Context: an optimization exercise on an open-source flow, tuned for small area. The choices shown serve that exercise and are no tape-out recipe. Where RTL was checked, it was by simulation tests only, not by an equivalence proof against the original. The series may have gaps, and a smaller design here may also do less where the tests do not look. The RTL of runs 2, 9 and 13 was laid out without a check of its function. In runs 8 to 14 the design's own scripts or RTL, not TritonCTS, make the clock network. The clock port is modelled as an ideal driver, which makes a skipped or thinned clock tree look cheaper than it is; a real chip needs a root buffer or a tree. Power and IR drop assume default switching activity.

Fig. 1: run 1, supply network
Bar = 20 um. Pins as bars on the die edge. Tap cells in grey.
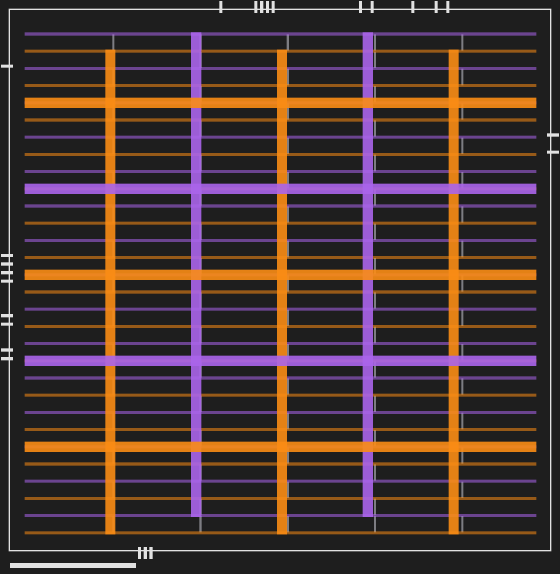
Fig. 2: run 1, cell classes on the final placement
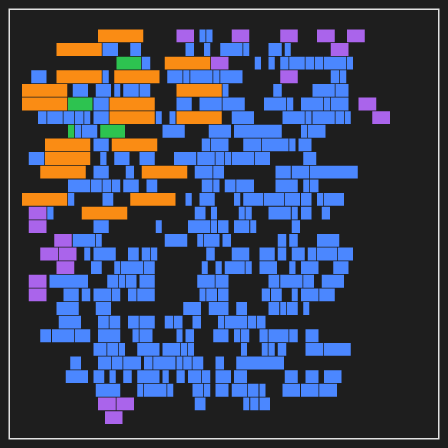
Fig. 3: run 1, metal layers overlaid
Two of the layers only.
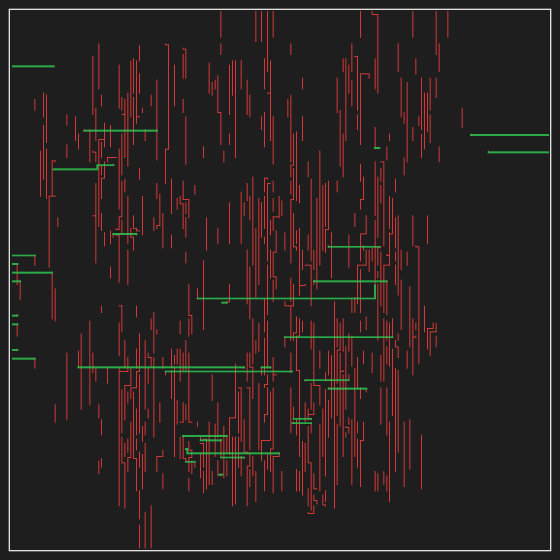
==> flow/design.v <==
module divisorDeReloj(
    input relojNexys2,  
    input rst,          
    output salidaReloj,  
    output pulsoReloj    
    );
	reg [23:0]divisorDeReloj;
	always@(posedge(relojNexys2), posedge(rst))
	begin
		if(rst)
			divisorDeReloj <= 24'b000000000000000000000000;
		else  
			divisorDeReloj <= divisorDeReloj + 1;
	end
	assign salidaReloj = divisorDeReloj[16];
	assign pulsoReloj = (divisorDeReloj[16:0] == 17'h0FFFF);
endmodule
module contadorSelector(
    input clk,              
    input rst,              
    input frecuenciaReloj,  
    output [1:0] contador
    );
	reg [1:0] conteoAscendente;  
	always@(posedge(clk), posedge(rst))
	begin
		if(rst)
			conteoAscendente <= 2'b00;
		else if(frecuenciaReloj)
			conteoAscendente <= conteoAscendente + 2'b01;
	end
	assign contador = conteoAscendente;
endmodule
module funcionMatematica(
    input [3:0] binario, 
    input [1:0] selectorOperacion, 
    output reg [7:0] Result 
    );
	always@(binario or selectorOperacion)
	begin
		case(selectorOperacion)
			2'b01 : Result = 2*binario+2;
			2'b10 : Result = binario*binario;
			default : Result = 8'b00000000; 
		endcase
	end
endmodule
module decodificadorBinBCD(
    input [7:0] numBinario, 
    output [3:0] centenasBCD,
    output [3:0] decenasBCD,
    output [3:0] unidadesBCD
    );
	reg [11:0] codigoBCDcompleto;
	reg [19:0] posiciones;
	integer ciclos;
	integer i;
	always@(numBinario)
	begin
		for(ciclos=0; ciclos<=19; ciclos=ciclos+1) begin
			posiciones[ciclos] = 1'b0; 
		end
		posiciones[7:0] = numBinario[7:0];
		for(i=0; i<=7; i=i+1) begin
			if(posiciones[11:8]>4'b0100) begin
				posiciones[11:8] = posiciones[11:8] + 4'b0011;  
			end
			if(posiciones[15:12]>4'b0100) begin
				posiciones[15:12] = posiciones[15:12] + 4'b0011;  
			end
			if(posiciones[19:16]>4'b0100) begin
				posiciones[19:16] = posiciones[19:16] + 4'b0011;  
			end
			posiciones[19:1] = posiciones[18:0];
		end
		codigoBCDcompleto = posiciones[19:8];
	end
	assign centenasBCD = codigoBCDcompleto[11:8]; 
	assign decenasBCD  = codigoBCDcompleto[7:4]; 
	assign unidadesBCD = codigoBCDcompleto[3:0]; 
endmodule
module display7Seg(
    input [3:0] unidades,  
    input [3:0] decenas,  
    input [3:0] centenas,  
    input [1:0] selectorMUX,  
    output reg [3:0] prenderDisplay,  
    output reg [7:0] ledsAhastaDP  
    );
	reg [3:0] digito;
	always@(selectorMUX or unidades or decenas or centenas or digito)
	begin : digitoDisplay  
		case(selectorMUX)
			2'b00 : begin  
				prenderDisplay = 4'b1101; 
				digito = unidades;
			end
			2'b01 : begin  
				prenderDisplay = 4'b1011; 
				digito = decenas;
			end
			2'b10 : begin  
				prenderDisplay = 4'b0111; 
				digito = centenas;
			end
			default : begin  
				prenderDisplay = 4'b1111; 
				digito = 4'b1111;
		   end
		endcase
	end
	always@(digito)
	begin : HEXtoDISP7SEG  
		case(digito)
			4'b0000 : ledsAhastaDP = 8'b00000011;
			4'b0001 : ledsAhastaDP = 8'b10011111;
			4'b0010 : ledsAhastaDP = 8'b00100101;
			4'b0011 : ledsAhastaDP = 8'b00001101;
			4'b0100 : ledsAhastaDP = 8'b10011001;
			4'b0101 : ledsAhastaDP = 8'b01001001;
			4'b0110 : ledsAhastaDP = 8'b01000001;
			4'b0111 : ledsAhastaDP = 8'b00011011;
			4'b1000 : ledsAhastaDP = 8'b00000001;
			4'b1001 : ledsAhastaDP = 8'b00001001;
			default : ledsAhastaDP = 8'b11111111;
		endcase
	end
endmodule
module relojContadorAritmeticaMuxDisp7SegTLD(
    input [3:0] numBinario,
    input [1:0] seleccionarOperacion,
    input clkNexys2,
    input Reset,
    output [3:0] leds,
    output [7:0] ledsDisplay,
    output [3:0] anodoComun
    );
	 assign leds = numBinario;
	wire reloj; 
	wire pulso; 
	wire [1:0] selector; 
	wire [7:0] resultado; 
	wire [3:0] CENTENAS; 
	wire [3:0] DECENAS; 
	wire [3:0] UNIDADES; 
	divisorDeReloj frecuenciaReloj(
			.relojNexys2(clkNexys2),  
			.rst(Reset),
			.salidaReloj(reloj),
			.pulsoReloj(pulso)
		);
	contadorSelector selectorDisplay(
			.clk(clkNexys2),
			.rst(Reset),
			.frecuenciaReloj(pulso),
			.contador(selector)
		);
	funcionMatematica seleccionarFuncion(
			.binario(numBinario),
			.selectorOperacion(seleccionarOperacion),
			.Result(resultado)
		);
	decodificadorBinBCD ShiftAdd_3(
			.numBinario(resultado),
			.centenasBCD(CENTENAS),
			.decenasBCD(DECENAS),
			.unidadesBCD(UNIDADES)
		);
	display7Seg mostrarDigito(
			.unidades(UNIDADES),
			.decenas(DECENAS),
			.centenas(CENTENAS),
			.selectorMUX(selector),  
			.prenderDisplay(anodoComun),  
			.ledsAhastaDP(ledsDisplay)
		);
endmodule
==> flow/run.sh <==
#!/bin/bash
# synth_recipe.tcl (not shown) runs the flow's synth.tcl, then flattens the netlist and writes it again
# the make line also repeats each setting of config.mk as NAME=value (left out here)
make -C /OpenROAD-flow-scripts/flow DESIGN_CONFIG=/design/flow/config.mk WORK_HOME=/design/flow/orfs CLKGATE_MAP_FILE= SYNTH_SCRIPT=/design/flow/synth_recipe.tcl finish
==> flow/config.mk <==
export PLATFORM = sky130hd
export DESIGN_NAME = relojContadorAritmeticaMuxDisp7SegTLD
export DESIGN_NICKNAME = relojContadorAritmeticaMuxDisp7SegTLD
export VERILOG_FILES = /design/flow/design.v
export SDC_FILE = /design/flow/constraint.sdc
export NUM_CORES = 4
export LEC_CHECK = 0
export CAP_MARGIN = 20
export CORE_MARGIN = 2
export CORE_UTILIZATION = 40
export SLEW_MARGIN = 20
==> flow/constraint.sdc <==
create_clock -name core_clock -period 20.0 [get_ports {clkNexys2}]
set_input_delay 4.0000 -clock core_clock [delete_from_list [all_inputs] [get_ports {clkNexys2}]]
set_output_delay 4.0000 -clock core_clock [all_outputs]
set_load 0.01 [all_outputs]
==> impl_metrics.yaml, run 1 <==
run_status:
  outcome: "complete, no violations"
min_path:
  whs_endpoint: "frecuenciaReloj.divisorDeReloj[5]$_DFF_PP0_"
  hp-class: "register to register"
  hold_path_depth: 1
pwr:
  pg_clk_uw: 26.0
  switching_share_pct: 37.5
  power-top-group: "combinational cells"
  power_density_nw_per_um2: 53.2
  clkPwrFrac_pct: 16.7
  powerComb_uw: 91.0
synthesis:
  syn_avg_cell_area_sq_um: 8.49
  synth_top_cell_area_share_pct: 17.9
  synth_common_cells: "ha_1, inv_1, nor2_1"
  synth_top_family_by_area: "simple AND/OR/NAND/NOR gates"
  synth_edf_count: 0
  synth-xor-area-share_pct: 7.27
  ys_ff_latch: 19
  synth-simple-area-share_pct: 23.7
  muxShareOfSynthArea_pct: 6.42
timing:
  rsz0062_at_grt: "no"
  fin_skew_ns: 0.00180
  setup_violations: 0
  maxSlewHeadroom_pct: 41.4
  finalHoldViolations: 0
  worstMarginPinSlew_ns: 0.874
finish:
  largest_reg_flops: 17
  areaGrowthSynthToFinish_pct: 10.3
  seq_area_sq_um: 475
  regMostFlops: "frecuenciaReloj.divisorDeReloj"
  multi_input_comb_area_sq_um: 1980
  multi_input_area_share_pct: 67.7
  multi_input_cells: 252
  final_nets: 371
  reg_top3: "frecuenciaReloj.divisorDeReloj x17, selectorDisplay.conteoAscendente x2"
  largest_class: "multi-input gates"
  buf_share_pct: 7.19
  buffers: 21
drt:
  dr.first_iter.drc_count: 113
  wl_met3_um: 235
  drc_errors: 0
worst_setup_path:
  setup.worst_path.class: "input port to primary output"
  cp-end-kind: "primary output"
  cp_max_fo: 11
  crit_buf_inv: 7
  worst_ep_arrival_time_ns: 12.89
  required_ns: 16.00
  crit_end: "ledsDisplay[3]"
  cp_top_family: "simple AND/OR/NAND/NOR gates"
die:
  initial_utilization_pct: 41.5
clock_tree:
  cts_buffer_depth: 2
  cts-root-buf: "clkbuf_8"
  cts_setup_buffers: 0
global_route:
  use_met1_pct: 22.1
  antenna_found_initial: 0
  grt_use_met2_pct: 25.0
place:
  dp.final_hpwl_um: 4360
Back to the opening pictures, Fig. 1:
colour	net
orange	VSS
purple	VDD
tap cells	77
rows	29
met4 straps	5
met1 rails	30
die width: 85.4 um
Peak supply drop: 0.0000563 V
floorplan core area: 6390 sq um
Die Y: 85.4 um

Back to the opening pictures, Fig. 2:
colour	class	cells
blue	remaining logic cells	283
orange	registers	19
green	clock drivers and dummy loads	4
purple	remaining buffers and delay cells	21
final instance area: 2920 sq um
Rows: 29
Finished Core Util: 45.8%
sequential portion of the cell area: 16.3%

Back to the opening pictures, Fig. 3:
colour	layer	wire length
red	M2	2490 um
green	M3	236 um
final wirelength: 5440 um
Via Count: 2289
Overall Global Routing Usage: 15.6%
Routed WL per cell: 13.5 um

--- run 2 (changed files replaced; the others as in run 1) ---
removed: flow/run.sh
==> flow/design.v <==
module divisorDeReloj(
    input relojNexys2,
    input rst,
    output pulsoReloj
    );
	reg [16:0] q;
	wire ceros = ~|q[15:0];
	always @(posedge relojNexys2, posedge rst)
	begin
		if (rst)
			q <= 17'h00204;
		else
			q <= {q[15:0], q[16] ^ q[13] ^ ceros};
	end
	assign pulsoReloj = ceros & ~q[16];
endmodule
module contadorSelector(
    input clk,
    input rst,
    input frecuenciaReloj,
    output [1:0] contador
    );
	reg [1:0] j;
	always @(posedge clk, posedge rst)
	begin
		if (rst)
			j <= 2'b00;
		else if (frecuenciaReloj)
			j <= {j[0], ~j[1]};
	end
	assign contador = j;
endmodule
module display7Seg(ys__n0, ys__n1, ys__n3, ys__n5, ys__n6, ys__n9, ys__n10, ys__n12, ys__n7, ys__n18, ys__n64, ys__n65, ys__n68, ys__n73, ys__n77, ys__n79, ys__n86);
  input ys__n0;
  wire ys__n0;
  input ys__n1;
  wire ys__n1;
  input ys__n3;
  wire ys__n3;
  input ys__n5;
  wire ys__n5;
  input ys__n6;
  wire ys__n6;
  input ys__n9;
  wire ys__n9;
  input ys__n10;
  wire ys__n10;
  input ys__n12;
  wire ys__n12;
  output ys__n7;
  wire ys__n7;
  output ys__n18;
  wire ys__n18;
  output ys__n64;
  wire ys__n64;
  output ys__n65;
  wire ys__n65;
  output ys__n68;
  wire ys__n68;
  output ys__n73;
  wire ys__n73;
  output ys__n77;
  wire ys__n77;
  output ys__n79;
  wire ys__n79;
  output ys__n86;
  wire ys__n86;
  wire _000_;
  wire _001_;
  wire _002_;
  wire _003_;
  wire _004_;
  wire _005_;
  wire _006_;
  wire _007_;
  wire _008_;
  wire _009_;
  wire _010_;
  wire _011_;
  wire _012_;
  wire _013_;
  wire _014_;
  wire _015_;
  wire _016_;
  wire _017_;
  wire _018_;
  wire _019_;
  wire _020_;
  wire _021_;
  wire _022_;
  wire _023_;
  wire _024_;
  wire _025_;
  wire _026_;
  wire _027_;
  wire _028_;
  wire _029_;
  wire _030_;
  wire _031_;
  wire _032_;
  wire _033_;
  wire _034_;
  wire _035_;
  wire _036_;
  wire _037_;
  wire _038_;
  wire _039_;
  wire _040_;
  wire _041_;
  wire _042_;
  wire _043_;
  wire _044_;
  wire _045_;
  wire _046_;
  wire _047_;
  wire _048_;
  wire _049_;
  wire _050_;
  wire _051_;
  wire _052_;
  wire _053_;
  wire _054_;
  wire _055_;
  wire _056_;
  wire _057_;
  wire _058_;
  wire _059_;
  wire _060_;
  wire _061_;
  wire _062_;
  wire _063_;
  wire _064_;
  wire _065_;
  wire _066_;
  wire _067_;
  wire _068_;
  assign _047_ = 4'h2 >> { ys__n6, ys__n5 };
  assign _041_ = 4'h4 >> { ys__n1, ys__n0 };
  assign _040_ = 4'h2 >> { _041_, ys__n3 };
  assign _039_ = 4'h4 >> { _040_, ys__n7 };
  assign _038_ = 4'h2 >> { _039_, _042_ };
  assign _037_ = 4'h2 >> { ys__n10, ys__n9 };
  assign _036_ = 4'h1 >> { _037_, _045_ };
  assign _035_ = 4'h1 >> { _036_, _038_ };
  assign _034_ = 4'h4 >> { _035_, _043_ };
  assign _033_ = 4'h2 >> { ys__n10, ys__n1 };
  assign _032_ = 4'h1 >> { ys__n3, ys__n0 };
  assign ys__n65 = 4'hd >> { _047_, ys__n5 };
  assign _031_ = 4'h8 >> { _032_, _033_ };
  assign _030_ = 4'h2 >> { ys__n1, ys__n0 };
  assign _029_ = 4'h4 >> { ys__n12, ys__n5 };
  assign _028_ = 4'h1 >> { ys__n18, ys__n3 };
  assign _027_ = 4'h8 >> { _028_, _029_ };
  assign _026_ = 4'h4 >> { _027_, _030_ };
  assign _025_ = 4'h2 >> { _033_, ys__n3 };
  assign _024_ = 4'h2 >> { _025_, _029_ };
  assign _023_ = 4'h8 >> { _032_, ys__n6 };
  assign _022_ = 4'h4 >> { _023_, _024_ };
  assign ys__n7 = 4'h7 >> { ys__n65, ys__n6 };
  assign _021_ = 4'h8 >> { _040_, _045_ };
  assign _020_ = 4'h4 >> { _021_, ys__n18 };
  assign _019_ = 4'h4 >> { _045_, ys__n12 };
  assign _018_ = 4'h1 >> { _019_, _037_ };
  assign _017_ = 4'h2 >> { _018_, _039_ };
  assign _016_ = 4'h8 >> { _017_, ys__n1 };
  assign _015_ = 4'h1 >> { _016_, _020_ };
  assign _014_ = 4'h4 >> { _015_, _022_ };
  assign _013_ = 4'h8 >> { _014_, _035_ };
  assign _012_ = 4'h4 >> { _013_, _026_ };
  assign _046_ = 4'h4 >> { ys__n65, _047_ };
  assign _011_ = 4'h1 >> { _030_, _041_ };
  assign _010_ = 4'h8 >> { _011_, _012_ };
  assign _009_ = 4'h4 >> { _035_, ys__n10 };
  assign _008_ = 4'h4 >> { _009_, ys__n7 };
  assign _007_ = 4'h1 >> { _008_, _010_ };
  assign _006_ = 4'h4 >> { _007_, _031_ };
  assign _005_ = 4'h8 >> { _006_, _046_ };
  assign _004_ = 4'h8 >> { _005_, _034_ };
  assign _003_ = 4'h8 >> { _018_, ys__n6 };
  assign _002_ = 4'h8 >> { _003_, _040_ };
  assign ys__n18 = 4'hb >> { _046_, ys__n6 };
  assign _001_ = 4'h8 >> { _002_, _010_ };
  assign _000_ = 4'h2 >> { ys__n12, ys__n3 };
  assign _068_ = 4'h4 >> { _000_, _041_ };
  assign _067_ = 4'h2 >> { _068_, _046_ };
  assign _066_ = 4'h8 >> { _067_, _012_ };
  assign _065_ = 4'h1 >> { _019_, _039_ };
  assign _064_ = 4'h8 >> { _065_, _066_ };
  assign _063_ = 4'h1 >> { _064_, _001_ };
  assign _062_ = 4'h8 >> { _063_, _015_ };
  assign ys__n64 = 4'h4 >> { _062_, _004_ };
  assign _045_ = 4'h4 >> { ys__n10, ys__n9 };
  assign _061_ = 4'h1 >> { _001_, _047_ };
  assign _060_ = 4'h4 >> { _064_, _007_ };
  assign ys__n68 = 4'hd >> { _060_, _061_ };
  assign _059_ = 4'h1 >> { ys__n68, _008_ };
  assign _058_ = 4'h2 >> { _066_, _045_ };
  assign _057_ = 4'h8 >> { _058_, _013_ };
  assign ys__n73 = 4'hd >> { _057_, _059_ };
  assign _056_ = 4'h2 >> { _064_, _004_ };
  assign _055_ = 4'h4 >> { _056_, _058_ };
  assign _054_ = 4'h8 >> { ys__n73, ys__n64 };
  assign _044_ = 4'h4 >> { ys__n12, ys__n6 };
  assign ys__n77 = 4'he >> { _054_, _055_ };
  assign _053_ = 4'h1 >> { _017_, _043_ };
  assign ys__n79 = 4'hb >> { _053_, ys__n77 };
  assign _052_ = 4'h4 >> { _020_, _030_ };
  assign _051_ = 4'h4 >> { _005_, _024_ };
  assign _050_ = 4'h4 >> { _051_, ys__n79 };
  assign _049_ = 4'h4 >> { _050_, ys__n64 };
  assign _048_ = 4'h1 >> { _049_, _052_ };
  assign ys__n86 = 4'hb >> { _048_, _047_ };
  assign _043_ = 4'h8 >> { _044_, _045_ };
  assign _042_ = 4'h4 >> { ys__n6, ys__n1 };
endmodule
module relojContadorAritmeticaMuxDisp7SegTLD(
    input [3:0] numBinario,
    input [1:0] seleccionarOperacion,
    input clkNexys2,
    input Reset,
    output [3:0] leds,
    output [7:0] ledsDisplay,
    output [3:0] anodoComun
    );
	assign leds = numBinario;
	wire pulso;
	wire [1:0] selector;
	divisorDeReloj frecuenciaReloj(.relojNexys2(clkNexys2), .rst(Reset), .pulsoReloj(pulso));
	contadorSelector selectorDisplay(.clk(clkNexys2), .rst(Reset), .frecuenciaReloj(pulso), .contador(selector));
	display7Seg mostrarDigito(.x(numBinario), .op(seleccionarOperacion), .sel(selector), .an(anodoComun), .seg(ledsDisplay));
endmodule
==> flow/flow/run.sh <==
#!/bin/bash
# Own layout flow: the standard flow (standard.sh) with these changes:
#  - synthesis runs the standard flow's synthesis script unchanged, except that Yosys's abc call
#    uses the area-oriented ABC script in flow/area.abc instead of ORFS's speed script,
#    and Yosys does not map half/full adders to adder cells before ABC;
#  - port buffers are the smallest buffer cell (buf_1) instead of ORFS's default choice;
#  - after CTS, the clock tree's leaf buffers are removed and its root buffer, sized up,
#    drives all the flip-flops directly (flow/one_clock_buffer.tcl).
# Each tool's full output stays in this folder: *.log here, per-step logs in orfs/logs.
set -euo pipefail
here=$(pwd)
{
  echo "set ::my_abc_script $here/flow/area.abc"
  cat "$here/flow/abc_override.tcl"
  cat "$here/synth_recipe.tcl"
} > "$here/own_synth.tcl"
export BUFFER_PORTS_ARGS="-buffer_cell sky130_fd_sc_hd__buf_1"
export CTS_ARGS="-sink_clustering_enable -repair_clock_nets -dont_use_dummy_load -sink_clustering_size 30 -sink_clustering_max_diameter 300 -root_buf sky130_fd_sc_hd__clkbuf_4 -buf_list sky130_fd_sc_hd__clkbuf_4"
args=(SYNTH_SCRIPT="$here/own_synth.tcl" ADDER_MAP_FILE= SKIP_REPAIR_TIE_FANOUT=1)
bash standard.sh "${args[@]}" cts > "$here/standard_to_cts.log" 2>&1
export RESULTS_DIR="$here/orfs/results/$FLOW_PLATFORM/relojContadorAritmeticaMuxDisp7SegTLD/base"
export CLOCK_PORT=clkNexys2
export ROOT_CLOCK_BUFFER=${ROOT_CLOCK_BUFFER:-sky130_fd_sc_hd__buf_6}
openroad -no_init -exit "$here/flow/one_clock_buffer.tcl" > "$here/one_clock_buffer.log" 2>&1
bash standard.sh "${args[@]}" finish > "$here/standard_finish.log" 2>&1
==> flow/flow/abc_override.tcl <==
# Run Yosys's abc with our own ABC script in place of the one ORFS passes.
proc abc {args} {
  set i [lsearch -exact $args -script]
  if { $i >= 0 } {
    lset args [expr { $i + 1 }] $::my_abc_script
  }
  yosys abc {*}$args
}
==> flow/flow/area.abc <==
strash
dch -f
amap
topo
==> flow/flow/one_clock_buffer.tcl <==
# After CTS: replace the two-level clock tree (root buffer feeding leaf buffers) by the
# root buffer alone, sized up, driving every clock sink. The clock port still feeds
# only the root buffer's input.
set results $::env(RESULTS_DIR)
read_db $results/4_cts.odb
set db [ord::get_db]
set block [ord::get_db_block]
set port_net [$block findNet $::env(CLOCK_PORT)]
set root ""
foreach it [$port_net getITerms] {
  set inst [$it getInst]
  if { [string match "*clkbuf*" [[$inst getMaster] getName]] } { set root $inst }
}
if { $root == "" } { error "no root clock buffer" }
set root_net [[$root findITerm X] getNet]
foreach it [$root_net getITerms] {
  set inst [$it getInst]
  if { $inst == $root } { continue }
  if { ![string match "*clkbuf*" [[$inst getMaster] getName]] } { continue }
  set leaf_net [[$inst findITerm X] getNet]
  foreach sink [$leaf_net getITerms] {
    if { [$sink getInst] == $inst } { continue }
    $sink disconnect
    $sink connect $root_net
  }
  puts "removing leaf clock buffer [$inst getName]"
  odb::dbInst_destroy $inst
  odb::dbNet_destroy $leaf_net
}
$root swapMaster [$db findMaster $::env(ROOT_CLOCK_BUFFER)]
detailed_placement
check_placement -verbose
write_db $results/4_cts.odb
==> flow/standard.sh <==
#!/bin/bash
# synth_recipe.tcl (not shown) runs the flow's synth.tcl, then flattens the netlist and writes it again
# the make line also repeats each setting of config.mk as NAME=value (left out here)
make -C /OpenROAD-flow-scripts/flow DESIGN_CONFIG=/design/flow/config.mk WORK_HOME=/design/flow/orfs CLKGATE_MAP_FILE= SYNTH_SCRIPT=/design/flow/synth_recipe.tcl "${@:-finish}"
==> flow/config.mk <==
export PLATFORM = sky130hd
export DESIGN_NAME = relojContadorAritmeticaMuxDisp7SegTLD
export DESIGN_NICKNAME = relojContadorAritmeticaMuxDisp7SegTLD
export VERILOG_FILES = /design/flow/design.v
export SDC_FILE = /design/flow/constraint.sdc
export NUM_CORES = 4
export LEC_CHECK = 0
export CAP_MARGIN = 20
export CORE_AREA = 2.3 2.72 57.5 57.12
export DIE_AREA = 0 0 60 60
export SLEW_MARGIN = 20
==> run 2 against run 1 <==
The run now fails in Yosys front end.
==> impl_metrics.yaml, run 2 <==
run_status:
  error_line: "ERROR: Module `display7Seg' referenced in module `relojContadorAritmeticaMuxDisp7SegTLD' in cell `mostrarDigito' does not have a port named 'seg'."
  outcome: "stopped before the end"
  lastStage: "Yosys front end"
synthesis:
  yosysWarningCount: 0
==> run 3: a larger rewrite; changed files in full <==
removed: flow/flow/run.sh
removed: flow/flow/abc_override.tcl
removed: flow/flow/area.abc
removed: flow/flow/one_clock_buffer.tcl
removed: flow/standard.sh
==> flow/design.v <==
module divisorDeReloj(
    input relojNexys2,
    input rst,
    output pulsoReloj
    );
	reg [16:0] q;
	wire ceros = ~|q[15:0];
	always @(posedge relojNexys2, posedge rst)
	begin
		if (rst)
			q <= 17'h00204;
		else
			q <= {q[15:0], q[16] ^ q[13] ^ ceros};
	end
	assign pulsoReloj = ceros & ~q[16];
endmodule
module contadorSelector(
    input clk,
    input rst,
    input frecuenciaReloj,
    output [1:0] contador
    );
	reg [1:0] j;
	always @(posedge clk, posedge rst)
	begin
		if (rst)
			j <= 2'b00;
		else if (frecuenciaReloj)
			j <= {j[0], ~j[1]};
	end
	assign contador = j;
endmodule
module display7Seg(x, op, sel, an, seg);
  input [3:0] x;
  wire [3:0] x;
  input [1:0] op;
  wire [1:0] op;
  input [1:0] sel;
  wire [1:0] sel;
  output [3:0] an;
  wire [3:0] an;
  output [7:0] seg;
  wire [7:0] seg;
  wire _126_;
  wire _127_;
  wire _128_;
  wire _129_;
  wire _130_;
  wire _131_;
  wire _132_;
  wire _133_;
  wire _134_;
  wire _135_;
  wire _136_;
  wire _137_;
  wire _138_;
  wire _139_;
  wire _140_;
  wire _141_;
  wire _142_;
  wire _143_;
  wire _144_;
  wire _145_;
  wire _146_;
  wire _147_;
  wire _148_;
  wire _149_;
  wire _150_;
  wire _151_;
  wire _152_;
  wire _153_;
  wire _154_;
  wire _155_;
  wire _156_;
  wire _157_;
  wire _158_;
  wire _159_;
  wire _160_;
  wire _161_;
  wire _162_;
  wire _163_;
  wire _164_;
  wire _165_;
  wire _166_;
  wire _167_;
  wire _168_;
  wire _169_;
  wire _170_;
  wire _171_;
  wire _172_;
  wire _173_;
  wire _174_;
  wire _175_;
  wire _176_;
  wire _177_;
  wire _178_;
  wire _179_;
  wire _180_;
  wire _181_;
  wire _182_;
  wire _183_;
  wire _184_;
  wire _185_;
  wire _186_;
  wire _187_;
  wire _188_;
  wire _189_;
  wire _190_;
  wire _191_;
  wire _192_;
  wire _193_;
  wire _194_;
  wire _195_;
  wire _196_;
  wire _197_;
  wire _198_;
  wire _199_;
  wire _200_;
  wire _201_;
  wire _202_;
  wire _203_;
  wire _204_;
  wire _205_;
  wire _206_;
  wire _207_;
  wire _208_;
  wire _209_;
  wire _210_;
  wire _211_;
  wire _212_;
  wire _213_;
  wire _214_;
  wire _215_;
  wire _216_;
  wire _217_;
  wire _218_;
  wire _219_;
  wire _220_;
  wire _221_;
  wire _222_;
  wire _223_;
  wire _224_;
  wire _225_;
  wire _226_;
  wire _227_;
  wire _228_;
  wire _229_;
  wire _230_;
  wire _231_;
  wire _232_;
  wire _233_;
  wire _234_;
  wire _235_;
  wire _236_;
  wire _237_;
  wire _238_;
  wire _239_;
  wire _240_;
  wire _241_;
  wire _242_;
  wire _243_;
  wire _244_;
  wire _245_;
  wire _246_;
  wire _247_;
  wire _248_;
  wire _249_;
  wire _250_;
  wire _251_;
  wire _252_;
  wire _253_;
  wire _254_;
  wire _255_;
  wire _256_;
  wire _257_;
  wire _258_;
  wire _259_;
  wire _260_;
  wire _261_;
  wire _262_;
  wire _263_;
  wire _264_;
  wire _265_;
  wire _266_;
  wire _267_;
  wire _268_;
  wire _269_;
  wire _270_;
  wire _271_;
  wire _272_;
  wire _273_;
  wire _274_;
  wire _275_;
  wire _276_;
  wire _277_;
  wire _278_;
  wire _279_;
  wire _280_;
  wire _281_;
  wire _282_;
  wire _283_;
  wire _284_;
  wire _285_;
  wire _286_;
  wire _287_;
  wire _288_;
  wire _289_;
  wire _290_;
  wire _291_;
  wire _292_;
  wire _293_;
  wire _294_;
  wire _295_;
  wire _296_;
  wire _297_;
  wire _298_;
  wire _299_;
  wire _300_;
  wire _301_;
  wire _302_;
  wire _303_;
  wire _304_;
  wire _305_;
  wire _306_;
  wire _307_;
  wire _308_;
  wire _309_;
  wire _310_;
  wire _311_;
  wire _312_;
  wire _313_;
  wire _314_;
  wire _315_;
  wire _316_;
  wire _317_;
  wire _318_;
  wire _319_;
  wire _320_;
  wire _321_;
  wire _322_;
  wire _323_;
  wire _324_;
  wire _325_;
  wire _326_;
  wire _327_;
  wire _328_;
  wire _329_;
  wire _330_;
  wire _331_;
  wire _332_;
  wire _333_;
  wire _334_;
  wire _335_;
  wire _336_;
  wire _337_;
  wire _338_;
  wire _339_;
  wire _340_;
  wire _341_;
  wire _342_;
  wire _343_;
  wire _344_;
  wire _345_;
  wire _346_;
  wire _347_;
  wire _348_;
  wire _349_;
  wire _350_;
  wire _351_;
  wire _352_;
  wire _353_;
  wire _354_;
  wire _355_;
  wire _356_;
  wire _357_;
  wire _358_;
  wire _359_;
  wire _360_;
  wire _361_;
  wire _362_;
  wire _363_;
  wire _364_;
  wire _365_;
  wire _366_;
  wire _367_;
  wire _368_;
  wire _369_;
  wire _370_;
  wire _371_;
  wire _372_;
  wire _373_;
  wire _374_;
  wire _375_;
  wire _376_;
  wire _377_;
  wire _378_;
  wire _379_;
  wire _380_;
  wire _381_;
  wire _382_;
  wire _383_;
  wire _384_;
  wire _385_;
  wire _386_;
  wire _387_;
  wire _388_;
  wire _389_;
  wire _390_;
  wire _391_;
  wire _392_;
  wire _393_;
  wire _394_;
  wire _395_;
  wire _396_;
  wire _397_;
  wire _398_;
  wire _399_;
  wire _400_;
  wire _401_;
  wire _402_;
  wire _403_;
  wire _404_;
  wire _405_;
  wire _406_;
  wire _407_;
  wire _408_;
  wire _409_;
  wire _410_;
  wire _411_;
  wire _412_;
  wire _413_;
  wire _414_;
  wire _415_;
  wire _416_;
  wire _417_;
  wire _418_;
  wire _419_;
  wire _420_;
  wire _421_;
  wire _422_;
  wire _423_;
  wire _424_;
  wire _425_;
  wire _426_;
  wire _427_;
  wire _428_;
  wire _429_;
  wire _430_;
  wire _431_;
  wire _432_;
  wire _433_;
  wire _434_;
  wire _435_;
  wire _436_;
  wire _437_;
  wire _438_;
  wire _439_;
  wire _440_;
  wire _441_;
  wire _442_;
  wire _443_;
  wire _444_;
  wire _445_;
  wire _446_;
  wire _447_;
  wire _448_;
  wire _449_;
  wire _450_;
  wire _451_;
  wire _452_;
  wire _453_;
  wire _454_;
  wire _455_;
  wire _456_;
  wire _457_;
  wire _458_;
  wire _459_;
  wire _460_;
  wire _461_;
  wire _462_;
  wire _463_;
  wire _464_;
  wire _465_;
  wire _466_;
  wire _467_;
  wire _468_;
  wire _469_;
  wire _470_;
  wire _471_;
  wire _472_;
  wire _473_;
  wire _474_;
  wire _475_;
  wire _476_;
  wire _477_;
  wire _478_;
  wire _479_;
  wire _480_;
  wire _481_;
  wire _482_;
  wire _483_;
  wire _484_;
  wire _485_;
  wire _486_;
  wire _487_;
  wire _488_;
  wire _489_;
  wire _490_;
  wire _491_;
  wire _492_;
  wire _493_;
  wire _494_;
  wire _495_;
  wire _496_;
  wire _497_;
  wire _498_;
  wire _499_;
  wire _500_;
  wire _501_;
  wire _502_;
  wire _503_;
  wire _504_;
  wire _505_;
  wire _506_;
  wire _507_;
  wire _508_;
  wire _509_;
  wire _510_;
  wire _511_;
  wire _512_;
  wire _513_;
  wire _514_;
  wire _515_;
  wire _516_;
  wire _517_;
  wire _518_;
  wire _519_;
  wire _520_;
  wire _521_;
  wire _522_;
  wire _523_;
  wire _524_;
  wire _525_;
  wire _526_;
  wire _527_;
  wire _528_;
  wire _529_;
  wire _530_;
  wire _531_;
  wire _532_;
  wire _533_;
  wire _534_;
  wire _535_;
  assign _307_ = ~sel[0];
  assign _308_ = ~sel[1];
  assign _309_ = _350_ | _351_;
  assign _350_ = ~_307_;
  assign _351_ = ~_308_;
  assign _207_ = _352_ | _353_;
  assign _352_ = ~sel[0];
  assign _353_ = ~sel[1];
  assign _298_ = _354_ & _355_;
  assign _354_ = ~sel[1];
  assign _355_ = ~_307_;
  assign _172_ = ~_298_;
  assign _258_ = _356_ | _357_;
  assign _356_ = ~_307_;
  assign _357_ = ~sel[1];
  assign _270_ = ~x[2];
  assign _277_ = ~x[3];
  assign _283_ = ~op[0];
  assign _280_ = _358_ & _359_;
  assign _358_ = ~op[1];
  assign _359_ = ~_283_;
  assign _278_ = ~_280_;
  assign _364_ = _360_ & _361_;
  assign _365_ = _362_ & _363_;
  assign _243_ = _364_ | _365_;
  assign _360_ = ~_298_;
  assign _361_ = ~_278_;
  assign _362_ = ~_277_;
  assign _363_ = ~_278_;
  assign _271_ = _366_ & _367_;
  assign _366_ = ~x[1];
  assign _367_ = ~_277_;
  assign _247_ = _368_ & _369_;
  assign _368_ = ~_270_;
  assign _369_ = ~_271_;
  assign _265_ = ~op[1];
  assign _261_ = _370_ & _371_;
  assign _370_ = ~op[0];
  assign _371_ = ~_265_;
  assign _375_ = _372_ & _373_;
  assign _248_ = _375_ | _374_;
  assign _372_ = ~_308_;
  assign _373_ = ~x[3];
  assign _374_ = ~_261_;
  assign _253_ = ~_271_;
  assign _379_ = _376_ & _377_;
  assign _249_ = _379_ & _378_;
  assign _376_ = ~_307_;
  assign _377_ = ~x[2];
  assign _378_ = ~_253_;
  assign _389_ = _380_ & _381_;
  assign _390_ = _389_ & _382_;
  assign _391_ = _383_ & _384_;
  assign _392_ = _391_ & _385_;
  assign _393_ = _386_ & _387_;
  assign _394_ = _393_ & _388_;
  assign _395_ = _390_ | _392_;
  assign _240_ = _395_ | _394_;
  assign _380_ = ~sel[0];
  assign _381_ = ~_248_;
  assign _382_ = ~_249_;
  assign _383_ = ~x[0];
  assign _384_ = ~_248_;
  assign _385_ = ~_249_;
  assign _386_ = ~_247_;
  assign _387_ = ~_248_;
  assign _388_ = ~_249_;
  assign _402_ = _396_ & _397_;
  assign _403_ = _398_ & _399_;
  assign _404_ = _400_ & _401_;
  assign _405_ = _402_ | _403_;
  assign _179_ = _405_ | _404_;
  assign _396_ = ~_240_;
  assign _397_ = ~_243_;
  assign _398_ = ~x[0];
  assign _399_ = ~_243_;
  assign _400_ = ~x[3];
  assign _401_ = ~_243_;
  assign _231_ = ~x[0];
  assign _409_ = _406_ & _407_;
  assign _230_ = _409_ & _408_;
  assign _406_ = ~sel[0];
  assign _407_ = ~_270_;
  assign _408_ = ~_271_;
  assign _208_ = _410_ | _411_;
  assign _410_ = ~_230_;
  assign _411_ = ~_231_;
  assign _215_ = _412_ & _413_;
  assign _412_ = ~x[0];
  assign _413_ = ~_270_;
  assign _219_ = _414_ & _415_;
  assign _414_ = ~x[2];
  assign _415_ = ~_231_;
  assign _216_ = _416_ & _417_;
  assign _416_ = ~_271_;
  assign _417_ = ~_219_;
  assign _213_ = _418_ & _419_;
  assign _418_ = ~_215_;
  assign _419_ = ~_216_;
  assign _423_ = _420_ & _421_;
  assign _206_ = _423_ | _422_;
  assign _420_ = ~_307_;
  assign _421_ = ~_231_;
  assign _422_ = ~_213_;
  assign _427_ = _424_ | _425_;
  assign _178_ = _427_ | _426_;
  assign _424_ = ~_206_;
  assign _425_ = ~_207_;
  assign _426_ = ~_208_;
  assign _200_ = ~x[1];
  assign _196_ = _428_ & _429_;
  assign _428_ = ~x[3];
  assign _429_ = ~_200_;
  assign _191_ = _430_ & _431_;
  assign _430_ = ~_271_;
  assign _431_ = ~_196_;
  assign _435_ = _432_ & _433_;
  assign _187_ = _435_ | _434_;
  assign _432_ = ~_231_;
  assign _433_ = ~_191_;
  assign _434_ = ~x[2];
  assign _184_ = _436_ & _437_;
  assign _436_ = ~_248_;
  assign _437_ = ~_187_;
  assign _441_ = _438_ & _439_;
  assign _180_ = _441_ | _440_;
  assign _438_ = ~x[0];
  assign _439_ = ~_196_;
  assign _440_ = ~_184_;
  assign _445_ = _442_ & _443_;
  assign _176_ = _445_ | _444_;
  assign _442_ = ~_178_;
  assign _443_ = ~_179_;
  assign _444_ = ~_180_;
  assign _142_ = ~_176_;
  assign _448_ = _446_ & _447_;
  assign _170_ = _448_ | _240_;
  assign _446_ = ~_172_;
  assign _447_ = ~_278_;
  assign _452_ = _449_ & _450_;
  assign _166_ = _452_ | _451_;
  assign _449_ = ~_247_;
  assign _450_ = ~_178_;
  assign _451_ = ~_170_;
  assign _144_ = ~_166_;
  assign _158_ = _453_ & _454_;
  assign _453_ = ~_219_;
  assign _454_ = ~_253_;
  assign _458_ = _455_ & _456_;
  assign _149_ = _458_ | _457_;
  assign _455_ = ~_196_;
  assign _456_ = ~_158_;
  assign _457_ = ~_307_;
  assign _462_ = _459_ & _460_;
  assign _148_ = _462_ | _461_;
  assign _459_ = ~_215_;
  assign _460_ = ~_219_;
  assign _461_ = ~_298_;
  assign _463_ = _277_ & _149_;
  assign _464_ = _148_ & _149_;
  assign _145_ = _463_ | _464_;
  assign _141_ = _465_ | _466_;
  assign _465_ = ~_144_;
  assign _466_ = ~_145_;
  assign _139_ = _467_ | _468_;
  assign _467_ = ~_141_;
  assign _468_ = ~_142_;
  assign _473_ = _469_ & _470_;
  assign _474_ = _471_ & _472_;
  assign _263_ = _473_ | _474_;
  assign _469_ = ~sel[0];
  assign _470_ = ~_139_;
  assign _471_ = ~_270_;
  assign _472_ = ~_139_;
  assign _478_ = _475_ & _476_;
  assign _333_ = _478_ | _477_;
  assign _475_ = ~_230_;
  assign _476_ = ~_158_;
  assign _477_ = ~op[1];
  assign _482_ = _479_ | _480_;
  assign _328_ = _482_ | _481_;
  assign _479_ = ~_213_;
  assign _480_ = ~_191_;
  assign _481_ = ~_265_;
  assign _487_ = _483_ & _484_;
  assign _488_ = _487_ | _485_;
  assign _229_ = _488_ | _486_;
  assign _483_ = ~_213_;
  assign _484_ = ~_191_;
  assign _485_ = ~_328_;
  assign _486_ = ~_333_;
  assign _202_ = _489_ | _490_;
  assign _489_ = ~_261_;
  assign _490_ = ~_308_;
  assign _205_ = _491_ & _492_;
  assign _491_ = ~x[0];
  assign _492_ = ~_200_;
  assign _194_ = _493_ & _494_;
  assign _493_ = ~_280_;
  assign _494_ = ~_261_;
  assign _499_ = _495_ & _496_;
  assign _500_ = _497_ & _498_;
  assign _225_ = _499_ | _500_;
  assign _495_ = ~sel[0];
  assign _496_ = ~_194_;
  assign _497_ = ~_205_;
  assign _498_ = ~_202_;
  assign _267_ = _501_ | _502_;
  assign _501_ = ~_229_;
  assign _502_ = ~_225_;
  assign _506_ = _503_ & _504_;
  assign _255_ = _506_ | _505_;
  assign _503_ = ~_267_;
  assign _504_ = ~_263_;
  assign _505_ = ~_258_;
  assign _510_ = _507_ | _508_;
  assign _313_ = _510_ | _509_;
  assign _507_ = ~_176_;
  assign _508_ = ~_166_;
  assign _509_ = ~_267_;
  assign _306_ = _511_ | _512_;
  assign _511_ = ~_313_;
  assign _512_ = ~_258_;
  assign _322_ = _513_ | _514_;
  assign _513_ = ~_139_;
  assign _514_ = ~_267_;
  assign _341_ = _515_ | _516_;
  assign _515_ = ~_322_;
  assign _516_ = ~_258_;
  assign _521_ = _517_ & _518_;
  assign _522_ = _519_ & _520_;
  assign _337_ = _521_ | _522_;
  assign _517_ = ~_144_;
  assign _518_ = ~_267_;
  assign _519_ = ~x[0];
  assign _520_ = ~_267_;
  assign _526_ = _523_ & _524_;
  assign _336_ = _526_ | _525_;
  assign _523_ = ~_145_;
  assign _524_ = ~_194_;
  assign _525_ = ~_142_;
  assign _530_ = _527_ & _528_;
  assign _340_ = _530_ | _529_;
  assign _527_ = ~_337_;
  assign _528_ = ~_336_;
  assign _529_ = ~_258_;
  assign _531_ = _341_ & _340_;
  assign _532_ = _263_ & _337_;
  assign _345_ = _531_ | _532_;
  assign _535_ = _533_ & _534_;
  assign _344_ = _535_ | _345_;
  assign _533_ = ~_166_;
  assign _534_ = ~_337_;
  assign _126_ = _205_;
  assign _127_ = _213_;
  assign _128_ = _191_;
  assign _129_ = _265_;
  assign _130_ = _328_;
  assign _131_ = _200_;
  assign _132_ = _230_;
  assign _133_ = _158_;
  assign _134_ = op[1];
  assign _135_ = _333_;
  assign _136_ = x[0];
  assign _137_ = sel[0];
  assign _138_ = _270_;
  assign _140_ = _263_;
  assign _143_ = _139_;
  assign _146_ = _141_;
  assign _147_ = _277_;
  assign _150_ = _145_;
  assign _151_ = _194_;
  assign _152_ = _215_;
  assign _153_ = _219_;
  assign _154_ = _298_;
  assign _155_ = _148_;
  assign _156_ = _261_;
  assign _157_ = _196_;
  assign _159_ = _307_;
  assign _160_ = _149_;
  assign _161_ = _280_;
  assign _162_ = _219_;
  assign _163_ = _253_;
  assign _164_ = _158_;
  assign _165_ = _261_;
  assign _167_ = _144_;
  assign _168_ = _247_;
  assign _169_ = _178_;
  assign _171_ = _166_;
  assign _173_ = _278_;
  assign _174_ = _240_;
  assign _175_ = _170_;
  assign _177_ = _142_;
  assign _181_ = _176_;
  assign _182_ = x[0];
  assign _183_ = _196_;
  assign _185_ = _180_;
  assign _186_ = _248_;
  assign _188_ = _184_;
  assign _189_ = _225_;
  assign _190_ = _231_;
  assign _192_ = x[2];
  assign _193_ = _187_;
  assign _195_ = _271_;
  assign _197_ = _191_;
  assign _198_ = sel[0];
  assign _199_ = x[3];
  assign _201_ = _196_;
  assign _203_ = x[1];
  assign _204_ = _200_;
  assign _209_ = _178_;
  assign _210_ = _308_;
  assign _211_ = _307_;
  assign _212_ = _231_;
  assign _214_ = _206_;
  assign _217_ = _213_;
  assign _218_ = _271_;
  assign _220_ = _216_;
  assign _221_ = _267_;
  assign _222_ = x[2];
  assign _223_ = _231_;
  assign _224_ = _219_;
  assign _226_ = x[0];
  assign _227_ = _270_;
  assign _228_ = _215_;
  assign _232_ = _208_;
  assign _233_ = _202_;
  assign _234_ = sel[0];
  assign _235_ = _270_;
  assign _236_ = _271_;
  assign _237_ = _230_;
  assign _238_ = x[0];
  assign _239_ = _231_;
  assign _241_ = x[0];
  assign _242_ = x[3];
  assign _244_ = _179_;
  assign _245_ = sel[0];
  assign _246_ = x[0];
  assign _250_ = _240_;
  assign _251_ = _307_;
  assign _252_ = x[2];
  assign _254_ = _249_;
  assign _256_ = _271_;
  assign _257_ = _253_;
  assign _259_ = _308_;
  assign _260_ = x[3];
  assign _262_ = _248_;
  assign _264_ = op[0];
  assign _266_ = _261_;
  assign _268_ = op[1];
  assign _269_ = _265_;
  assign _272_ = _247_;
  assign _273_ = x[1];
  assign _274_ = _277_;
  assign _275_ = _271_;
  assign _276_ = _298_;
  assign _279_ = _243_;
  assign _281_ = _278_;
  assign _282_ = op[1];
  assign _284_ = _280_;
  assign _285_ = _313_;
  assign _286_ = op[0];
  assign _287_ = _283_;
  assign _288_ = _267_;
  assign _289_ = x[3];
  assign _290_ = _277_;
  assign _291_ = _166_;
  assign _292_ = x[2];
  assign _293_ = _270_;
  assign _294_ = _176_;
  assign _295_ = _307_;
  assign _296_ = sel[1];
  assign _297_ = _258_;
  assign _299_ = _172_;
  assign _300_ = sel[1];
  assign _301_ = _307_;
  assign _302_ = _298_;
  assign _303_ = sel[0];
  assign _304_ = sel[1];
  assign _305_ = _207_;
  assign _310_ = _258_;
  assign _311_ = sel[1];
  assign _312_ = _308_;
  assign _314_ = sel[0];
  assign _315_ = _307_;
  assign _316_ = _322_;
  assign _317_ = _267_;
  assign _318_ = _139_;
  assign _319_ = _213_;
  assign _320_ = _341_;
  assign _321_ = _258_;
  assign _323_ = _191_;
  assign _324_ = _337_;
  assign _325_ = _267_;
  assign _326_ = x[0];
  assign _327_ = _144_;
  assign _329_ = _336_;
  assign _330_ = _142_;
  assign _331_ = _194_;
  assign _332_ = _145_;
  assign _334_ = _340_;
  assign _335_ = _258_;
  assign _338_ = _229_;
  assign _339_ = _345_;
  assign _342_ = _337_;
  assign _343_ = _263_;
  assign _346_ = _337_;
  assign _347_ = _166_;
  assign _348_ = _345_;
  assign _349_ = _345_;
  assign seg = { _345_, _255_, _306_, _345_, _344_, _341_, _340_, 1'h1 };
  assign an = { _207_, _172_, _309_, 1'h1 };
endmodule
module relojContadorAritmeticaMuxDisp7SegTLD(
    input [3:0] numBinario,
    input [1:0] seleccionarOperacion,
    input clkNexys2,
    input Reset,
    output [3:0] leds,
    output [7:0] ledsDisplay,
    output [3:0] anodoComun
    );
	assign leds = numBinario;
	wire pulso;
	wire [1:0] selector;
	divisorDeReloj frecuenciaReloj(.relojNexys2(clkNexys2), .rst(Reset), .pulsoReloj(pulso));
	contadorSelector selectorDisplay(.clk(clkNexys2), .rst(Reset), .frecuenciaReloj(pulso), .contador(selector));
	display7Seg mostrarDigito(.x(numBinario), .op(seleccionarOperacion), .sel(selector), .an(anodoComun), .seg(ledsDisplay));
endmodule
==> flow/run.sh <==
#!/bin/bash
# synth_recipe.tcl (not shown) runs the flow's synth.tcl, then flattens the netlist and writes it again
# the make line also repeats each setting of config.mk as NAME=value (left out here)
make -C /OpenROAD-flow-scripts/flow DESIGN_CONFIG=/design/flow/config.mk WORK_HOME=/design/flow/orfs CLKGATE_MAP_FILE= SYNTH_SCRIPT=/design/flow/synth_recipe.tcl finish
==> flow/config.mk <==
export PLATFORM = sky130hd
export DESIGN_NAME = relojContadorAritmeticaMuxDisp7SegTLD
export DESIGN_NICKNAME = relojContadorAritmeticaMuxDisp7SegTLD
export VERILOG_FILES = /design/flow/design.v
export SDC_FILE = /design/flow/constraint.sdc
export NUM_CORES = 4
export LEC_CHECK = 0
export CAP_MARGIN = 20
export CORE_MARGIN = 2
export CORE_UTILIZATION = 40
export SLEW_MARGIN = 20
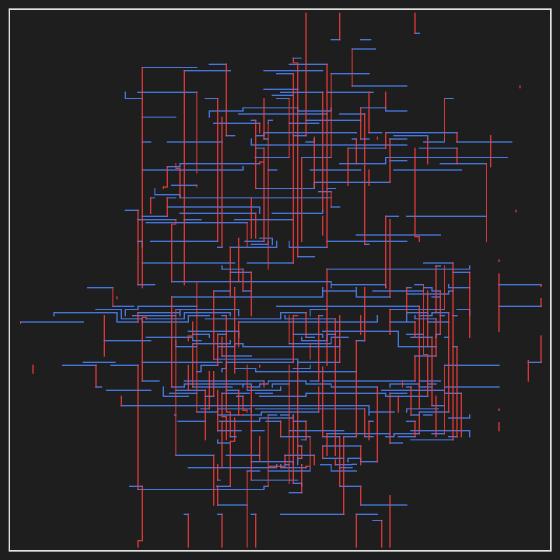
Fig. 4. Metal layers overlaid (run 3).
Two of the layers only.
colour	layer	wire length
blue	M1	1210 um
red	M2	963 um
Via Count: 842
Overall Global Routing Usage: 13.9%
final wirelength: 2260 um

==> run 3 against run 2 <==
The run now finishes clean.
==> impl_metrics.yaml, run 3 <==
die:
  core_sq_um: 2980
finish:
  seq_area_sq_um: 478
  largest_reg_flops: 17
  largest_class: "multi-input gates"
  buffers: 21
  final_core_util_pct: 45.2
  regMostFlops: "frecuenciaReloj.q"
  final_nets: 141
  multi_input_cells: 71
worst_setup_path:
  crit_end: "ledsDisplay[2]"
  cp_max_fo: 11
  crit_buf_inv: 3
  worst_ep_arrival_time_ns: 6.83
run_status:
  outcome: "complete, no violations"
timing:
  worstMarginPinSlew_ns: 0.678
  finalHoldViolations: 0
  fin_skew_ns: 0.00322
  rsz0062_at_grt: "no"
min_path:
  hp-class: "register to register"
  whs_endpoint: "frecuenciaReloj.q[9]$_DFF_PP1_"
  hold_path_depth: 0
pwr:
  switching_share_pct: 26.5
  clkPwrFrac_pct: 25.3
  power-top-group: "sequential cells"
  pg_clk_uw: 18.7
synthesis:
  syn_avg_cell_area_sq_um: 10.1
  synth-xor-area-share_pct: 2.16
  ys_ff_latch: 19
clock_tree:
  cts_setup_buffers: 0
  cts-root-buf: "clkbuf_4"
drt:
  drc_errors: 0
  wl_met3_um: 83
  dr.first_iter.drc_count: 21
place:
  dp.final_hpwl_um: 1700
global_route:
  use_met1_pct: 21.4
  grt_use_met2_pct: 21.0
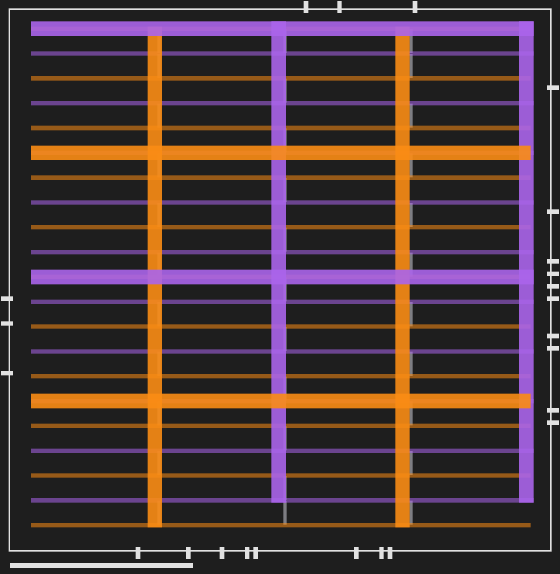
Fig. 5. Supply network (run 3).
Bar = 20 um. Pins as bars on the die edge. Tap cells in grey.
colour	net
orange	VSS
purple	VDD
met4 straps	4
rows	20
met1 rails	21
signal pins	24
Die Y: 59.2 um
die width: 59.2 um
Peak supply drop: 0.0000247 V

==> run 4: changes to the inputs <==
==> flow/flow/run.sh (new file) <==
#!/bin/bash
# Own layout flow: the standard flow (standard.sh) with two changes:
#  - synthesis runs the standard flow's synthesis script unchanged, except that Yosys's abc call
#    uses the area-oriented ABC script in flow/area.abc instead of ORFS's speed script;
#  - port buffers are the smallest buffer cell (buf_1) instead of ORFS's default choice.
# Each tool's full output stays in this folder: standard.log here, per-step logs in orfs/logs.
set -euo pipefail
here=$(pwd)
{
  echo "set ::my_abc_script $here/flow/area.abc"
  cat "$here/flow/abc_override.tcl"
  cat "$here/synth_recipe.tcl"
} > "$here/own_synth.tcl"
export BUFFER_PORTS_ARGS="-buffer_cell sky130_fd_sc_hd__buf_1"
bash standard.sh SYNTH_SCRIPT="$here/own_synth.tcl" ADDER_MAP_FILE= finish > "$here/standard.log" 2>&1
==> flow/flow/abc_override.tcl (new file) <==
# Run Yosys's abc with our own ABC script in place of the one ORFS passes.
proc abc {args} {
  set i [lsearch -exact $args -script]
  if { $i >= 0 } {
    lset args [expr { $i + 1 }] $::my_abc_script
  }
  yosys abc {*}$args
}
==> flow/flow/area.abc (new file) <==
strash
dch -f
amap
topo
==> flow/standard.sh (new file) <==
#!/bin/bash
# synth_recipe.tcl (not shown) runs the flow's synth.tcl, then flattens the netlist and writes it again
# the make line also repeats each setting of config.mk as NAME=value (left out here)
make -C /OpenROAD-flow-scripts/flow DESIGN_CONFIG=/design/flow/config.mk WORK_HOME=/design/flow/orfs CLKGATE_MAP_FILE= SYNTH_SCRIPT=/design/flow/synth_recipe.tcl "${@:-finish}"
removed: flow/run.sh
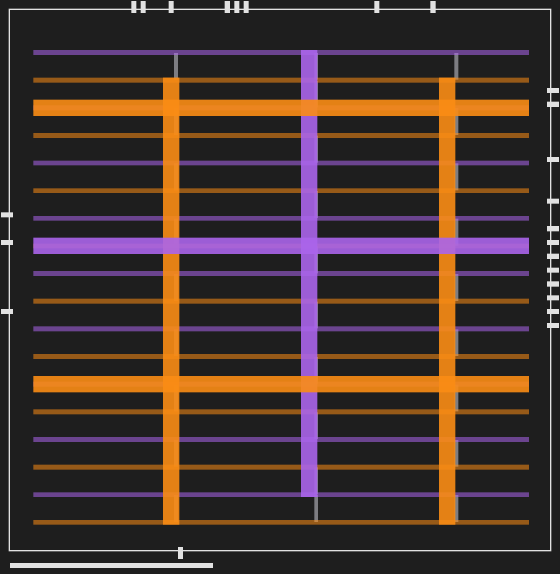
Fig. 6. Supply network (run 4).
Bar = 20 um. Pins as bars on the die edge. Tap cells in grey.
colour	net
orange	VSS
purple	VDD
signal pins	24
met4 straps	3
tap cells	28
die width: 53.1 um
Peak supply drop: 0.0000399 V
floorplan core area: 2250 sq um

==> run 4 against run 3 <==
Sequential power hardly changed; utilization is 1.3 points lower; register-to-register slack better by 0.08 ns; global-route usage is 0.80 points higher; total power is 10% lower; clock skew is 0.0015 ns lower; die area is 19% lower; critical path type unchanged; largest cell class is now registers.
==> impl_metrics.yaml, run 4 <==
run_status:
  outcome: "complete, no violations"
drt:
  routed_wl_um: 1770
  wl_met3_um: 90
  vias: 759
  drc_errors: 0
  wl_per_cell_um: 11.8
  dr.first_iter.drc_count: 14
pwr:
  switching_share_pct: 25.6
  pg_clk_uw: 17.7
  powerComb_uw: 10.1
global_route:
  antenna_found_initial: 0
  grt.total_usage_pct: 14.7
  use_met1_pct: 22.2
  grt_use_met2_pct: 20.8
synthesis:
  syn_avg_cell_area_sq_um: 8.70
  synth-xor-area-share_pct: 0
  synth_common_cells: "dfrtp_1, buf_4, nor2_1"
  synth_edf_count: 0
  yosysWarningCount: 2
  ys_ff_latch: 19
  synth_top_cell_area_share_pct: 44.0
  synth-simple-area-share_pct: 15.0
  muxShareOfSynthArea_pct: 0
  synth_top_family_by_area: "compound AO/OA/AOI/OAI gates"
clock_tree:
  cts_setup_buffers: 0
  cts-root-buf: "clkbuf_4"
  cts_buffer_depth: 2
worst_setup_path:
  cp_max_fo: 6
  setup.worst_path.class: "input port to primary output"
  cp_top_family: "compound AO/OA/AOI/OAI gates"
  required_ns: 16.00
  crit_buf_inv: 4
  crit_end: "ledsDisplay[3]"
  cp-end-kind: "primary output"
min_path:
  whs_endpoint: "frecuenciaReloj.q[8]$_DFF_PP0_"
  hold_path_depth: 0
  hp-class: "register to register"
finish:
  largest_reg_flops: 17
  buf_share_pct: 7.96
  multi_input_comb_area_sq_um: 323
  buffers: 21
  largest_class: "registers"
  multi_input_cells: 64
  areaGrowthSynthToFinish_pct: 2.46
  regMostFlops: "frecuenciaReloj.q"
  multi_input_area_share_pct: 32.6
timing:
  finalHoldViolations: 0
  fin_skew_ns: 0.00172
  maxSlewHeadroom_pct: 59.6
  worstMarginPinSlew_ns: 0.603
  rsz0062_at_grt: "no"
  setup_violations: 0
die:
  num_rows: 17
  initial_utilization_pct: 42.8
place:
  dp.final_hpwl_um: 1380
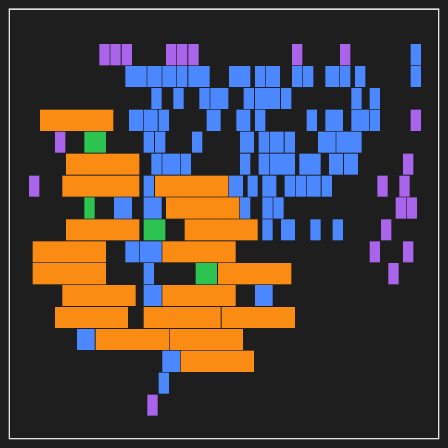
Fig. 7. Cell classes on the final placement (run 4).
colour	class	cells
blue	remaining logic cells	77
purple	remaining buffers and delay cells	21
green	clock drivers and dummy loads	4
orange	registers	19
Finished Core Util: 43.9%
sequential portion of the cell area: 48.3%
final instance area: 990 sq um

==> run 5: changes to the inputs <==
--- a/flow/config.mk
+++ b/flow/config.mk
@@ -8,4 +8,6 @@
 export CAP_MARGIN = 20
 export CORE_MARGIN = 2
 export CORE_UTILIZATION = 40
+export CTS_CLUSTER_DIAMETER = 300
+export CTS_CLUSTER_SIZE = 30
 export SLEW_MARGIN = 20
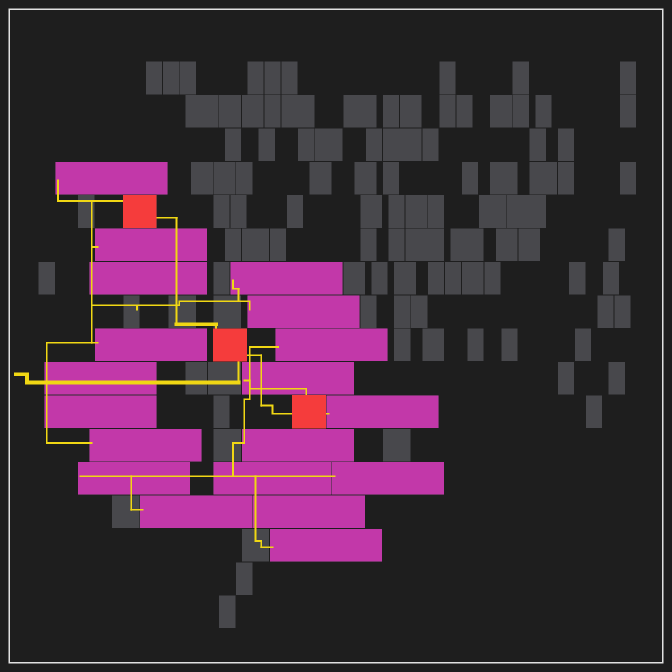
Fig. 8. Clock network drawn from the DEF (run 5).
[yellow] clock wires | length: 157 um
[magenta] flip-flops | count: 19
[red] clock-net drivers | count: 3
routed clock nets	4
Clk power: 17.7 uW
Clock power frac: 26.7%

==> run 5 against run 4 <==
Total power unchanged; final cell count unchanged; register-to-register slack barely moved; combinational power hardly changed; synthesized cell count unchanged.
==> impl_metrics.yaml, run 5 <==
run_status:
  outcome: "complete, no violations"
worst_setup_path:
  crit_end: "ledsDisplay[3]"
  setup.worst_path.class: "input port to primary output"
  crit_buf_inv: 4
  cp.depth: 13
  cp_top_family: "compound AO/OA/AOI/OAI gates"
  cp_max_fo: 6
  required_ns: 16.00
clock_tree:
  cts-root-buf: "clkbuf_4"
  cts_buffer_depth: 2
  cts_setup_buffers: 0
finish:
  sh_seq_area_pct: 48.3
  multi_input_cells: 64
  final_cell_area_sq_um: 990
  areaGrowthSynthToFinish_pct: 2.46
  largest_class: "registers"
  reg_top3: "frecuenciaReloj.q x17, selectorDisplay.j x2"
  buf_share_pct: 7.96
  final_core_util_pct: 43.9
  largest_reg_flops: 17
  multi_input_area_share_pct: 32.6
  final_nets: 130
  buffers: 21
  seq_area_sq_um: 478
drt:
  drc_errors: 0
  dr.first_iter.drc_count: 14
  wl_per_cell_um: 11.8
  vias: 759
  routed_wl_um: 1770
  wl_met3_um: 90
global_route:
  use_met1_pct: 22.2
  grt_use_met2_pct: 20.8
  grt_max_degree: 20
  antenna_found_initial: 0
synthesis:
  synth-xor-area-share_pct: 0
  synth-simple-area-share_pct: 15.0
  yosysWarningCount: 2
  muxShareOfSynthArea_pct: 0
  synth_top_family_by_area: "compound AO/OA/AOI/OAI gates"
  syn_avg_cell_area_sq_um: 8.70
  synth_common_cells: "dfrtp_1, buf_4, nor2_1"
  ys_ff_latch: 19
  synth_edf_count: 0
pwr:
  peakVddDrop_v: 0.0000399
  power_density_nw_per_um2: 66.9
  power-top-group: "sequential cells"
  powerComb_uw: 10.1
timing:
  fin_skew_ns: 0.00172
  maxSlewHeadroom_pct: 59.6
  worstMarginPinSlew_ns: 0.603
  setup_violations: 0
  rsz0062_at_grt: "no"
die:
  fp.dieH_um: 53.1
  num_rows: 17
place:
  dp.final_hpwl_um: 1380
min_path:
  hold_path_depth: 0
  hp-class: "register to register"
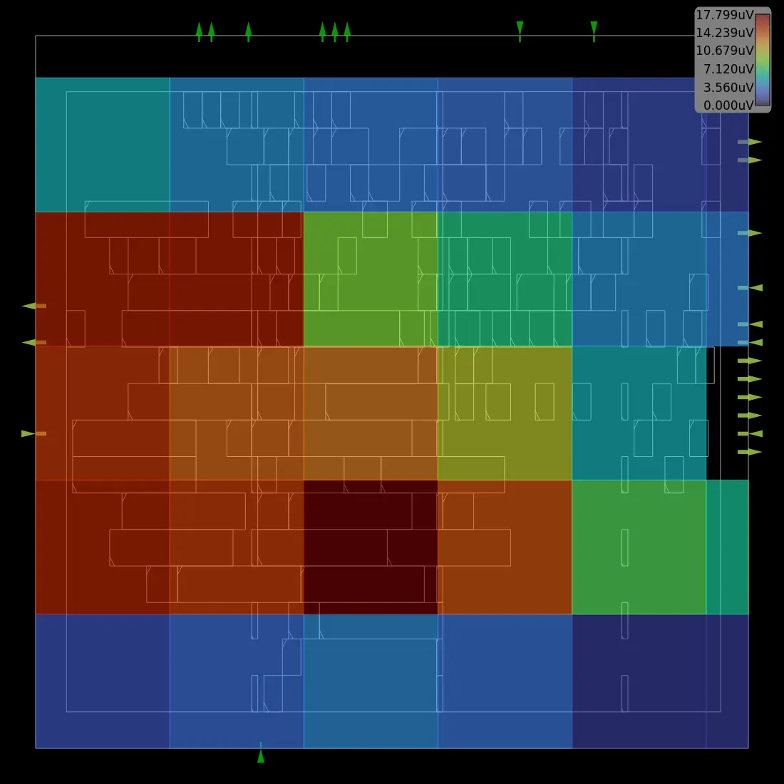
Fig. 9. Supply voltage drop heat map (run 5).
cell-internal power: 49.3 uW
Net Sw Power: 16.9 uW

==> run 6: changes to the inputs <==
--- a/flow/flow/run.sh
+++ b/flow/flow/run.sh
@@ -12,4 +12,5 @@
   cat "$here/synth_recipe.tcl"
 } > "$here/own_synth.tcl"
 export BUFFER_PORTS_ARGS="-buffer_cell sky130_fd_sc_hd__buf_1"
+export CTS_ARGS="-sink_clustering_enable -repair_clock_nets -dont_use_dummy_load -sink_clustering_size 30 -sink_clustering_max_diameter 300 -root_buf sky130_fd_sc_hd__clkbuf_4 -buf_list sky130_fd_sc_hd__clkbuf_4"
 bash standard.sh SYNTH_SCRIPT="$here/own_synth.tcl" ADDER_MAP_FILE= finish > "$here/standard.log" 2>&1
--- a/flow/config.mk
+++ b/flow/config.mk
@@ -6,8 +6,6 @@
 export NUM_CORES = 4
 export LEC_CHECK = 0
 export CAP_MARGIN = 20
-export CORE_MARGIN = 2
-export CORE_UTILIZATION = 40
-export CTS_CLUSTER_DIAMETER = 300
-export CTS_CLUSTER_SIZE = 30
+export CORE_AREA = 2.3 2.72 57.5 57.12
+export DIE_AREA = 0 0 60 60
 export SLEW_MARGIN = 20
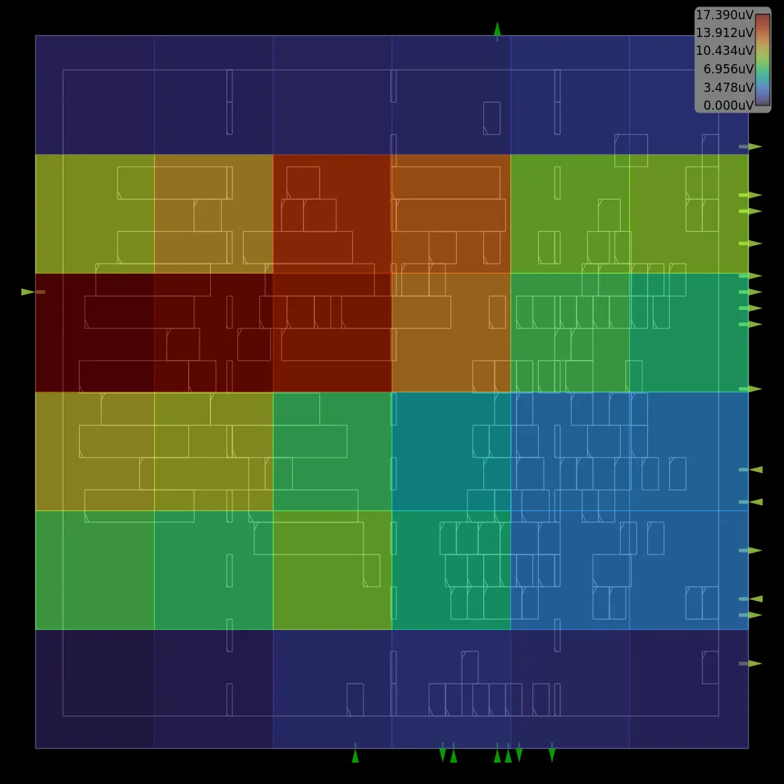
Fig. 10. Supply voltage drop heat map (run 6).
Net Sw Power: 16.6 uW
Final Power: 65.1 uW

==> run 6 against run 5 <==
Worst hold slack better by 0.0013 ns; utilization down 11 points; clock-buffer cell count down 1; final cell count up 2.7%; still clean; register-to-register slack better by 0.02 ns.
==> impl_metrics.yaml, run 6 <==
drt:
  routed_wl_um: 1750
  wl_met3_um: 96
  drc_errors: 0
  wl_per_cell_um: 11.4
  top_layer: "met4"
pwr:
  power_density_nw_per_um2: 65.6
  powerComb_uw: 10.1
  switching_share_pct: 25.5
  intPower_uw: 48.5
  pg_clk_uw: 16.6
  power-top-group: "sequential cells"
finish:
  seq_area_sq_um: 478
  final_core_util_pct: 33.0
  reg_top3: "frecuenciaReloj.q x17, selectorDisplay.j x2"
  final_cell_area_sq_um: 992
  multi_input_comb_area_sq_um: 323
  final_nets: 130
  multi_input_cells: 64
  largest_reg_flops: 17
  areaGrowthSynthToFinish_pct: 2.72
  buf_share_pct: 7.94
  buffers: 21
  multi_input_area_share_pct: 32.5
  sh_seq_area_pct: 48.2
  largest_class: "registers"
synthesis:
  synth_edf_count: 0
  synth-xor-area-share_pct: 0
  muxShareOfSynthArea_pct: 0
  synth_common_cells: "dfrtp_1, buf_4, nor2_1"
  synth_top_family_by_area: "compound AO/OA/AOI/OAI gates"
  syn_avg_cell_area_sq_um: 8.70
  ys_ff_latch: 19
die:
  initial_utilization_pct: 32.2
worst_setup_path:
  crit_buf_inv: 4
  required_ns: 16.00
  cp_max_fo: 6
  cp.depth: 13
  cp-end-kind: "primary output"
  setup.worst_path.class: "input port to primary output"
  cp_top_family: "compound AO/OA/AOI/OAI gates"
min_path:
  whs_endpoint: "frecuenciaReloj.q[9]$_DFF_PP1_"
  hold_path_depth: 0
global_route:
  grt_max_degree: 20
  use_met1_pct: 13.4
  antenna_found_initial: 0
  grt_use_met2_pct: 19.6
timing:
  rsz0062_at_grt: "no"
  finalHoldViolations: 0
  worstMarginPinSlew_ns: 0.628
clock_tree:
  cts_buffer_depth: 2
  cts_setup_buffers: 0
run_status:
  outcome: "complete, no violations"
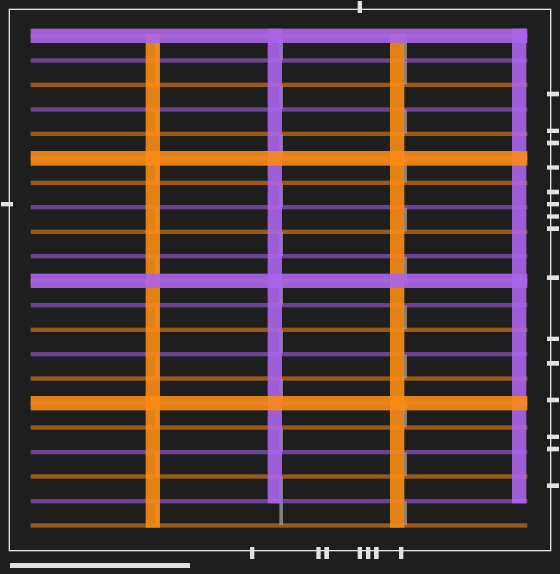
Fig. 11. Supply network (run 6).
Bar = 20 um. Pins as bars on the die edge. Tap cells in grey.
colour	net
orange	VSS
purple	VDD
met4 straps	4
tap cells	33
met1 rails	21
signal pins	24
Peak supply drop: 0.0000442 V
die width: 60 um
Die Y: 60 um

--- run 7 (changed files replaced; the others as in run 6) ---
==> flow/design.v <==
module divisorDeReloj(
    input relojNexys2,
    input rst,
    output pulsoReloj
    );
	reg [16:0] q;
	wire ceros = ~|q[15:0];
	always @(posedge relojNexys2, posedge rst)
	begin
		if (rst)
			q <= 17'h00204;
		else
			q <= {q[15:0], q[16] ^ q[13] ^ ceros};
	end
	assign pulsoReloj = ceros & ~q[16];
endmodule
module contadorSelector(
    input clk,
    input rst,
    input frecuenciaReloj,
    output [1:0] contador
    );
	reg [1:0] j;
	always @(posedge clk, posedge rst)
	begin
		if (rst)
			j <= 2'b00;
		else if (frecuenciaReloj)
			j <= {j[0], ~j[1]};
	end
	assign contador = j;
endmodule
module display7Seg(x, op, sel, an, seg);
  input [3:0] x;
  wire [3:0] x;
  input [1:0] op;
  wire [1:0] op;
  input [1:0] sel;
  wire [1:0] sel;
  output [3:0] an;
  wire [3:0] an;
  output [7:0] seg;
  wire [7:0] seg;
  wire _087_;
  wire _088_;
  wire _089_;
  wire _090_;
  wire _091_;
  wire _092_;
  wire _093_;
  wire _094_;
  wire _095_;
  wire _096_;
  wire _097_;
  wire _098_;
  wire _099_;
  wire _100_;
  wire _101_;
  wire _102_;
  wire _103_;
  wire _104_;
  wire _105_;
  wire _106_;
  wire _107_;
  wire _108_;
  wire _109_;
  wire _110_;
  wire _111_;
  wire _112_;
  wire _113_;
  wire _114_;
  wire _115_;
  wire _116_;
  wire _117_;
  wire _118_;
  wire _119_;
  wire _120_;
  wire _121_;
  wire _122_;
  wire _123_;
  wire _124_;
  wire _125_;
  wire _126_;
  wire _127_;
  wire _128_;
  wire _129_;
  wire _130_;
  wire _131_;
  wire _132_;
  wire _133_;
  wire _134_;
  wire _135_;
  wire _136_;
  wire _137_;
  wire _138_;
  wire _139_;
  wire _140_;
  wire _141_;
  wire _142_;
  wire _143_;
  wire _144_;
  wire _145_;
  wire _146_;
  wire _147_;
  wire _148_;
  wire _149_;
  wire _150_;
  wire _151_;
  wire _152_;
  wire _153_;
  wire _154_;
  wire _155_;
  wire _156_;
  wire _157_;
  wire _158_;
  wire _159_;
  wire _160_;
  wire _161_;
  wire _162_;
  wire _163_;
  wire _164_;
  wire _165_;
  wire _166_;
  wire _167_;
  wire _168_;
  wire _169_;
  wire _170_;
  wire _171_;
  wire _172_;
  wire _173_;
  wire _174_;
  wire _175_;
  wire _176_;
  wire _177_;
  wire _178_;
  wire _179_;
  wire _180_;
  wire _181_;
  wire _182_;
  wire _183_;
  wire _184_;
  wire _185_;
  wire _186_;
  wire _187_;
  wire _188_;
  wire _189_;
  wire _190_;
  wire _191_;
  wire _192_;
  wire _193_;
  wire _194_;
  wire _195_;
  wire _196_;
  wire _197_;
  wire _198_;
  wire _199_;
  wire _200_;
  wire _201_;
  wire _202_;
  wire _203_;
  wire _204_;
  wire _205_;
  wire _206_;
  wire _207_;
  wire _208_;
  wire _209_;
  wire _210_;
  wire _211_;
  wire _212_;
  wire _213_;
  wire _214_;
  wire _215_;
  wire _216_;
  wire _217_;
  wire _218_;
  wire _219_;
  wire _220_;
  wire _221_;
  wire _222_;
  wire _223_;
  wire _224_;
  wire _225_;
  wire _226_;
  wire _227_;
  wire _228_;
  wire _229_;
  wire _230_;
  wire _231_;
  wire _232_;
  wire _233_;
  wire _234_;
  wire _235_;
  wire _236_;
  wire _237_;
  wire _238_;
  wire _239_;
  wire _240_;
  wire _241_;
  wire _242_;
  wire _243_;
  wire _244_;
  wire _245_;
  wire _246_;
  wire _247_;
  wire _248_;
  wire _249_;
  wire _250_;
  wire _251_;
  wire _252_;
  wire _253_;
  wire _254_;
  wire _255_;
  wire _256_;
  wire _257_;
  wire _258_;
  wire _259_;
  wire _260_;
  wire _261_;
  wire _262_;
  wire _263_;
  wire _264_;
  wire _265_;
  wire _266_;
  wire _267_;
  wire _268_;
  wire _269_;
  wire _270_;
  wire _271_;
  wire _272_;
  wire _273_;
  wire _274_;
  wire _275_;
  wire _276_;
  wire _277_;
  wire _278_;
  wire _279_;
  wire _280_;
  wire _281_;
  wire _282_;
  wire _283_;
  wire _284_;
  wire _285_;
  wire _286_;
  wire _287_;
  wire _288_;
  wire _289_;
  wire _290_;
  wire _291_;
  wire _292_;
  wire _293_;
  wire _294_;
  wire _295_;
  wire _296_;
  wire _297_;
  wire _298_;
  wire _299_;
  wire _300_;
  wire _301_;
  wire _302_;
  wire _303_;
  wire _304_;
  wire _305_;
  wire _306_;
  wire _307_;
  wire _308_;
  wire _309_;
  wire _310_;
  wire _311_;
  wire _312_;
  wire _313_;
  wire _314_;
  wire _315_;
  wire _316_;
  wire _317_;
  wire _318_;
  wire _319_;
  wire _320_;
  wire _321_;
  wire _322_;
  wire _323_;
  wire _324_;
  wire _325_;
  wire _326_;
  wire _327_;
  wire _328_;
  wire _329_;
  wire _330_;
  wire _331_;
  wire _332_;
  wire _333_;
  wire _334_;
  wire _335_;
  wire _336_;
  wire _337_;
  wire _338_;
  wire _339_;
  wire _340_;
  wire _341_;
  wire _342_;
  wire _343_;
  wire _344_;
  wire _345_;
  wire _346_;
  wire _347_;
  wire _348_;
  wire _349_;
  wire _350_;
  wire _351_;
  wire _352_;
  wire _353_;
  wire _354_;
  wire _355_;
  wire _356_;
  wire _357_;
  wire _358_;
  wire _359_;
  wire _360_;
  wire _361_;
  wire _362_;
  wire _363_;
  wire _364_;
  wire _365_;
  wire _366_;
  wire _367_;
  wire _368_;
  wire _369_;
  wire _370_;
  wire _371_;
  wire _372_;
  wire _373_;
  wire _374_;
  wire _375_;
  wire _376_;
  wire _377_;
  wire _378_;
  wire _379_;
  wire _380_;
  wire _381_;
  wire _382_;
  wire _383_;
  wire _384_;
  wire _385_;
  wire _386_;
  wire _387_;
  assign _228_ = ~sel[0];
  assign _229_ = ~sel[1];
  assign _159_ = _260_ | _261_;
  assign _260_ = ~_228_;
  assign _261_ = ~_229_;
  assign _190_ = _262_ | _263_;
  assign _262_ = ~sel[0];
  assign _263_ = ~_229_;
  assign _199_ = ~op[0];
  assign _218_ = ~x[3];
  assign _214_ = x[1] | _218_;
  assign _191_ = _264_ | _265_;
  assign _264_ = ~x[2];
  assign _265_ = ~_214_;
  assign _143_ = _266_ | _267_;
  assign _266_ = ~x[1];
  assign _267_ = ~_218_;
  assign _203_ = ~x[0];
  assign _144_ = _268_ & _269_;
  assign _268_ = ~x[2];
  assign _269_ = ~_203_;
  assign _273_ = _270_ & _271_;
  assign _195_ = _273_ & _272_;
  assign _270_ = ~_203_;
  assign _271_ = ~_214_;
  assign _272_ = ~_199_;
  assign _277_ = _274_ & _275_;
  assign _149_ = _277_ & _276_;
  assign _274_ = ~x[2];
  assign _275_ = ~_214_;
  assign _276_ = ~_195_;
  assign _175_ = _278_ & _279_;
  assign _278_ = ~_190_;
  assign _279_ = ~_191_;
  assign _176_ = _280_ & _281_;
  assign _280_ = ~_199_;
  assign _281_ = ~op[1];
  assign _180_ = _282_ | _283_;
  assign _282_ = ~_199_;
  assign _283_ = ~op[1];
  assign _177_ = ~_180_;
  assign _289_ = _284_ & _285_;
  assign _290_ = _289_ & _286_;
  assign _291_ = _287_ & _288_;
  assign _150_ = _290_ | _291_;
  assign _284_ = ~_228_;
  assign _285_ = ~x[3];
  assign _286_ = ~_175_;
  assign _287_ = ~_176_;
  assign _288_ = ~_177_;
  assign _165_ = _292_ & _293_;
  assign _292_ = ~x[0];
  assign _293_ = ~_180_;
  assign _297_ = _294_ & _295_;
  assign _155_ = _297_ | _296_;
  assign _294_ = ~_176_;
  assign _295_ = ~_165_;
  assign _296_ = ~_175_;
  assign _298_ = _159_ | _191_;
  assign _156_ = _298_ | _180_;
  assign _302_ = _299_ & _300_;
  assign _151_ = _302_ | _301_;
  assign _299_ = ~_218_;
  assign _300_ = ~_155_;
  assign _301_ = ~_156_;
  assign _303_ = sel[0] & _149_;
  assign _304_ = _303_ | _150_;
  assign _145_ = _304_ | _151_;
  assign _311_ = _305_ & _306_;
  assign _312_ = _307_ & _308_;
  assign _313_ = _309_ & _310_;
  assign _314_ = _311_ | _312_;
  assign _140_ = _314_ | _313_;
  assign _305_ = ~_190_;
  assign _306_ = ~_145_;
  assign _307_ = ~_143_;
  assign _308_ = ~_145_;
  assign _309_ = ~_144_;
  assign _310_ = ~_145_;
  assign _319_ = _315_ & _316_;
  assign _320_ = _319_ | _317_;
  assign _135_ = _320_ | _318_;
  assign _315_ = ~x[0];
  assign _316_ = ~_191_;
  assign _317_ = ~_229_;
  assign _318_ = ~_140_;
  assign _172_ = _321_ | _322_;
  assign _321_ = ~_199_;
  assign _322_ = ~_135_;
  assign _326_ = _323_ & _324_;
  assign _089_ = _326_ & _325_;
  assign _323_ = ~_165_;
  assign _324_ = ~_135_;
  assign _325_ = ~_175_;
  assign _125_ = _327_ | _328_;
  assign _327_ = ~x[0];
  assign _328_ = ~_177_;
  assign _094_ = _329_ & _330_;
  assign _329_ = ~sel[0];
  assign _330_ = ~_125_;
  assign _334_ = _331_ & _332_;
  assign _095_ = _334_ & _333_;
  assign _331_ = ~_199_;
  assign _332_ = ~x[2];
  assign _333_ = ~_214_;
  assign _338_ = _335_ | _336_;
  assign _098_ = _338_ | _337_;
  assign _335_ = ~sel[0];
  assign _336_ = ~_229_;
  assign _337_ = ~_176_;
  assign _108_ = _339_ | _340_;
  assign _339_ = ~sel[0];
  assign _340_ = ~sel[1];
  assign _103_ = _341_ | _342_;
  assign _341_ = ~sel[1];
  assign _342_ = ~_108_;
  assign _347_ = _343_ | _344_;
  assign _348_ = _347_ | _345_;
  assign _099_ = _348_ | _346_;
  assign _343_ = ~_214_;
  assign _344_ = ~_143_;
  assign _345_ = ~_103_;
  assign _346_ = ~_140_;
  assign _096_ = _349_ | _350_;
  assign _349_ = ~_098_;
  assign _350_ = ~_099_;
  assign _351_ = sel[1] | _094_;
  assign _352_ = _351_ | _095_;
  assign _090_ = _352_ | _096_;
  assign _356_ = _353_ & _354_;
  assign _163_ = _356_ & _355_;
  assign _353_ = ~_150_;
  assign _354_ = ~_089_;
  assign _355_ = ~_090_;
  assign _361_ = _357_ & _358_;
  assign _362_ = _359_ & _360_;
  assign _212_ = _361_ | _362_;
  assign _357_ = ~_145_;
  assign _358_ = ~_172_;
  assign _359_ = ~_098_;
  assign _360_ = ~_150_;
  assign _153_ = _363_ & _364_;
  assign _363_ = ~_125_;
  assign _364_ = ~_099_;
  assign _369_ = _365_ & _366_;
  assign _370_ = _369_ & _367_;
  assign _208_ = _370_ & _368_;
  assign _365_ = ~_089_;
  assign _366_ = ~_163_;
  assign _367_ = ~_151_;
  assign _368_ = ~_153_;
  assign _205_ = ~_103_;
  assign _371_ = _212_ & _208_;
  assign _372_ = _172_ & _163_;
  assign _373_ = _371_ | _372_;
  assign _238_ = _373_ | _205_;
  assign _375_ = _238_ | _094_;
  assign _257_ = _375_ | _374_;
  assign _374_ = ~_155_;
  assign _376_ = _096_ & _089_;
  assign _377_ = _376_ | _205_;
  assign _245_ = _377_ | _153_;
  assign _244_ = _212_ | _245_;
  assign _258_ = ~_143_;
  assign _378_ = _195_ | _144_;
  assign _379_ = _378_ | _090_;
  assign _256_ = _379_ | _208_;
  assign _385_ = _380_ & _381_;
  assign _386_ = _382_ & _383_;
  assign _387_ = _385_ | _386_;
  assign _254_ = _387_ | _384_;
  assign _380_ = ~_257_;
  assign _381_ = ~_256_;
  assign _382_ = ~_156_;
  assign _383_ = ~_258_;
  assign _384_ = ~_103_;
  assign _087_ = _098_;
  assign _088_ = _150_;
  assign _091_ = _163_;
  assign _092_ = _150_;
  assign _093_ = sel[1];
  assign _097_ = _090_;
  assign _100_ = _096_;
  assign _101_ = _214_;
  assign _102_ = _143_;
  assign _104_ = _140_;
  assign _105_ = _099_;
  assign _106_ = _153_;
  assign _107_ = sel[1];
  assign _109_ = _103_;
  assign _110_ = _099_;
  assign _111_ = sel[0];
  assign _112_ = sel[1];
  assign _113_ = _108_;
  assign _114_ = _125_;
  assign _115_ = sel[0];
  assign _116_ = _229_;
  assign _117_ = _176_;
  assign _118_ = _098_;
  assign _119_ = _145_;
  assign _120_ = _199_;
  assign _121_ = x[2];
  assign _122_ = _214_;
  assign _123_ = _095_;
  assign _124_ = sel[0];
  assign _126_ = _094_;
  assign _127_ = x[0];
  assign _128_ = _177_;
  assign _129_ = _125_;
  assign _130_ = _165_;
  assign _131_ = _135_;
  assign _132_ = _175_;
  assign _133_ = _089_;
  assign _134_ = _199_;
  assign _136_ = _172_;
  assign _137_ = x[0];
  assign _138_ = _191_;
  assign _139_ = _229_;
  assign _141_ = _135_;
  assign _142_ = _190_;
  assign _146_ = _140_;
  assign _147_ = _208_;
  assign _148_ = sel[0];
  assign _152_ = _145_;
  assign _154_ = _218_;
  assign _157_ = _151_;
  assign _158_ = _151_;
  assign _160_ = _191_;
  assign _161_ = _180_;
  assign _162_ = _156_;
  assign _164_ = _176_;
  assign _166_ = _175_;
  assign _167_ = _155_;
  assign _168_ = _089_;
  assign _169_ = x[0];
  assign _170_ = _180_;
  assign _171_ = _165_;
  assign _173_ = _228_;
  assign _174_ = x[3];
  assign _178_ = _150_;
  assign _179_ = _205_;
  assign _181_ = _177_;
  assign _182_ = _103_;
  assign _183_ = _199_;
  assign _184_ = op[1];
  assign _185_ = _180_;
  assign _186_ = _212_;
  assign _187_ = _199_;
  assign _188_ = op[1];
  assign _189_ = _176_;
  assign _192_ = _175_;
  assign _193_ = x[2];
  assign _194_ = _214_;
  assign _196_ = _149_;
  assign _197_ = _203_;
  assign _198_ = _214_;
  assign _200_ = _195_;
  assign _201_ = _238_;
  assign _202_ = x[2];
  assign _204_ = _144_;
  assign _206_ = x[0];
  assign _207_ = _203_;
  assign _209_ = x[1];
  assign _210_ = _218_;
  assign _211_ = _143_;
  assign _213_ = x[2];
  assign _215_ = _191_;
  assign _216_ = _163_;
  assign _217_ = x[1];
  assign _219_ = _214_;
  assign _220_ = _172_;
  assign _221_ = x[3];
  assign _222_ = _218_;
  assign _223_ = op[0];
  assign _224_ = _199_;
  assign _225_ = sel[0];
  assign _226_ = _229_;
  assign _227_ = _190_;
  assign _230_ = _159_;
  assign _231_ = _257_;
  assign _232_ = sel[1];
  assign _233_ = _229_;
  assign _234_ = _155_;
  assign _235_ = sel[0];
  assign _236_ = _228_;
  assign _237_ = _094_;
  assign _239_ = _245_;
  assign _240_ = _153_;
  assign _241_ = _205_;
  assign _242_ = _089_;
  assign _243_ = _096_;
  assign _246_ = _212_;
  assign _247_ = _258_;
  assign _248_ = _143_;
  assign _249_ = _256_;
  assign _250_ = _208_;
  assign _251_ = _090_;
  assign _252_ = _144_;
  assign _253_ = _195_;
  assign _255_ = _103_;
  assign _259_ = _156_;
  assign seg = { _238_, _254_, _245_, _238_, _257_, _244_, _208_, 1'h1 };
  assign an = { _108_, _190_, _159_, 1'h1 };
endmodule
module relojContadorAritmeticaMuxDisp7SegTLD(
    input [3:0] numBinario,
    input [1:0] seleccionarOperacion,
    input clkNexys2,
    input Reset,
    output [3:0] leds,
    output [7:0] ledsDisplay,
    output [3:0] anodoComun
    );
	assign leds = numBinario;
	wire pulso;
	wire [1:0] selector;
	divisorDeReloj frecuenciaReloj(.relojNexys2(clkNexys2), .rst(Reset), .pulsoReloj(pulso));
	contadorSelector selectorDisplay(.clk(clkNexys2), .rst(Reset), .frecuenciaReloj(pulso), .contador(selector));
	display7Seg mostrarDigito(.x(numBinario), .op(seleccionarOperacion), .sel(selector), .an(anodoComun), .seg(ledsDisplay));
endmodule
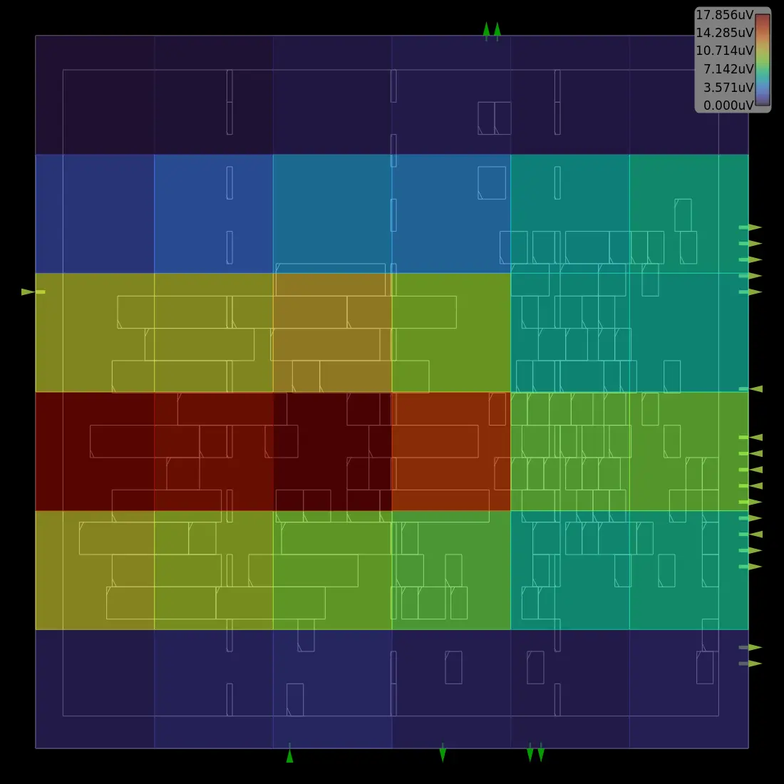
Fig. 12. Supply voltage drop heat map (run 7).
Pwr Density: 68.4 nW/um^2
Net Sw Power: 16.4 uW
Final Power: 64.7 uW
cell-internal power: 48.3 uW

==> run 7 against run 6 <==
Still clean; combinational power decreased by 5%; global-route usage about the same; final area is 4.5% lower; worst hold slack worse by 0.0058 ns; critical path depth increased by 6; maximum frequency fell by 8.1%; synthesized area fell by 4.7%; die area did not move; largest power group unchanged.
==> impl_metrics.yaml, run 7 <==
run_status:
  outcome: "complete, no violations"
min_path:
  hold_path_depth: 0
  hp-class: "register to register"
clock_tree:
  cts_buffer_depth: 2
  cts-root-buf: "clkbuf_4"
pwr:
  switching_share_pct: 25.3
  peakVddDrop_v: 0.0000315
  power-top-group: "sequential cells"
  powerComb_uw: 9.61
  clkPwrFrac_pct: 25.8
  pg_clk_uw: 16.7
finish:
  final_nets: 118
  buf_share_pct: 8.32
  regMostFlops: "frecuenciaReloj.q"
  reg_top3: "frecuenciaReloj.q x17, selectorDisplay.j x2"
  areaGrowthSynthToFinish_pct: 2.85
  multi_input_cells: 55
worst_setup_path:
  cp.depth: 19
  cp-end-kind: "primary output"
  crit_end: "ledsDisplay[6]"
timing:
  setup_violations: 0
  fin_skew_ns: 0.00901
  rsz0062_at_grt: "no"
synthesis:
  syn_avg_cell_area_sq_um: 9.30
  synth_edf_count: 0
  synth_top_family_by_area: "simple AND/OR/NAND/NOR gates"
  muxShareOfSynthArea_pct: 0
  synth_common_cells: "dfrtp_1, buf_4, nor2_1"
  synth-xor-area-share_pct: 0
  synth_top_cell_area_share_pct: 46.2
global_route:
  grt_use_met2_pct: 19.1
  antenna_found_initial: 0
  grt_max_degree: 20
drt:
  wl_met3_um: 107
  drc_errors: 0
  wl_per_cell_um: 12.7
  vias: 729
die:
  die_x_um: 60
place:
  dp.final_hpwl_um: 1390
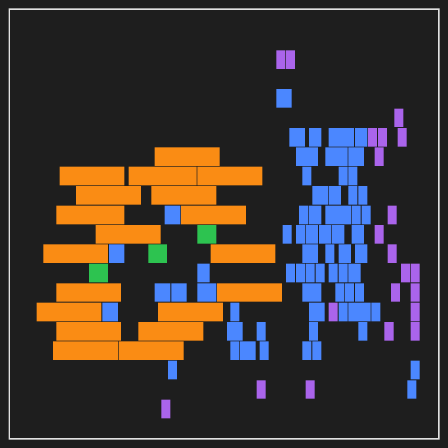
Fig. 13. Cell classes on the final placement (run 7).
colour	class	cells
orange	registers	19
purple	remaining buffers and delay cells	21
blue	remaining logic cells	65
green	clock-net drivers	3
Rows: 20
sequential portion of the cell area: 50.5%
floorplan core area: 3000 sq um
final instance area: 947 sq um
Finished Core Util: 31.5%

==> run 8: changes to the inputs <==
==> flow/flow/run.sh (replaced) <==
#!/bin/bash
# Own layout flow: the standard flow (standard.sh) with these changes:
#  - synthesis runs the standard flow's synthesis script unchanged, except that Yosys's abc call
#    uses the area-oriented ABC script in flow/area.abc instead of ORFS's speed script,
#    and Yosys does not map half/full adders to adder cells before ABC;
#  - port buffers are the smallest buffer cell (buf_1) instead of ORFS's default choice;
#  - after CTS, the clock tree's leaf buffers are removed and its root buffer, sized up,
#    drives all the flip-flops directly (flow/one_clock_buffer.tcl).
# Each tool's full output stays in this folder: *.log here, per-step logs in orfs/logs.
set -euo pipefail
here=$(pwd)
{
  echo "set ::my_abc_script $here/flow/area.abc"
  cat "$here/flow/abc_override.tcl"
  cat "$here/synth_recipe.tcl"
} > "$here/own_synth.tcl"
export BUFFER_PORTS_ARGS="-buffer_cell sky130_fd_sc_hd__buf_1"
export CTS_ARGS="-sink_clustering_enable -repair_clock_nets -dont_use_dummy_load -sink_clustering_size 30 -sink_clustering_max_diameter 300 -root_buf sky130_fd_sc_hd__clkbuf_4 -buf_list sky130_fd_sc_hd__clkbuf_4"
args=(SYNTH_SCRIPT="$here/own_synth.tcl" ADDER_MAP_FILE= SKIP_REPAIR_TIE_FANOUT=1)
bash standard.sh "${args[@]}" cts > "$here/standard_to_cts.log" 2>&1
export RESULTS_DIR="$here/orfs/results/$FLOW_PLATFORM/relojContadorAritmeticaMuxDisp7SegTLD/base"
export CLOCK_PORT=clkNexys2
export ROOT_CLOCK_BUFFER=${ROOT_CLOCK_BUFFER:-sky130_fd_sc_hd__clkbuf_8}
openroad -no_init -exit "$here/flow/one_clock_buffer.tcl" > "$here/one_clock_buffer.log" 2>&1
bash standard.sh "${args[@]}" finish > "$here/standard_finish.log" 2>&1
==> flow/flow/one_clock_buffer.tcl (new file) <==
# After CTS: replace the two-level clock tree (root buffer feeding leaf buffers) by the
# root buffer alone, sized up, driving every clock sink. The clock port still feeds
# only the root buffer's input.
set results $::env(RESULTS_DIR)
read_db $results/4_cts.odb
set db [ord::get_db]
set block [ord::get_db_block]
set port_net [$block findNet $::env(CLOCK_PORT)]
set root ""
foreach it [$port_net getITerms] {
  set inst [$it getInst]
  if { [string match "*clkbuf*" [[$inst getMaster] getName]] } { set root $inst }
}
if { $root == "" } { error "no root clock buffer" }
set root_net [[$root findITerm X] getNet]
foreach it [$root_net getITerms] {
  set inst [$it getInst]
  if { $inst == $root } { continue }
  if { ![string match "*clkbuf*" [[$inst getMaster] getName]] } { continue }
  set leaf_net [[$inst findITerm X] getNet]
  foreach sink [$leaf_net getITerms] {
    if { [$sink getInst] == $inst } { continue }
    $sink disconnect
    $sink connect $root_net
  }
  puts "removing leaf clock buffer [$inst getName]"
  odb::dbInst_destroy $inst
  odb::dbNet_destroy $leaf_net
}
$root swapMaster [$db findMaster $::env(ROOT_CLOCK_BUFFER)]
detailed_placement
check_placement -verbose
write_db $results/4_cts.odb
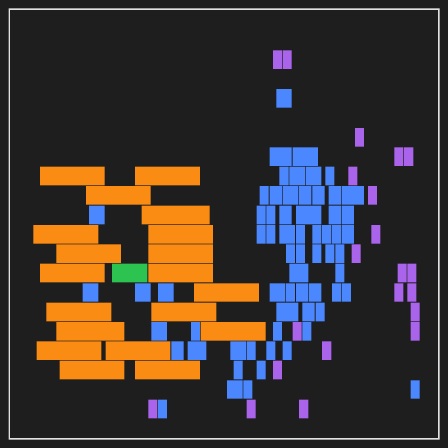
Fig. 14. Cell classes on the final placement (run 8).
colour	class	cells
blue	remaining logic cells	64
orange	registers	19
green	clock-net drivers	1
purple	remaining buffers and delay cells	21
Finished Core Util: 31.1%
final instance area: 935 sq um

==> run 8 against run 7 <==
Still clean on timing, DRC and antenna; register-to-register slack worse by 0.02 ns; non-clock buffer count is the same; sequential power hardly changed; routed wire length shrank 5.0%; final cell count fell by 2.1%; sequential share of layout area is 0.68 points higher; critical path type unchanged; critical endpoint unchanged; largest cell class unchanged; largest power group unchanged.
==> impl_metrics.yaml, run 8 <==
global_route:
  grt_max_degree: 20
  grt.total_usage_pct: 10.5
  grt_use_met2_pct: 19.6
  use_met1_pct: 12.3
  antenna_found_initial: 0
pwr:
  power_uw: 60.8
  intPower_uw: 46.0
  power_switching_uw: 14.8
  powerComb_uw: 9.45
  peakVddDrop_v: 0.0000504
  power_density_nw_per_um2: 65.1
  switching_share_pct: 24.3
worst_setup_path:
  crit_buf_inv: 4
  cp-end-kind: "primary output"
  worst_ep_arrival_time_ns: 7.33
  required_ns: 16.00
  cp_max_fo: 3
  cp_top_family: "simple AND/OR/NAND/NOR gates"
  crit_end: "ledsDisplay[6]"
  setup.worst_path.class: "input port to primary output"
finish:
  buf_share_pct: 8.43
  multi_input_cells: 54
  largest_class: "registers"
  seq_area_sq_um: 478
  buffers: 21
  multi_input_comb_area_sq_um: 285
  sh_seq_area_pct: 51.1
  largest_reg_flops: 17
  regMostFlops: "frecuenciaReloj.q"
  final_nets: 115
drt:
  top_layer: "met4"
  wl_per_cell_um: 12.3
  dr.first_iter.drc_count: 34
  wl_met3_um: 163
  drc_errors: 0
timing:
  finalHoldViolations: 0
  setup_violations: 0
  maxSlewHeadroom_pct: 59.0
  worstMarginPinSlew_ns: 0.612
place:
  dp.final_hpwl_um: 1330
run_status:
  outcome: "complete, no violations"
die:
  core_sq_um: 3000
  fp.dieH_um: 60
  initial_utilization_pct: 30.7
synthesis:
  synth_common_cells: "dfrtp_1, buf_4, nor2_1"
  muxShareOfSynthArea_pct: 0
  yosysWarningCount: 2
  synth_top_cell_area_share_pct: 46.2
  synth_top_family_by_area: "simple AND/OR/NAND/NOR gates"
  synth_edf_count: 0
min_path:
  whs_endpoint: "frecuenciaReloj.q[7]$_DFF_PP0_"
  hold_path_depth: 0
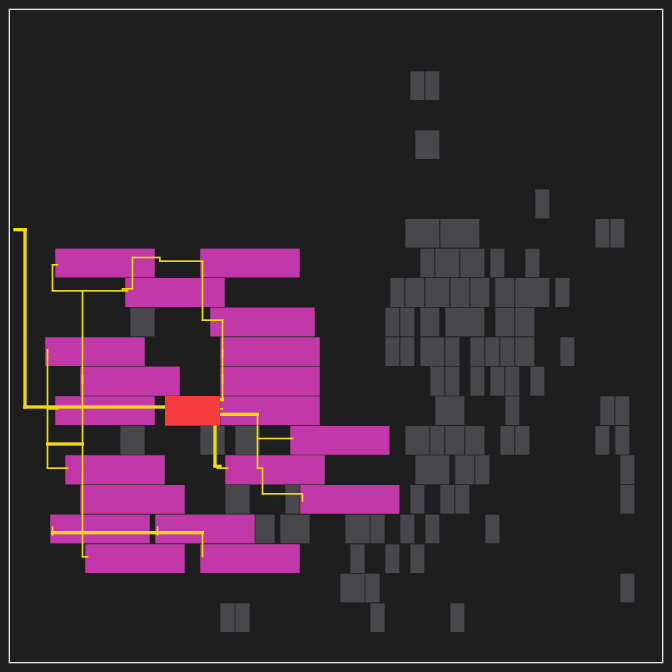
Fig. 15. Clock network drawn from the DEF (run 8).
[yellow] clock wires | length: 161 um
[magenta] flip-flops | count: 19
[red] clock-net drivers | count: 1
routed clock nets	2
Clock power frac: 21.3%
clk latency of the worst-skew pair: 0.16 ns
Clk power: 12.9 uW
Setup Skew: 0.00367 ns

==> run 9: changes to the inputs <==
--- a/flow/design.v
+++ b/flow/design.v
@@ -10,7 +10,7 @@
 		if (rst)
 			q <= 17'h00204;
 		else
-			q <= {q[15:0], q[16] ^ q[13] ^ ceros};
+			q <= {q[15:0], q[16] ^ (q[13] | ceros)};
 	end
 	assign pulsoReloj = ceros & ~q[16];
 endmodule
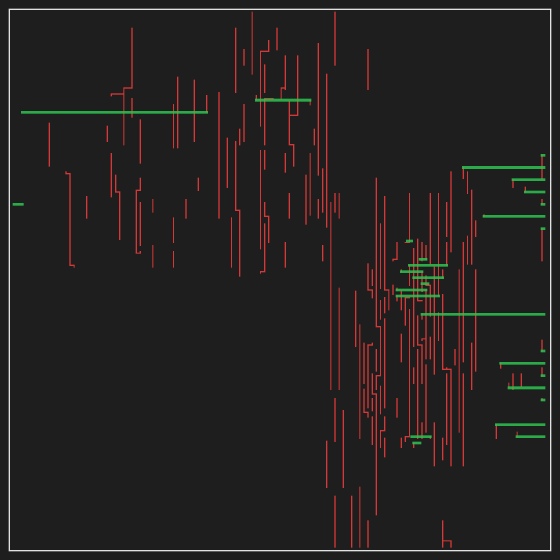
Fig. 16. Metal layers overlaid (run 9).
Two of the layers only.
colour	layer	wire length
red	M2	799 um
green	M3	102 um
Routed WL per cell: 12.2 um
Via Count: 712
final wirelength: 1690 um

==> run 9 against run 8 <==
Maximum frequency up 0.85%; synthesized cell count is 1.0% higher; highest routed layer unchanged; sequential share of layout area is 0.14 points lower; worst hold slack better by 0.0034 ns; clock-buffer cell count is the same.
==> impl_metrics.yaml, run 9 <==
finish:
  sh_seq_area_pct: 51.0
  largest_reg_flops: 17
  multi_input_area_share_pct: 30.7
  final_core_util_pct: 31.2
  buf_share_pct: 8.41
  largest_class: "registers"
  reg_top3: "frecuenciaReloj.q x17, selectorDisplay.j x2"
worst_setup_path:
  crit_end: "ledsDisplay[6]"
  cp_top_family: "simple AND/OR/NAND/NOR gates"
  cp-end-kind: "primary output"
pwr:
  power_switching_uw: 15.0
  power_uw: 61.0
  switching_share_pct: 24.5
  power_density_nw_per_um2: 65.1
drt:
  dr.first_iter.drc_count: 64
place:
  dp.final_hpwl_um: 1370
synthesis:
  synth-xor-area-share_pct: 0
  synth_top_family_by_area: "simple AND/OR/NAND/NOR gates"
  syn_avg_cell_area_sq_um: 9.23
  synth_common_cells: "dfrtp_1, buf_4, nor2_1"
  synth-simple-area-share_pct: 19.5
  ys_ff_latch: 19
global_route:
  grt.total_usage_pct: 11.4
  grt_max_degree: 20
  antenna_found_initial: 0
timing:
  rsz0062_at_grt: "no"
  fin_skew_ns: 0.00133
  worstMarginPinSlew_ns: 0.625
clock_tree:
  cts_setup_buffers: 0
  insertion_delay_ns: 0.16
run_status:
  outcome: "complete, no violations"
die:
  num_rows: 20
  fp.dieH_um: 60
min_path:
  hp-class: "register to register"
  hold_path_depth: 0
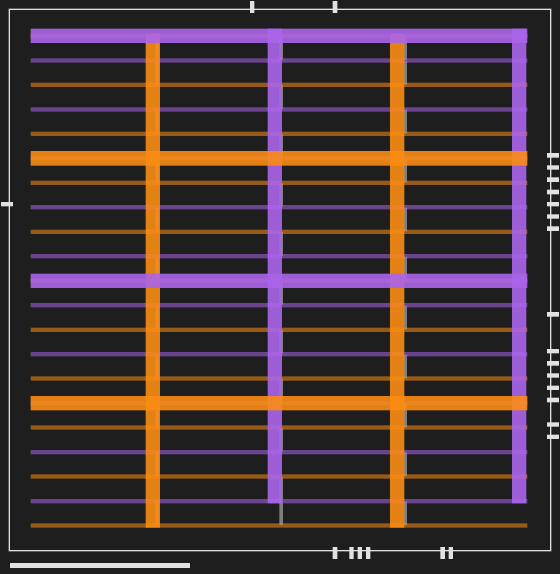
Fig. 17. Supply network (run 9).
Bar = 20 um. Pins as bars on the die edge. Tap cells in grey.
colour	net
purple	VDD
orange	VSS
rows	20
met5 straps	4
met1 rails	21
tap cells	33
Peak supply drop: 0.0000402 V

==> run 10: changes to the inputs <==
--- a/flow/design.v
+++ b/flow/design.v
@@ -10,7 +10,7 @@
 		if (rst)
 			q <= 17'h00204;
 		else
-			q <= {q[15:0], q[16] ^ (q[13] | ceros)};
+			q <= {q[15:0], q[16] ^ q[13] ^ ceros};
 	end
 	assign pulsoReloj = ceros & ~q[16];
 endmodule
--- a/flow/flow/run.sh
+++ b/flow/flow/run.sh
@@ -16,7 +16,7 @@
 } > "$here/own_synth.tcl"
 export BUFFER_PORTS_ARGS="-buffer_cell sky130_fd_sc_hd__buf_1"
 export CTS_ARGS="-sink_clustering_enable -repair_clock_nets -dont_use_dummy_load -sink_clustering_size 30 -sink_clustering_max_diameter 300 -root_buf sky130_fd_sc_hd__clkbuf_4 -buf_list sky130_fd_sc_hd__clkbuf_4"
-args=(SYNTH_SCRIPT="$here/own_synth.tcl" ADDER_MAP_FILE= SKIP_REPAIR_TIE_FANOUT=1)
+args=(SYNTH_SCRIPT="$here/own_synth.tcl" ADDER_MAP_FILE=)
 bash standard.sh "${args[@]}" cts > "$here/standard_to_cts.log" 2>&1
 export RESULTS_DIR="$here/orfs/results/$FLOW_PLATFORM/relojContadorAritmeticaMuxDisp7SegTLD/base"
 export CLOCK_PORT=clkNexys2
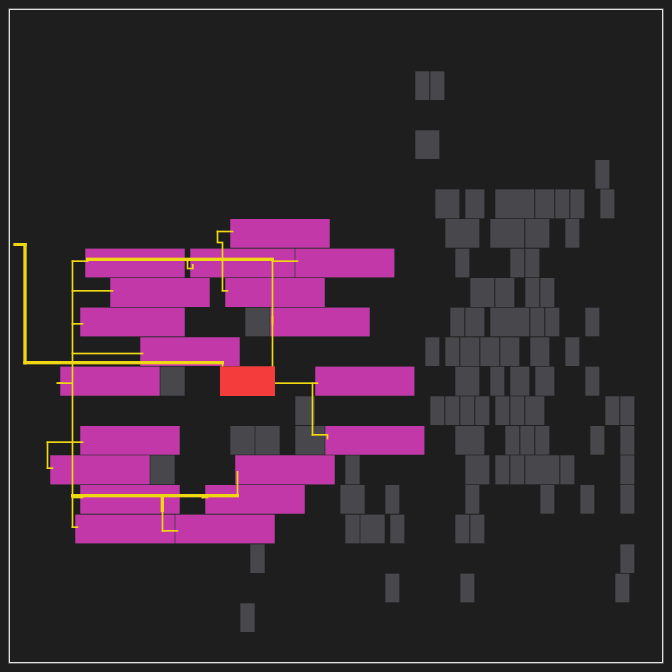
Fig. 18. Clock network drawn from the DEF (run 10).
[magenta] flip-flops | count: 19
[red] clock-net drivers | count: 1
[yellow] clock wires | length: 153 um
routed clock nets	2
Clk power: 12.8 uW
clk latency of the worst-skew pair: 0.15 ns

==> run 10 against run 9 <==
Non-clock buffer count is the same; routed wire length grew 4.6%; sequential power is essentially flat; via count grew 2.9%; worst hold slack lost 0.0016 ns; register-to-register slack lost 0.07 ns; global-route usage grew 0.50 points; clock power shrank 3%; critical path type unchanged; largest cell class unchanged.
==> impl_metrics.yaml, run 10 <==
global_route:
  grt_use_met2_pct: 20.7
  use_met1_pct: 15.0
  grt.total_usage_pct: 11.9
  grt_max_degree: 20
  antenna_found_initial: 0
run_status:
  outcome: "complete, no violations"
place:
  dp.final_hpwl_um: 1390
pwr:
  power_uw: 60.8
  intPower_uw: 46.0
  switching_share_pct: 24.3
  power_switching_uw: 14.7
  powerComb_uw: 9.58
  power-top-group: "sequential cells"
finish:
  largest_class: "registers"
  regMostFlops: "frecuenciaReloj.q"
  buffers: 21
  seq_area_sq_um: 478
  multi_input_comb_area_sq_um: 289
  areaGrowthSynthToFinish_pct: 1.90
  reg_top3: "frecuenciaReloj.q x17, selectorDisplay.j x2"
  final_cell_area_sq_um: 938
  final_core_util_pct: 31.3
  final_nets: 116
synthesis:
  synth-xor-area-share_pct: 0
  yosysWarningCount: 2
  synth_top_cell_area_share_pct: 46.2
  ys_ff_latch: 19
  synth_edf_count: 0
min_path:
  hp-class: "register to register"
  whs_endpoint: "frecuenciaReloj.q[11]$_DFF_PP0_"
  hold_path_depth: 0
die:
  initial_utilization_pct: 30.7
  num_rows: 20
  core_sq_um: 3000
timing:
  fin_skew_ns: 0.00208
  rsz0062_at_grt: "no"
  maxSlewHeadroom_pct: 59.1
  setup_violations: 0
drt:
  wl_met3_um: 141
  vias: 733
  drc_errors: 0
  top_layer: "met4"
worst_setup_path:
  cp.depth: 19
  cp_top_family: "simple AND/OR/NAND/NOR gates"
  worst_ep_arrival_time_ns: 7.32
  required_ns: 16.00
  crit_end: "ledsDisplay[6]"
clock_tree:
  cts_setup_buffers: 0
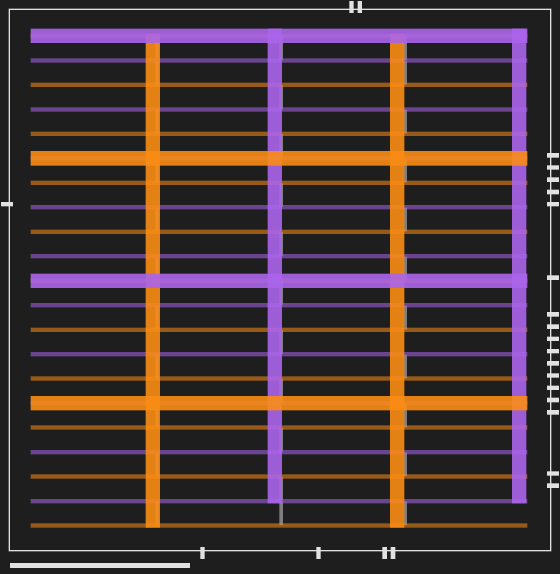
Fig. 19. Supply network (run 10).
Bar = 20 um. Pins as bars on the die edge. Tap cells in grey.
colour	net
purple	VDD
orange	VSS
met4 straps	4
met1 rails	21
signal pins	24
rows	20
Peak supply drop: 0.0000398 V

==> run 11: changes to the inputs <==
--- a/flow/flow/run.sh
+++ b/flow/flow/run.sh
@@ -16,10 +16,10 @@
 } > "$here/own_synth.tcl"
 export BUFFER_PORTS_ARGS="-buffer_cell sky130_fd_sc_hd__buf_1"
 export CTS_ARGS="-sink_clustering_enable -repair_clock_nets -dont_use_dummy_load -sink_clustering_size 30 -sink_clustering_max_diameter 300 -root_buf sky130_fd_sc_hd__clkbuf_4 -buf_list sky130_fd_sc_hd__clkbuf_4"
-args=(SYNTH_SCRIPT="$here/own_synth.tcl" ADDER_MAP_FILE=)
+args=(SYNTH_SCRIPT="$here/own_synth.tcl" ADDER_MAP_FILE= SKIP_REPAIR_TIE_FANOUT=1)
 bash standard.sh "${args[@]}" cts > "$here/standard_to_cts.log" 2>&1
 export RESULTS_DIR="$here/orfs/results/$FLOW_PLATFORM/relojContadorAritmeticaMuxDisp7SegTLD/base"
 export CLOCK_PORT=clkNexys2
-export ROOT_CLOCK_BUFFER=${ROOT_CLOCK_BUFFER:-sky130_fd_sc_hd__clkbuf_8}
+export ROOT_CLOCK_BUFFER=${ROOT_CLOCK_BUFFER:-sky130_fd_sc_hd__buf_6}
 openroad -no_init -exit "$here/flow/one_clock_buffer.tcl" > "$here/one_clock_buffer.log" 2>&1
 bash standard.sh "${args[@]}" finish > "$here/standard_finish.log" 2>&1
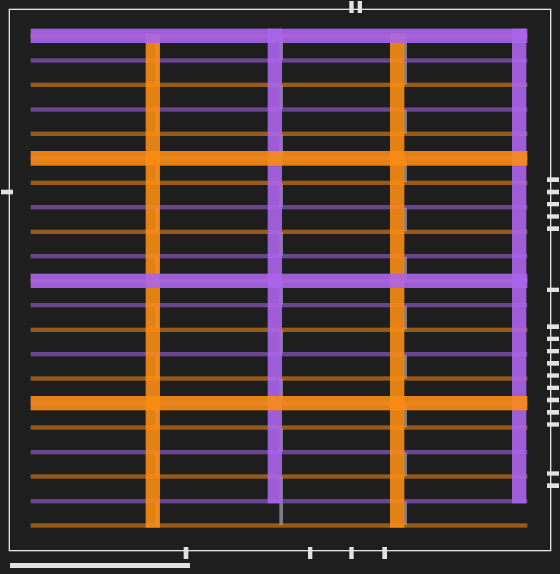
Fig. 20. Supply network (run 11).
Bar = 20 um. Pins as bars on the die edge. Tap cells in grey.
colour	net
orange	VSS
purple	VDD
met5 straps	4
signal pins	24
Peak supply drop: 0.0000483 V

==> run 11 against run 10 <==
Largest power group unchanged; critical path depth stayed put; utilization fell by 0.21 points; largest cell class unchanged; worst hold slack lost 0.0039 ns; non-clock buffer count unchanged; maximum frequency barely moved; worst setup slack lost 0.0050 ns.
==> impl_metrics.yaml, run 11 <==
synthesis:
  synth-simple-area-share_pct: 18.5
  yosysWarningCount: 2
  synth-xor-area-share_pct: 0
  synth_top_family_by_area: "simple AND/OR/NAND/NOR gates"
  synth_top_cell_area_share_pct: 46.2
  synth_edf_count: 0
clock_tree:
  cts_setup_buffers: 0
worst_setup_path:
  crit_buf_inv: 4
  required_ns: 16.00
  cp.depth: 19
  cp-end-kind: "primary output"
min_path:
  whs_endpoint: "frecuenciaReloj.q[7]$_DFF_PP0_"
timing:
  maxSlewHeadroom_pct: 59.0
  rsz0062_at_grt: "no"
  worstMarginPinSlew_ns: 0.611
  setup_violations: 0
finish:
  multi_input_area_share_pct: 30.6
  final_cell_area_sq_um: 932
  buffers: 21
  multi_input_cells: 54
  largest_class: "registers"
  reg_top3: "frecuenciaReloj.q x17, selectorDisplay.j x2"
  sh_seq_area_pct: 51.3
  final_core_util_pct: 31.0
  final_nets: 115
  largest_reg_flops: 17
  seq_area_sq_um: 478
  areaGrowthSynthToFinish_pct: 1.22
  regMostFlops: "frecuenciaReloj.q"
global_route:
  grt_use_met2_pct: 19.6
  antenna_found_initial: 0
  grt_max_degree: 20
  use_met1_pct: 12.3
  grt.total_usage_pct: 10.5
pwr:
  power_uw: 60.0
  switching_share_pct: 24.3
  power-top-group: "sequential cells"
  power_switching_uw: 14.6
  intPower_uw: 45.4
  powerComb_uw: 9.47
drt:
  vias: 736
  wl_per_cell_um: 12.3
  top_layer: "met4"
  routed_wl_um: 1690
  wl_met3_um: 149
run_status:
  outcome: "complete, no violations"
die:
  num_rows: 20
  fp.dieH_um: 60
  die_x_um: 60
  core_sq_um: 3000
place:
  dp.final_hpwl_um: 1330
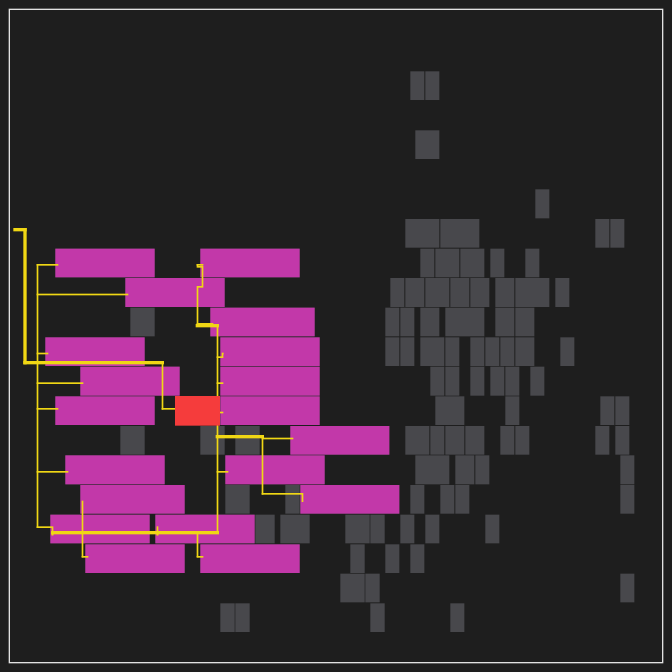
Fig. 21. Clock network drawn from the DEF (run 11).
[yellow] clock wires | length: 152 um
[magenta] flip-flops | count: 19
[red] clock-net drivers | count: 1
routed clock nets	2
Setup Skew: 0.00105 ns
clk latency of the worst-skew pair: 0.13 ns
Clk power: 12.1 uW
Clock power frac: 20.2%

--- run 12: outline of the changes from run 11 ---
flow/design.v: 664 -> 734 lines; modules unchanged: 3
  display7Seg: edited, 616 -> 686 lines
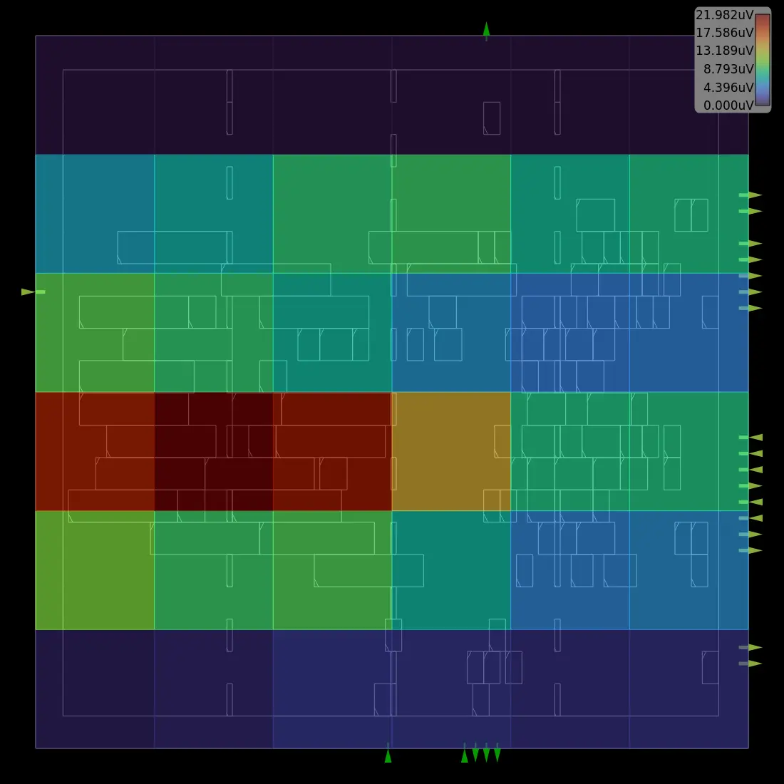
Fig. 22. Supply voltage drop heat map (run 12).
Net Sw Power: 15.4 uW
Final Power: 61.1 uW

==> run 12 against run 11 <==
Register-to-register slack barely moved; first-iteration DRC count grew to 3.4 times the previous value; global-route usage up 2.1 points; utilization fell by 0.12 points; combinational power up 9.8%; largest power group unchanged; largest cell class unchanged; non-clock buffer count did not move; die area is the same; via count is 3.0% lower; sequential share of layout area up 0.21 points; maximum frequency is 3.4% lower; synthesized cell count is 7.1% lower.
==> impl_metrics.yaml, run 12 <==
finish:
  buffers: 21
  largest_reg_flops: 17
  areaGrowthSynthToFinish_pct: 1.23
  final_nets: 108
  sh_seq_area_pct: 51.5
  final_cell_area_sq_um: 928
  seq_area_sq_um: 478
  regMostFlops: "frecuenciaReloj.q"
  multi_input_cells: 48
  buf_share_pct: 8.49
  reg_top3: "frecuenciaReloj.q x17, selectorDisplay.j x2"
global_route:
  antenna_found_initial: 0
  use_met1_pct: 17.9
  grt.total_usage_pct: 12.6
synthesis:
  synth-xor-area-share_pct: 0
  synth_top_family_by_area: "buffers and inverters"
  yosysWarningCount: 2
  ys_ff_latch: 19
run_status:
  outcome: "complete, no violations"
pwr:
  power-top-group: "sequential cells"
die:
  die_x_um: 60
  num_rows: 20
  initial_utilization_pct: 30.5
drt:
  drc_errors: 0
  vias: 714
  routed_wl_um: 1750
  wl_per_cell_um: 13.3
min_path:
  hold_path_depth: 0
timing:
  rsz0062_at_grt: "no"
  finalHoldViolations: 0
  fin_skew_ns: 0.00290
  setup_violations: 0
  worstMarginPinSlew_ns: 0.615
worst_setup_path:
  cp.depth: 17
  required_ns: 16.00
  crit_buf_inv: 3
  cp_top_family: "compound AO/OA/AOI/OAI gates"
  setup.worst_path.class: "input port to primary output"
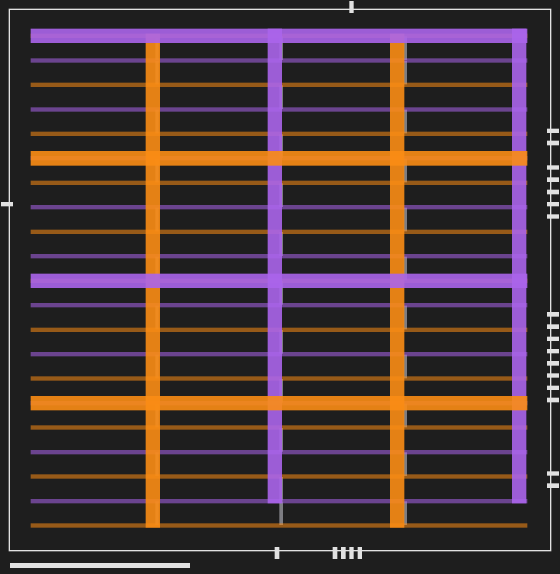
Fig. 23. Supply network (run 12).
Bar = 20 um. Pins as bars on the die edge. Tap cells in grey.
colour	net
orange	VSS
purple	VDD
signal pins	24
tap cells	33
rows	20
met5 straps	4
met1 rails	21
Peak supply drop: 0.0000542 V

==> run 13: changes to the inputs <==
--- a/flow/design.v
+++ b/flow/design.v
@@ -10,7 +10,7 @@
 		if (rst)
 			q <= 17'h00204;
 		else
-			q <= {q[15:0], q[16] ^ q[13] ^ ceros};
+			q <= {q[15:0], q[16] ^ (q[13] | ceros)};
 	end
 	assign pulsoReloj = ceros & ~q[16];
 endmodule
--- a/flow/flow/run.sh
+++ b/flow/flow/run.sh
@@ -4,8 +4,10 @@
 #    uses the area-oriented ABC script in flow/area.abc instead of ORFS's speed script,
 #    and Yosys does not map half/full adders to adder cells before ABC;
 #  - port buffers are the smallest buffer cell (buf_1) instead of ORFS's default choice;
-#  - after CTS, the clock tree's leaf buffers are removed and its root buffer, sized up,
-#    drives all the flip-flops directly (flow/one_clock_buffer.tcl).
+#  - the two constant outputs share one tie cell (SKIP_REPAIR_TIE_FANOUT=1);
+#  - after CTS, the clock tree's leaf buffers are removed and its root buffer, resized to
+#    buf_6, drives all 19 flip-flops directly (flow/one_clock_buffer.tcl). Every flip-flop
+#    then gets the clock through the same single buffer.
 # Each tool's full output stays in this folder: *.log here, per-step logs in orfs/logs.
 set -euo pipefail
 here=$(pwd)
--- a/flow/flow/one_clock_buffer.tcl
+++ b/flow/flow/one_clock_buffer.tcl
@@ -1,5 +1,5 @@
 # After CTS: replace the two-level clock tree (root buffer feeding leaf buffers) by the
-# root buffer alone, sized up, driving every clock sink. The clock port still feeds
+# root buffer alone, resized to ROOT_CLOCK_BUFFER, driving every clock sink. The clock port still feeds
 # only the root buffer's input.
 set results $::env(RESULTS_DIR)
 read_db $results/4_cts.odb
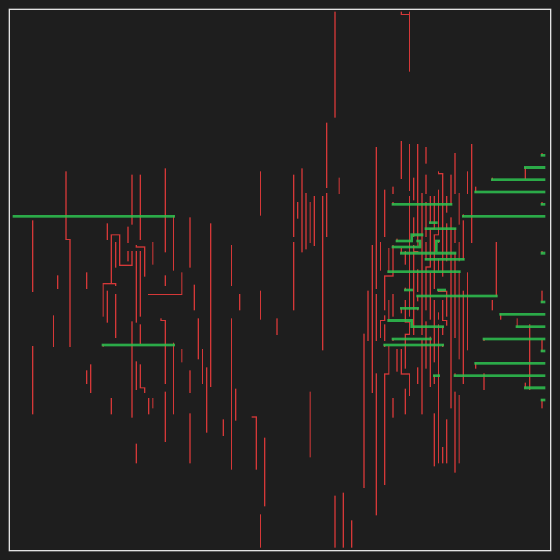
Fig. 24. Metal layers overlaid (run 13).
Two of the layers only.
colour	layer	wire length
green	M3	152 um
red	M2	869 um
final wirelength: 1820 um
Overall Global Routing Usage: 12.0%
Routed WL per cell: 13.8 um
Via Count: 756

==> run 13 against run 12 <==
Routed wire length increased by 4.1%; flip-flop and latch count unchanged; final area increased by 0.27%; clock-buffer cell count unchanged; worst setup slack got worse by 0.032 ns; die area unchanged; synthesized area increased by 0.27%; still clean; non-clock buffer count unchanged; via count increased by 5.9%; combinational power about the same; highest routed layer unchanged; register-to-register slack improved by 0.03 ns; largest power group unchanged.
==> impl_metrics.yaml, run 13 <==
die:
  num_rows: 20
  initial_utilization_pct: 30.6
  core_sq_um: 3000
  die_x_um: 60
  fp.dieH_um: 60
synthesis:
  synth-simple-area-share_pct: 15.9
  yosysWarningCount: 2
  synth_edf_count: 0
  synth-xor-area-share_pct: 0
  synth_top_family_by_area: "buffers and inverters"
  synth_common_cells: "dfrtp_1, buf_4, clkinv_1"
finish:
  buffers: 21
  final_nets: 109
  reg_top3: "frecuenciaReloj.q x17, selectorDisplay.j x2"
  buf_share_pct: 8.47
  final_cell_area_sq_um: 931
  multi_input_area_share_pct: 30.9
  areaGrowthSynthToFinish_pct: 1.22
  seq_area_sq_um: 478
  multi_input_cells: 49
  regMostFlops: "frecuenciaReloj.q"
  final_core_util_pct: 31.0
pwr:
  switching_share_pct: 25.4
  peakVddDrop_v: 0.0000487
  clkPwrFrac_pct: 20.4
  power-top-group: "sequential cells"
timing:
  worstMarginPinSlew_ns: 0.614
  setup_violations: 0
  rsz0062_at_grt: "no"
  finalHoldViolations: 0
  maxSlewHeadroom_pct: 58.8
global_route:
  antenna_found_initial: 0
  use_met1_pct: 16.7
drt:
  wl_met3_um: 151
  dr.first_iter.drc_count: 59
  drc_errors: 0
  top_layer: "met4"
run_status:
  outcome: "complete, no violations"
worst_setup_path:
  cp_max_fo: 4
  cp.depth: 17
  setup.worst_path.class: "input port to primary output"
  worst_ep_arrival_time_ns: 7.75
  cp-end-kind: "primary output"
  required_ns: 16.00
  cp_top_family: "compound AO/OA/AOI/OAI gates"
  crit_buf_inv: 3
min_path:
  whs_endpoint: "frecuenciaReloj.q[13]$_DFF_PP0_"
  hp-class: "register to register"
  hold_path_depth: 0
clock_tree:
  cts_setup_buffers: 0
  insertion_delay_ns: 0.14
place:
  dp.final_hpwl_um: 1420
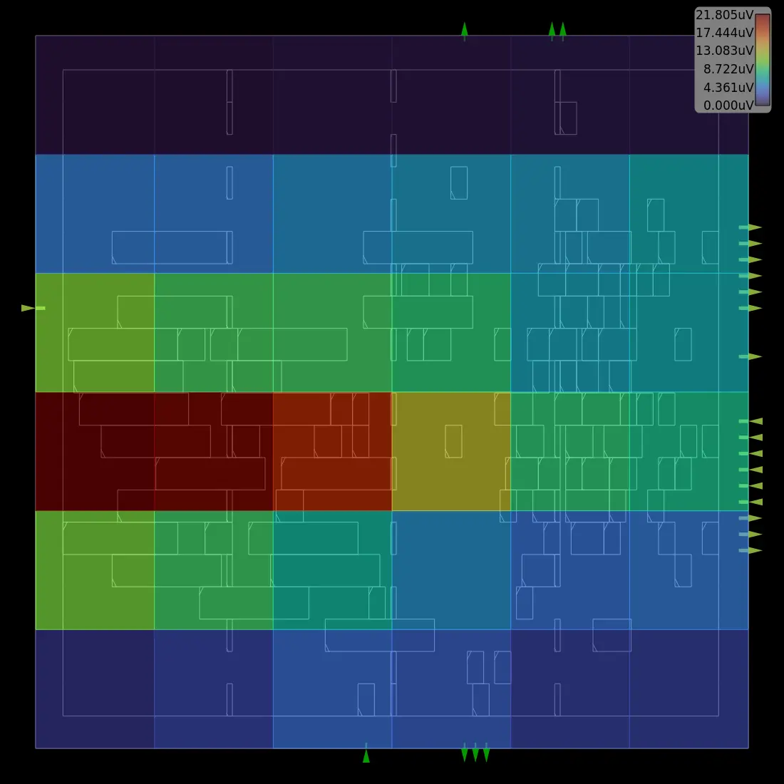
Fig. 25. Supply voltage drop heat map (run 13).
Net Sw Power: 15.6 uW
cell-internal power: 45.8 uW
Pwr Density: 65.9 nW/um^2
Final Power: 61.4 uW

==> run 14: changes to the inputs <==
--- a/flow/design.v
+++ b/flow/design.v
@@ -10,7 +10,7 @@
 		if (rst)
 			q <= 17'h00204;
 		else
-			q <= {q[15:0], q[16] ^ (q[13] | ceros)};
+			q <= {q[15:0], q[16] ^ q[13] ^ ceros};
 	end
 	assign pulsoReloj = ceros & ~q[16];
 endmodule
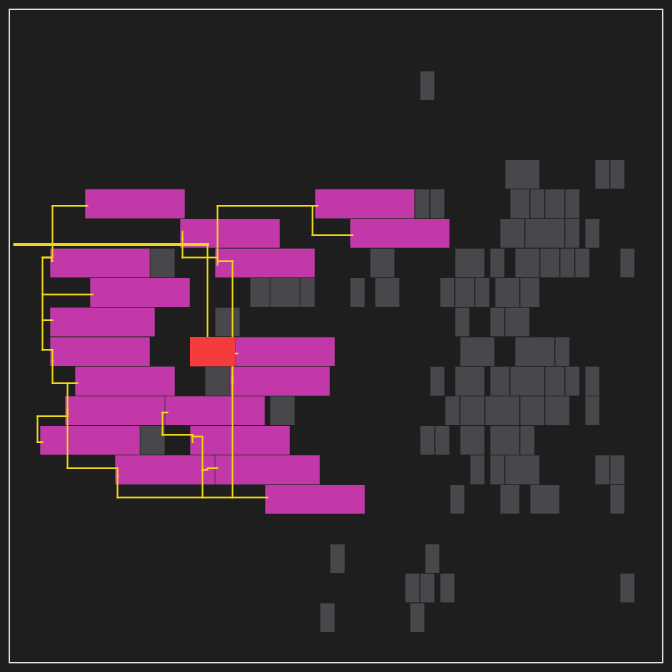
Fig. 26. Clock network drawn from the DEF (run 14).
[magenta] flip-flops | count: 19
[red] clock-net drivers | count: 1
[yellow] clock wires | length: 161 um
routed clock nets	2
Setup Skew: 0.00290 ns
Clock power frac: 20.1%
Clk power: 12.3 uW

==> run 14 against run 13 <==
Flip-flop and latch count unchanged; routed wire length shrank 4.0%; worst hold slack about the same; non-clock buffer count stayed put; sequential share of layout area increased by 0.14 points; maximum frequency increased by 0.27%; die area is the same; total power shrank 0.40%; critical path type unchanged; critical endpoint unchanged; largest cell class unchanged.
==> impl_metrics.yaml, run 14 <==
run_status:
  outcome: "complete, no violations"
finish:
  regMostFlops: "frecuenciaReloj.q"
  buf_share_pct: 8.49
  buffers: 21
  seq_area_sq_um: 478
  multi_input_comb_area_sq_um: 285
  reg_top3: "frecuenciaReloj.q x17, selectorDisplay.j x2"
  sh_seq_area_pct: 51.5
  largest_reg_flops: 17
  largest_class: "registers"
  final_core_util_pct: 30.9
  final_cell_area_sq_um: 928
  final_nets: 108
place:
  dp.final_hpwl_um: 1380
worst_setup_path:
  cp.depth: 17
  cp-end-kind: "primary output"
  worst_ep_arrival_time_ns: 7.72
  crit_buf_inv: 3
  required_ns: 16.00
  cp_max_fo: 4
  cp_top_family: "compound AO/OA/AOI/OAI gates"
pwr:
  peakVddDrop_v: 0.0000542
  power_switching_uw: 15.4
  powerComb_uw: 10.4
  power_uw: 61.1
  switching_share_pct: 25.1
synthesis:
  synth_top_cell_area_share_pct: 46.4
  ys_ff_latch: 19
  syn_avg_cell_area_sq_um: 9.97
timing:
  rsz0062_at_grt: "no"
  worstMarginPinSlew_ns: 0.615
  maxSlewHeadroom_pct: 58.8
  setup_violations: 0
die:
  num_rows: 20
  core_sq_um: 3000
  initial_utilization_pct: 30.5
drt:
  wl_met3_um: 137
  top_layer: "met4"
  dr.first_iter.drc_count: 118
global_route:
  grt.total_usage_pct: 12.6
  antenna_found_initial: 0
min_path:
  whs_endpoint: "frecuenciaReloj.q[12]$_DFF_PP0_"
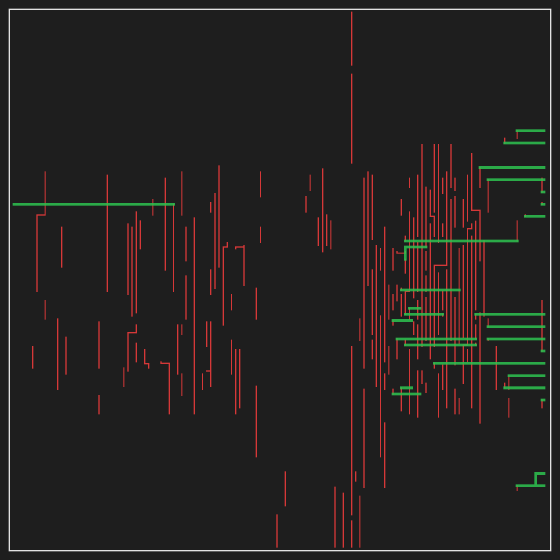
Fig. 27. Metal layers overlaid (run 14).
Two of the layers only.
colour	layer	wire length
red	M2	860 um
green	M3	138 um
Routed WL per cell: 13.3 um
Via Count: 714
final wirelength: 1750 um

static timing again, ports no longer ideal:
How much do the figures lean on ideal ports? The routed layouts below were timed once more, with nothing changed but the port constraints.
Step 1, drivers: a clkbuf_16 drives clkNexys2 and a buf_2 each remaining input, both assumed.
Step 2, shift: input delay + t, output delay - t, t = (earliest + latest rising clock arrival at the registers) / 2. This alone moves slack from input paths to output paths.
a / b / c = ideal / step 1 / step 2; a / b = the first two.
| run | t (ns) | setup slack, ns | worst setup path at the end | clock arrival spread, ns | worst slew at a driven data input, ns |
|---|---|---|---|---|---|
| run 1 | 0.271 | 3.110 / 3.089 / 3.089 | input to output | 0.001 / 0.002 | 0.03 |
| run 3 | 0.302 | 9.172 / 9.149 / 9.149 | input to output | 0.003 / 0.003 | 0.03 |
| run 4 | 0.297 | 9.529 / 9.507 / 9.507 | input to output | 0.002 / 0.002 | 0.03 |
| run 5 | 0.297 | 9.529 / 9.507 / 9.507 | input to output | 0.002 / 0.002 | 0.03 |
| run 6 | 0.293 | 9.582 / 9.561 / 9.561 | input to output | 0.006 / 0.005 | 0.03 |
| run 7 | 0.293 | 8.661 / 8.636 / 8.636 | input to output | 0.009 / 0.009 | 0.03 |
| run 8 | 0.175 | 8.670 / 8.638 / 8.638 | input to output | 0.004 / 0.004 | 0.03 |
| run 9 | 0.178 | 8.766 / 8.743 / 8.743 | input to output | 0.001 / 0.001 | 0.03 |
| run 10 | 0.175 | 8.678 / 8.653 / 8.653 | input to output | 0.002 / 0.002 | 0.03 |
| run 11 | 0.153 | 8.673 / 8.641 / 8.641 | input to output | 0.001 / 0.001 | 0.03 |
| run 12 | 0.154 | 8.278 / 8.253 / 8.253 | input to output | 0.003 / 0.003 | 0.03 |
| run 13 | 0.155 | 8.246 / 8.224 / 8.224 | input to output | 0.003 / 0.002 | 0.03 |
| run 14 | 0.154 | 8.278 / 8.253 / 8.253 | input to output | 0.003 / 0.003 | 0.03 |
After both steps setup and hold are still met in every run listed.
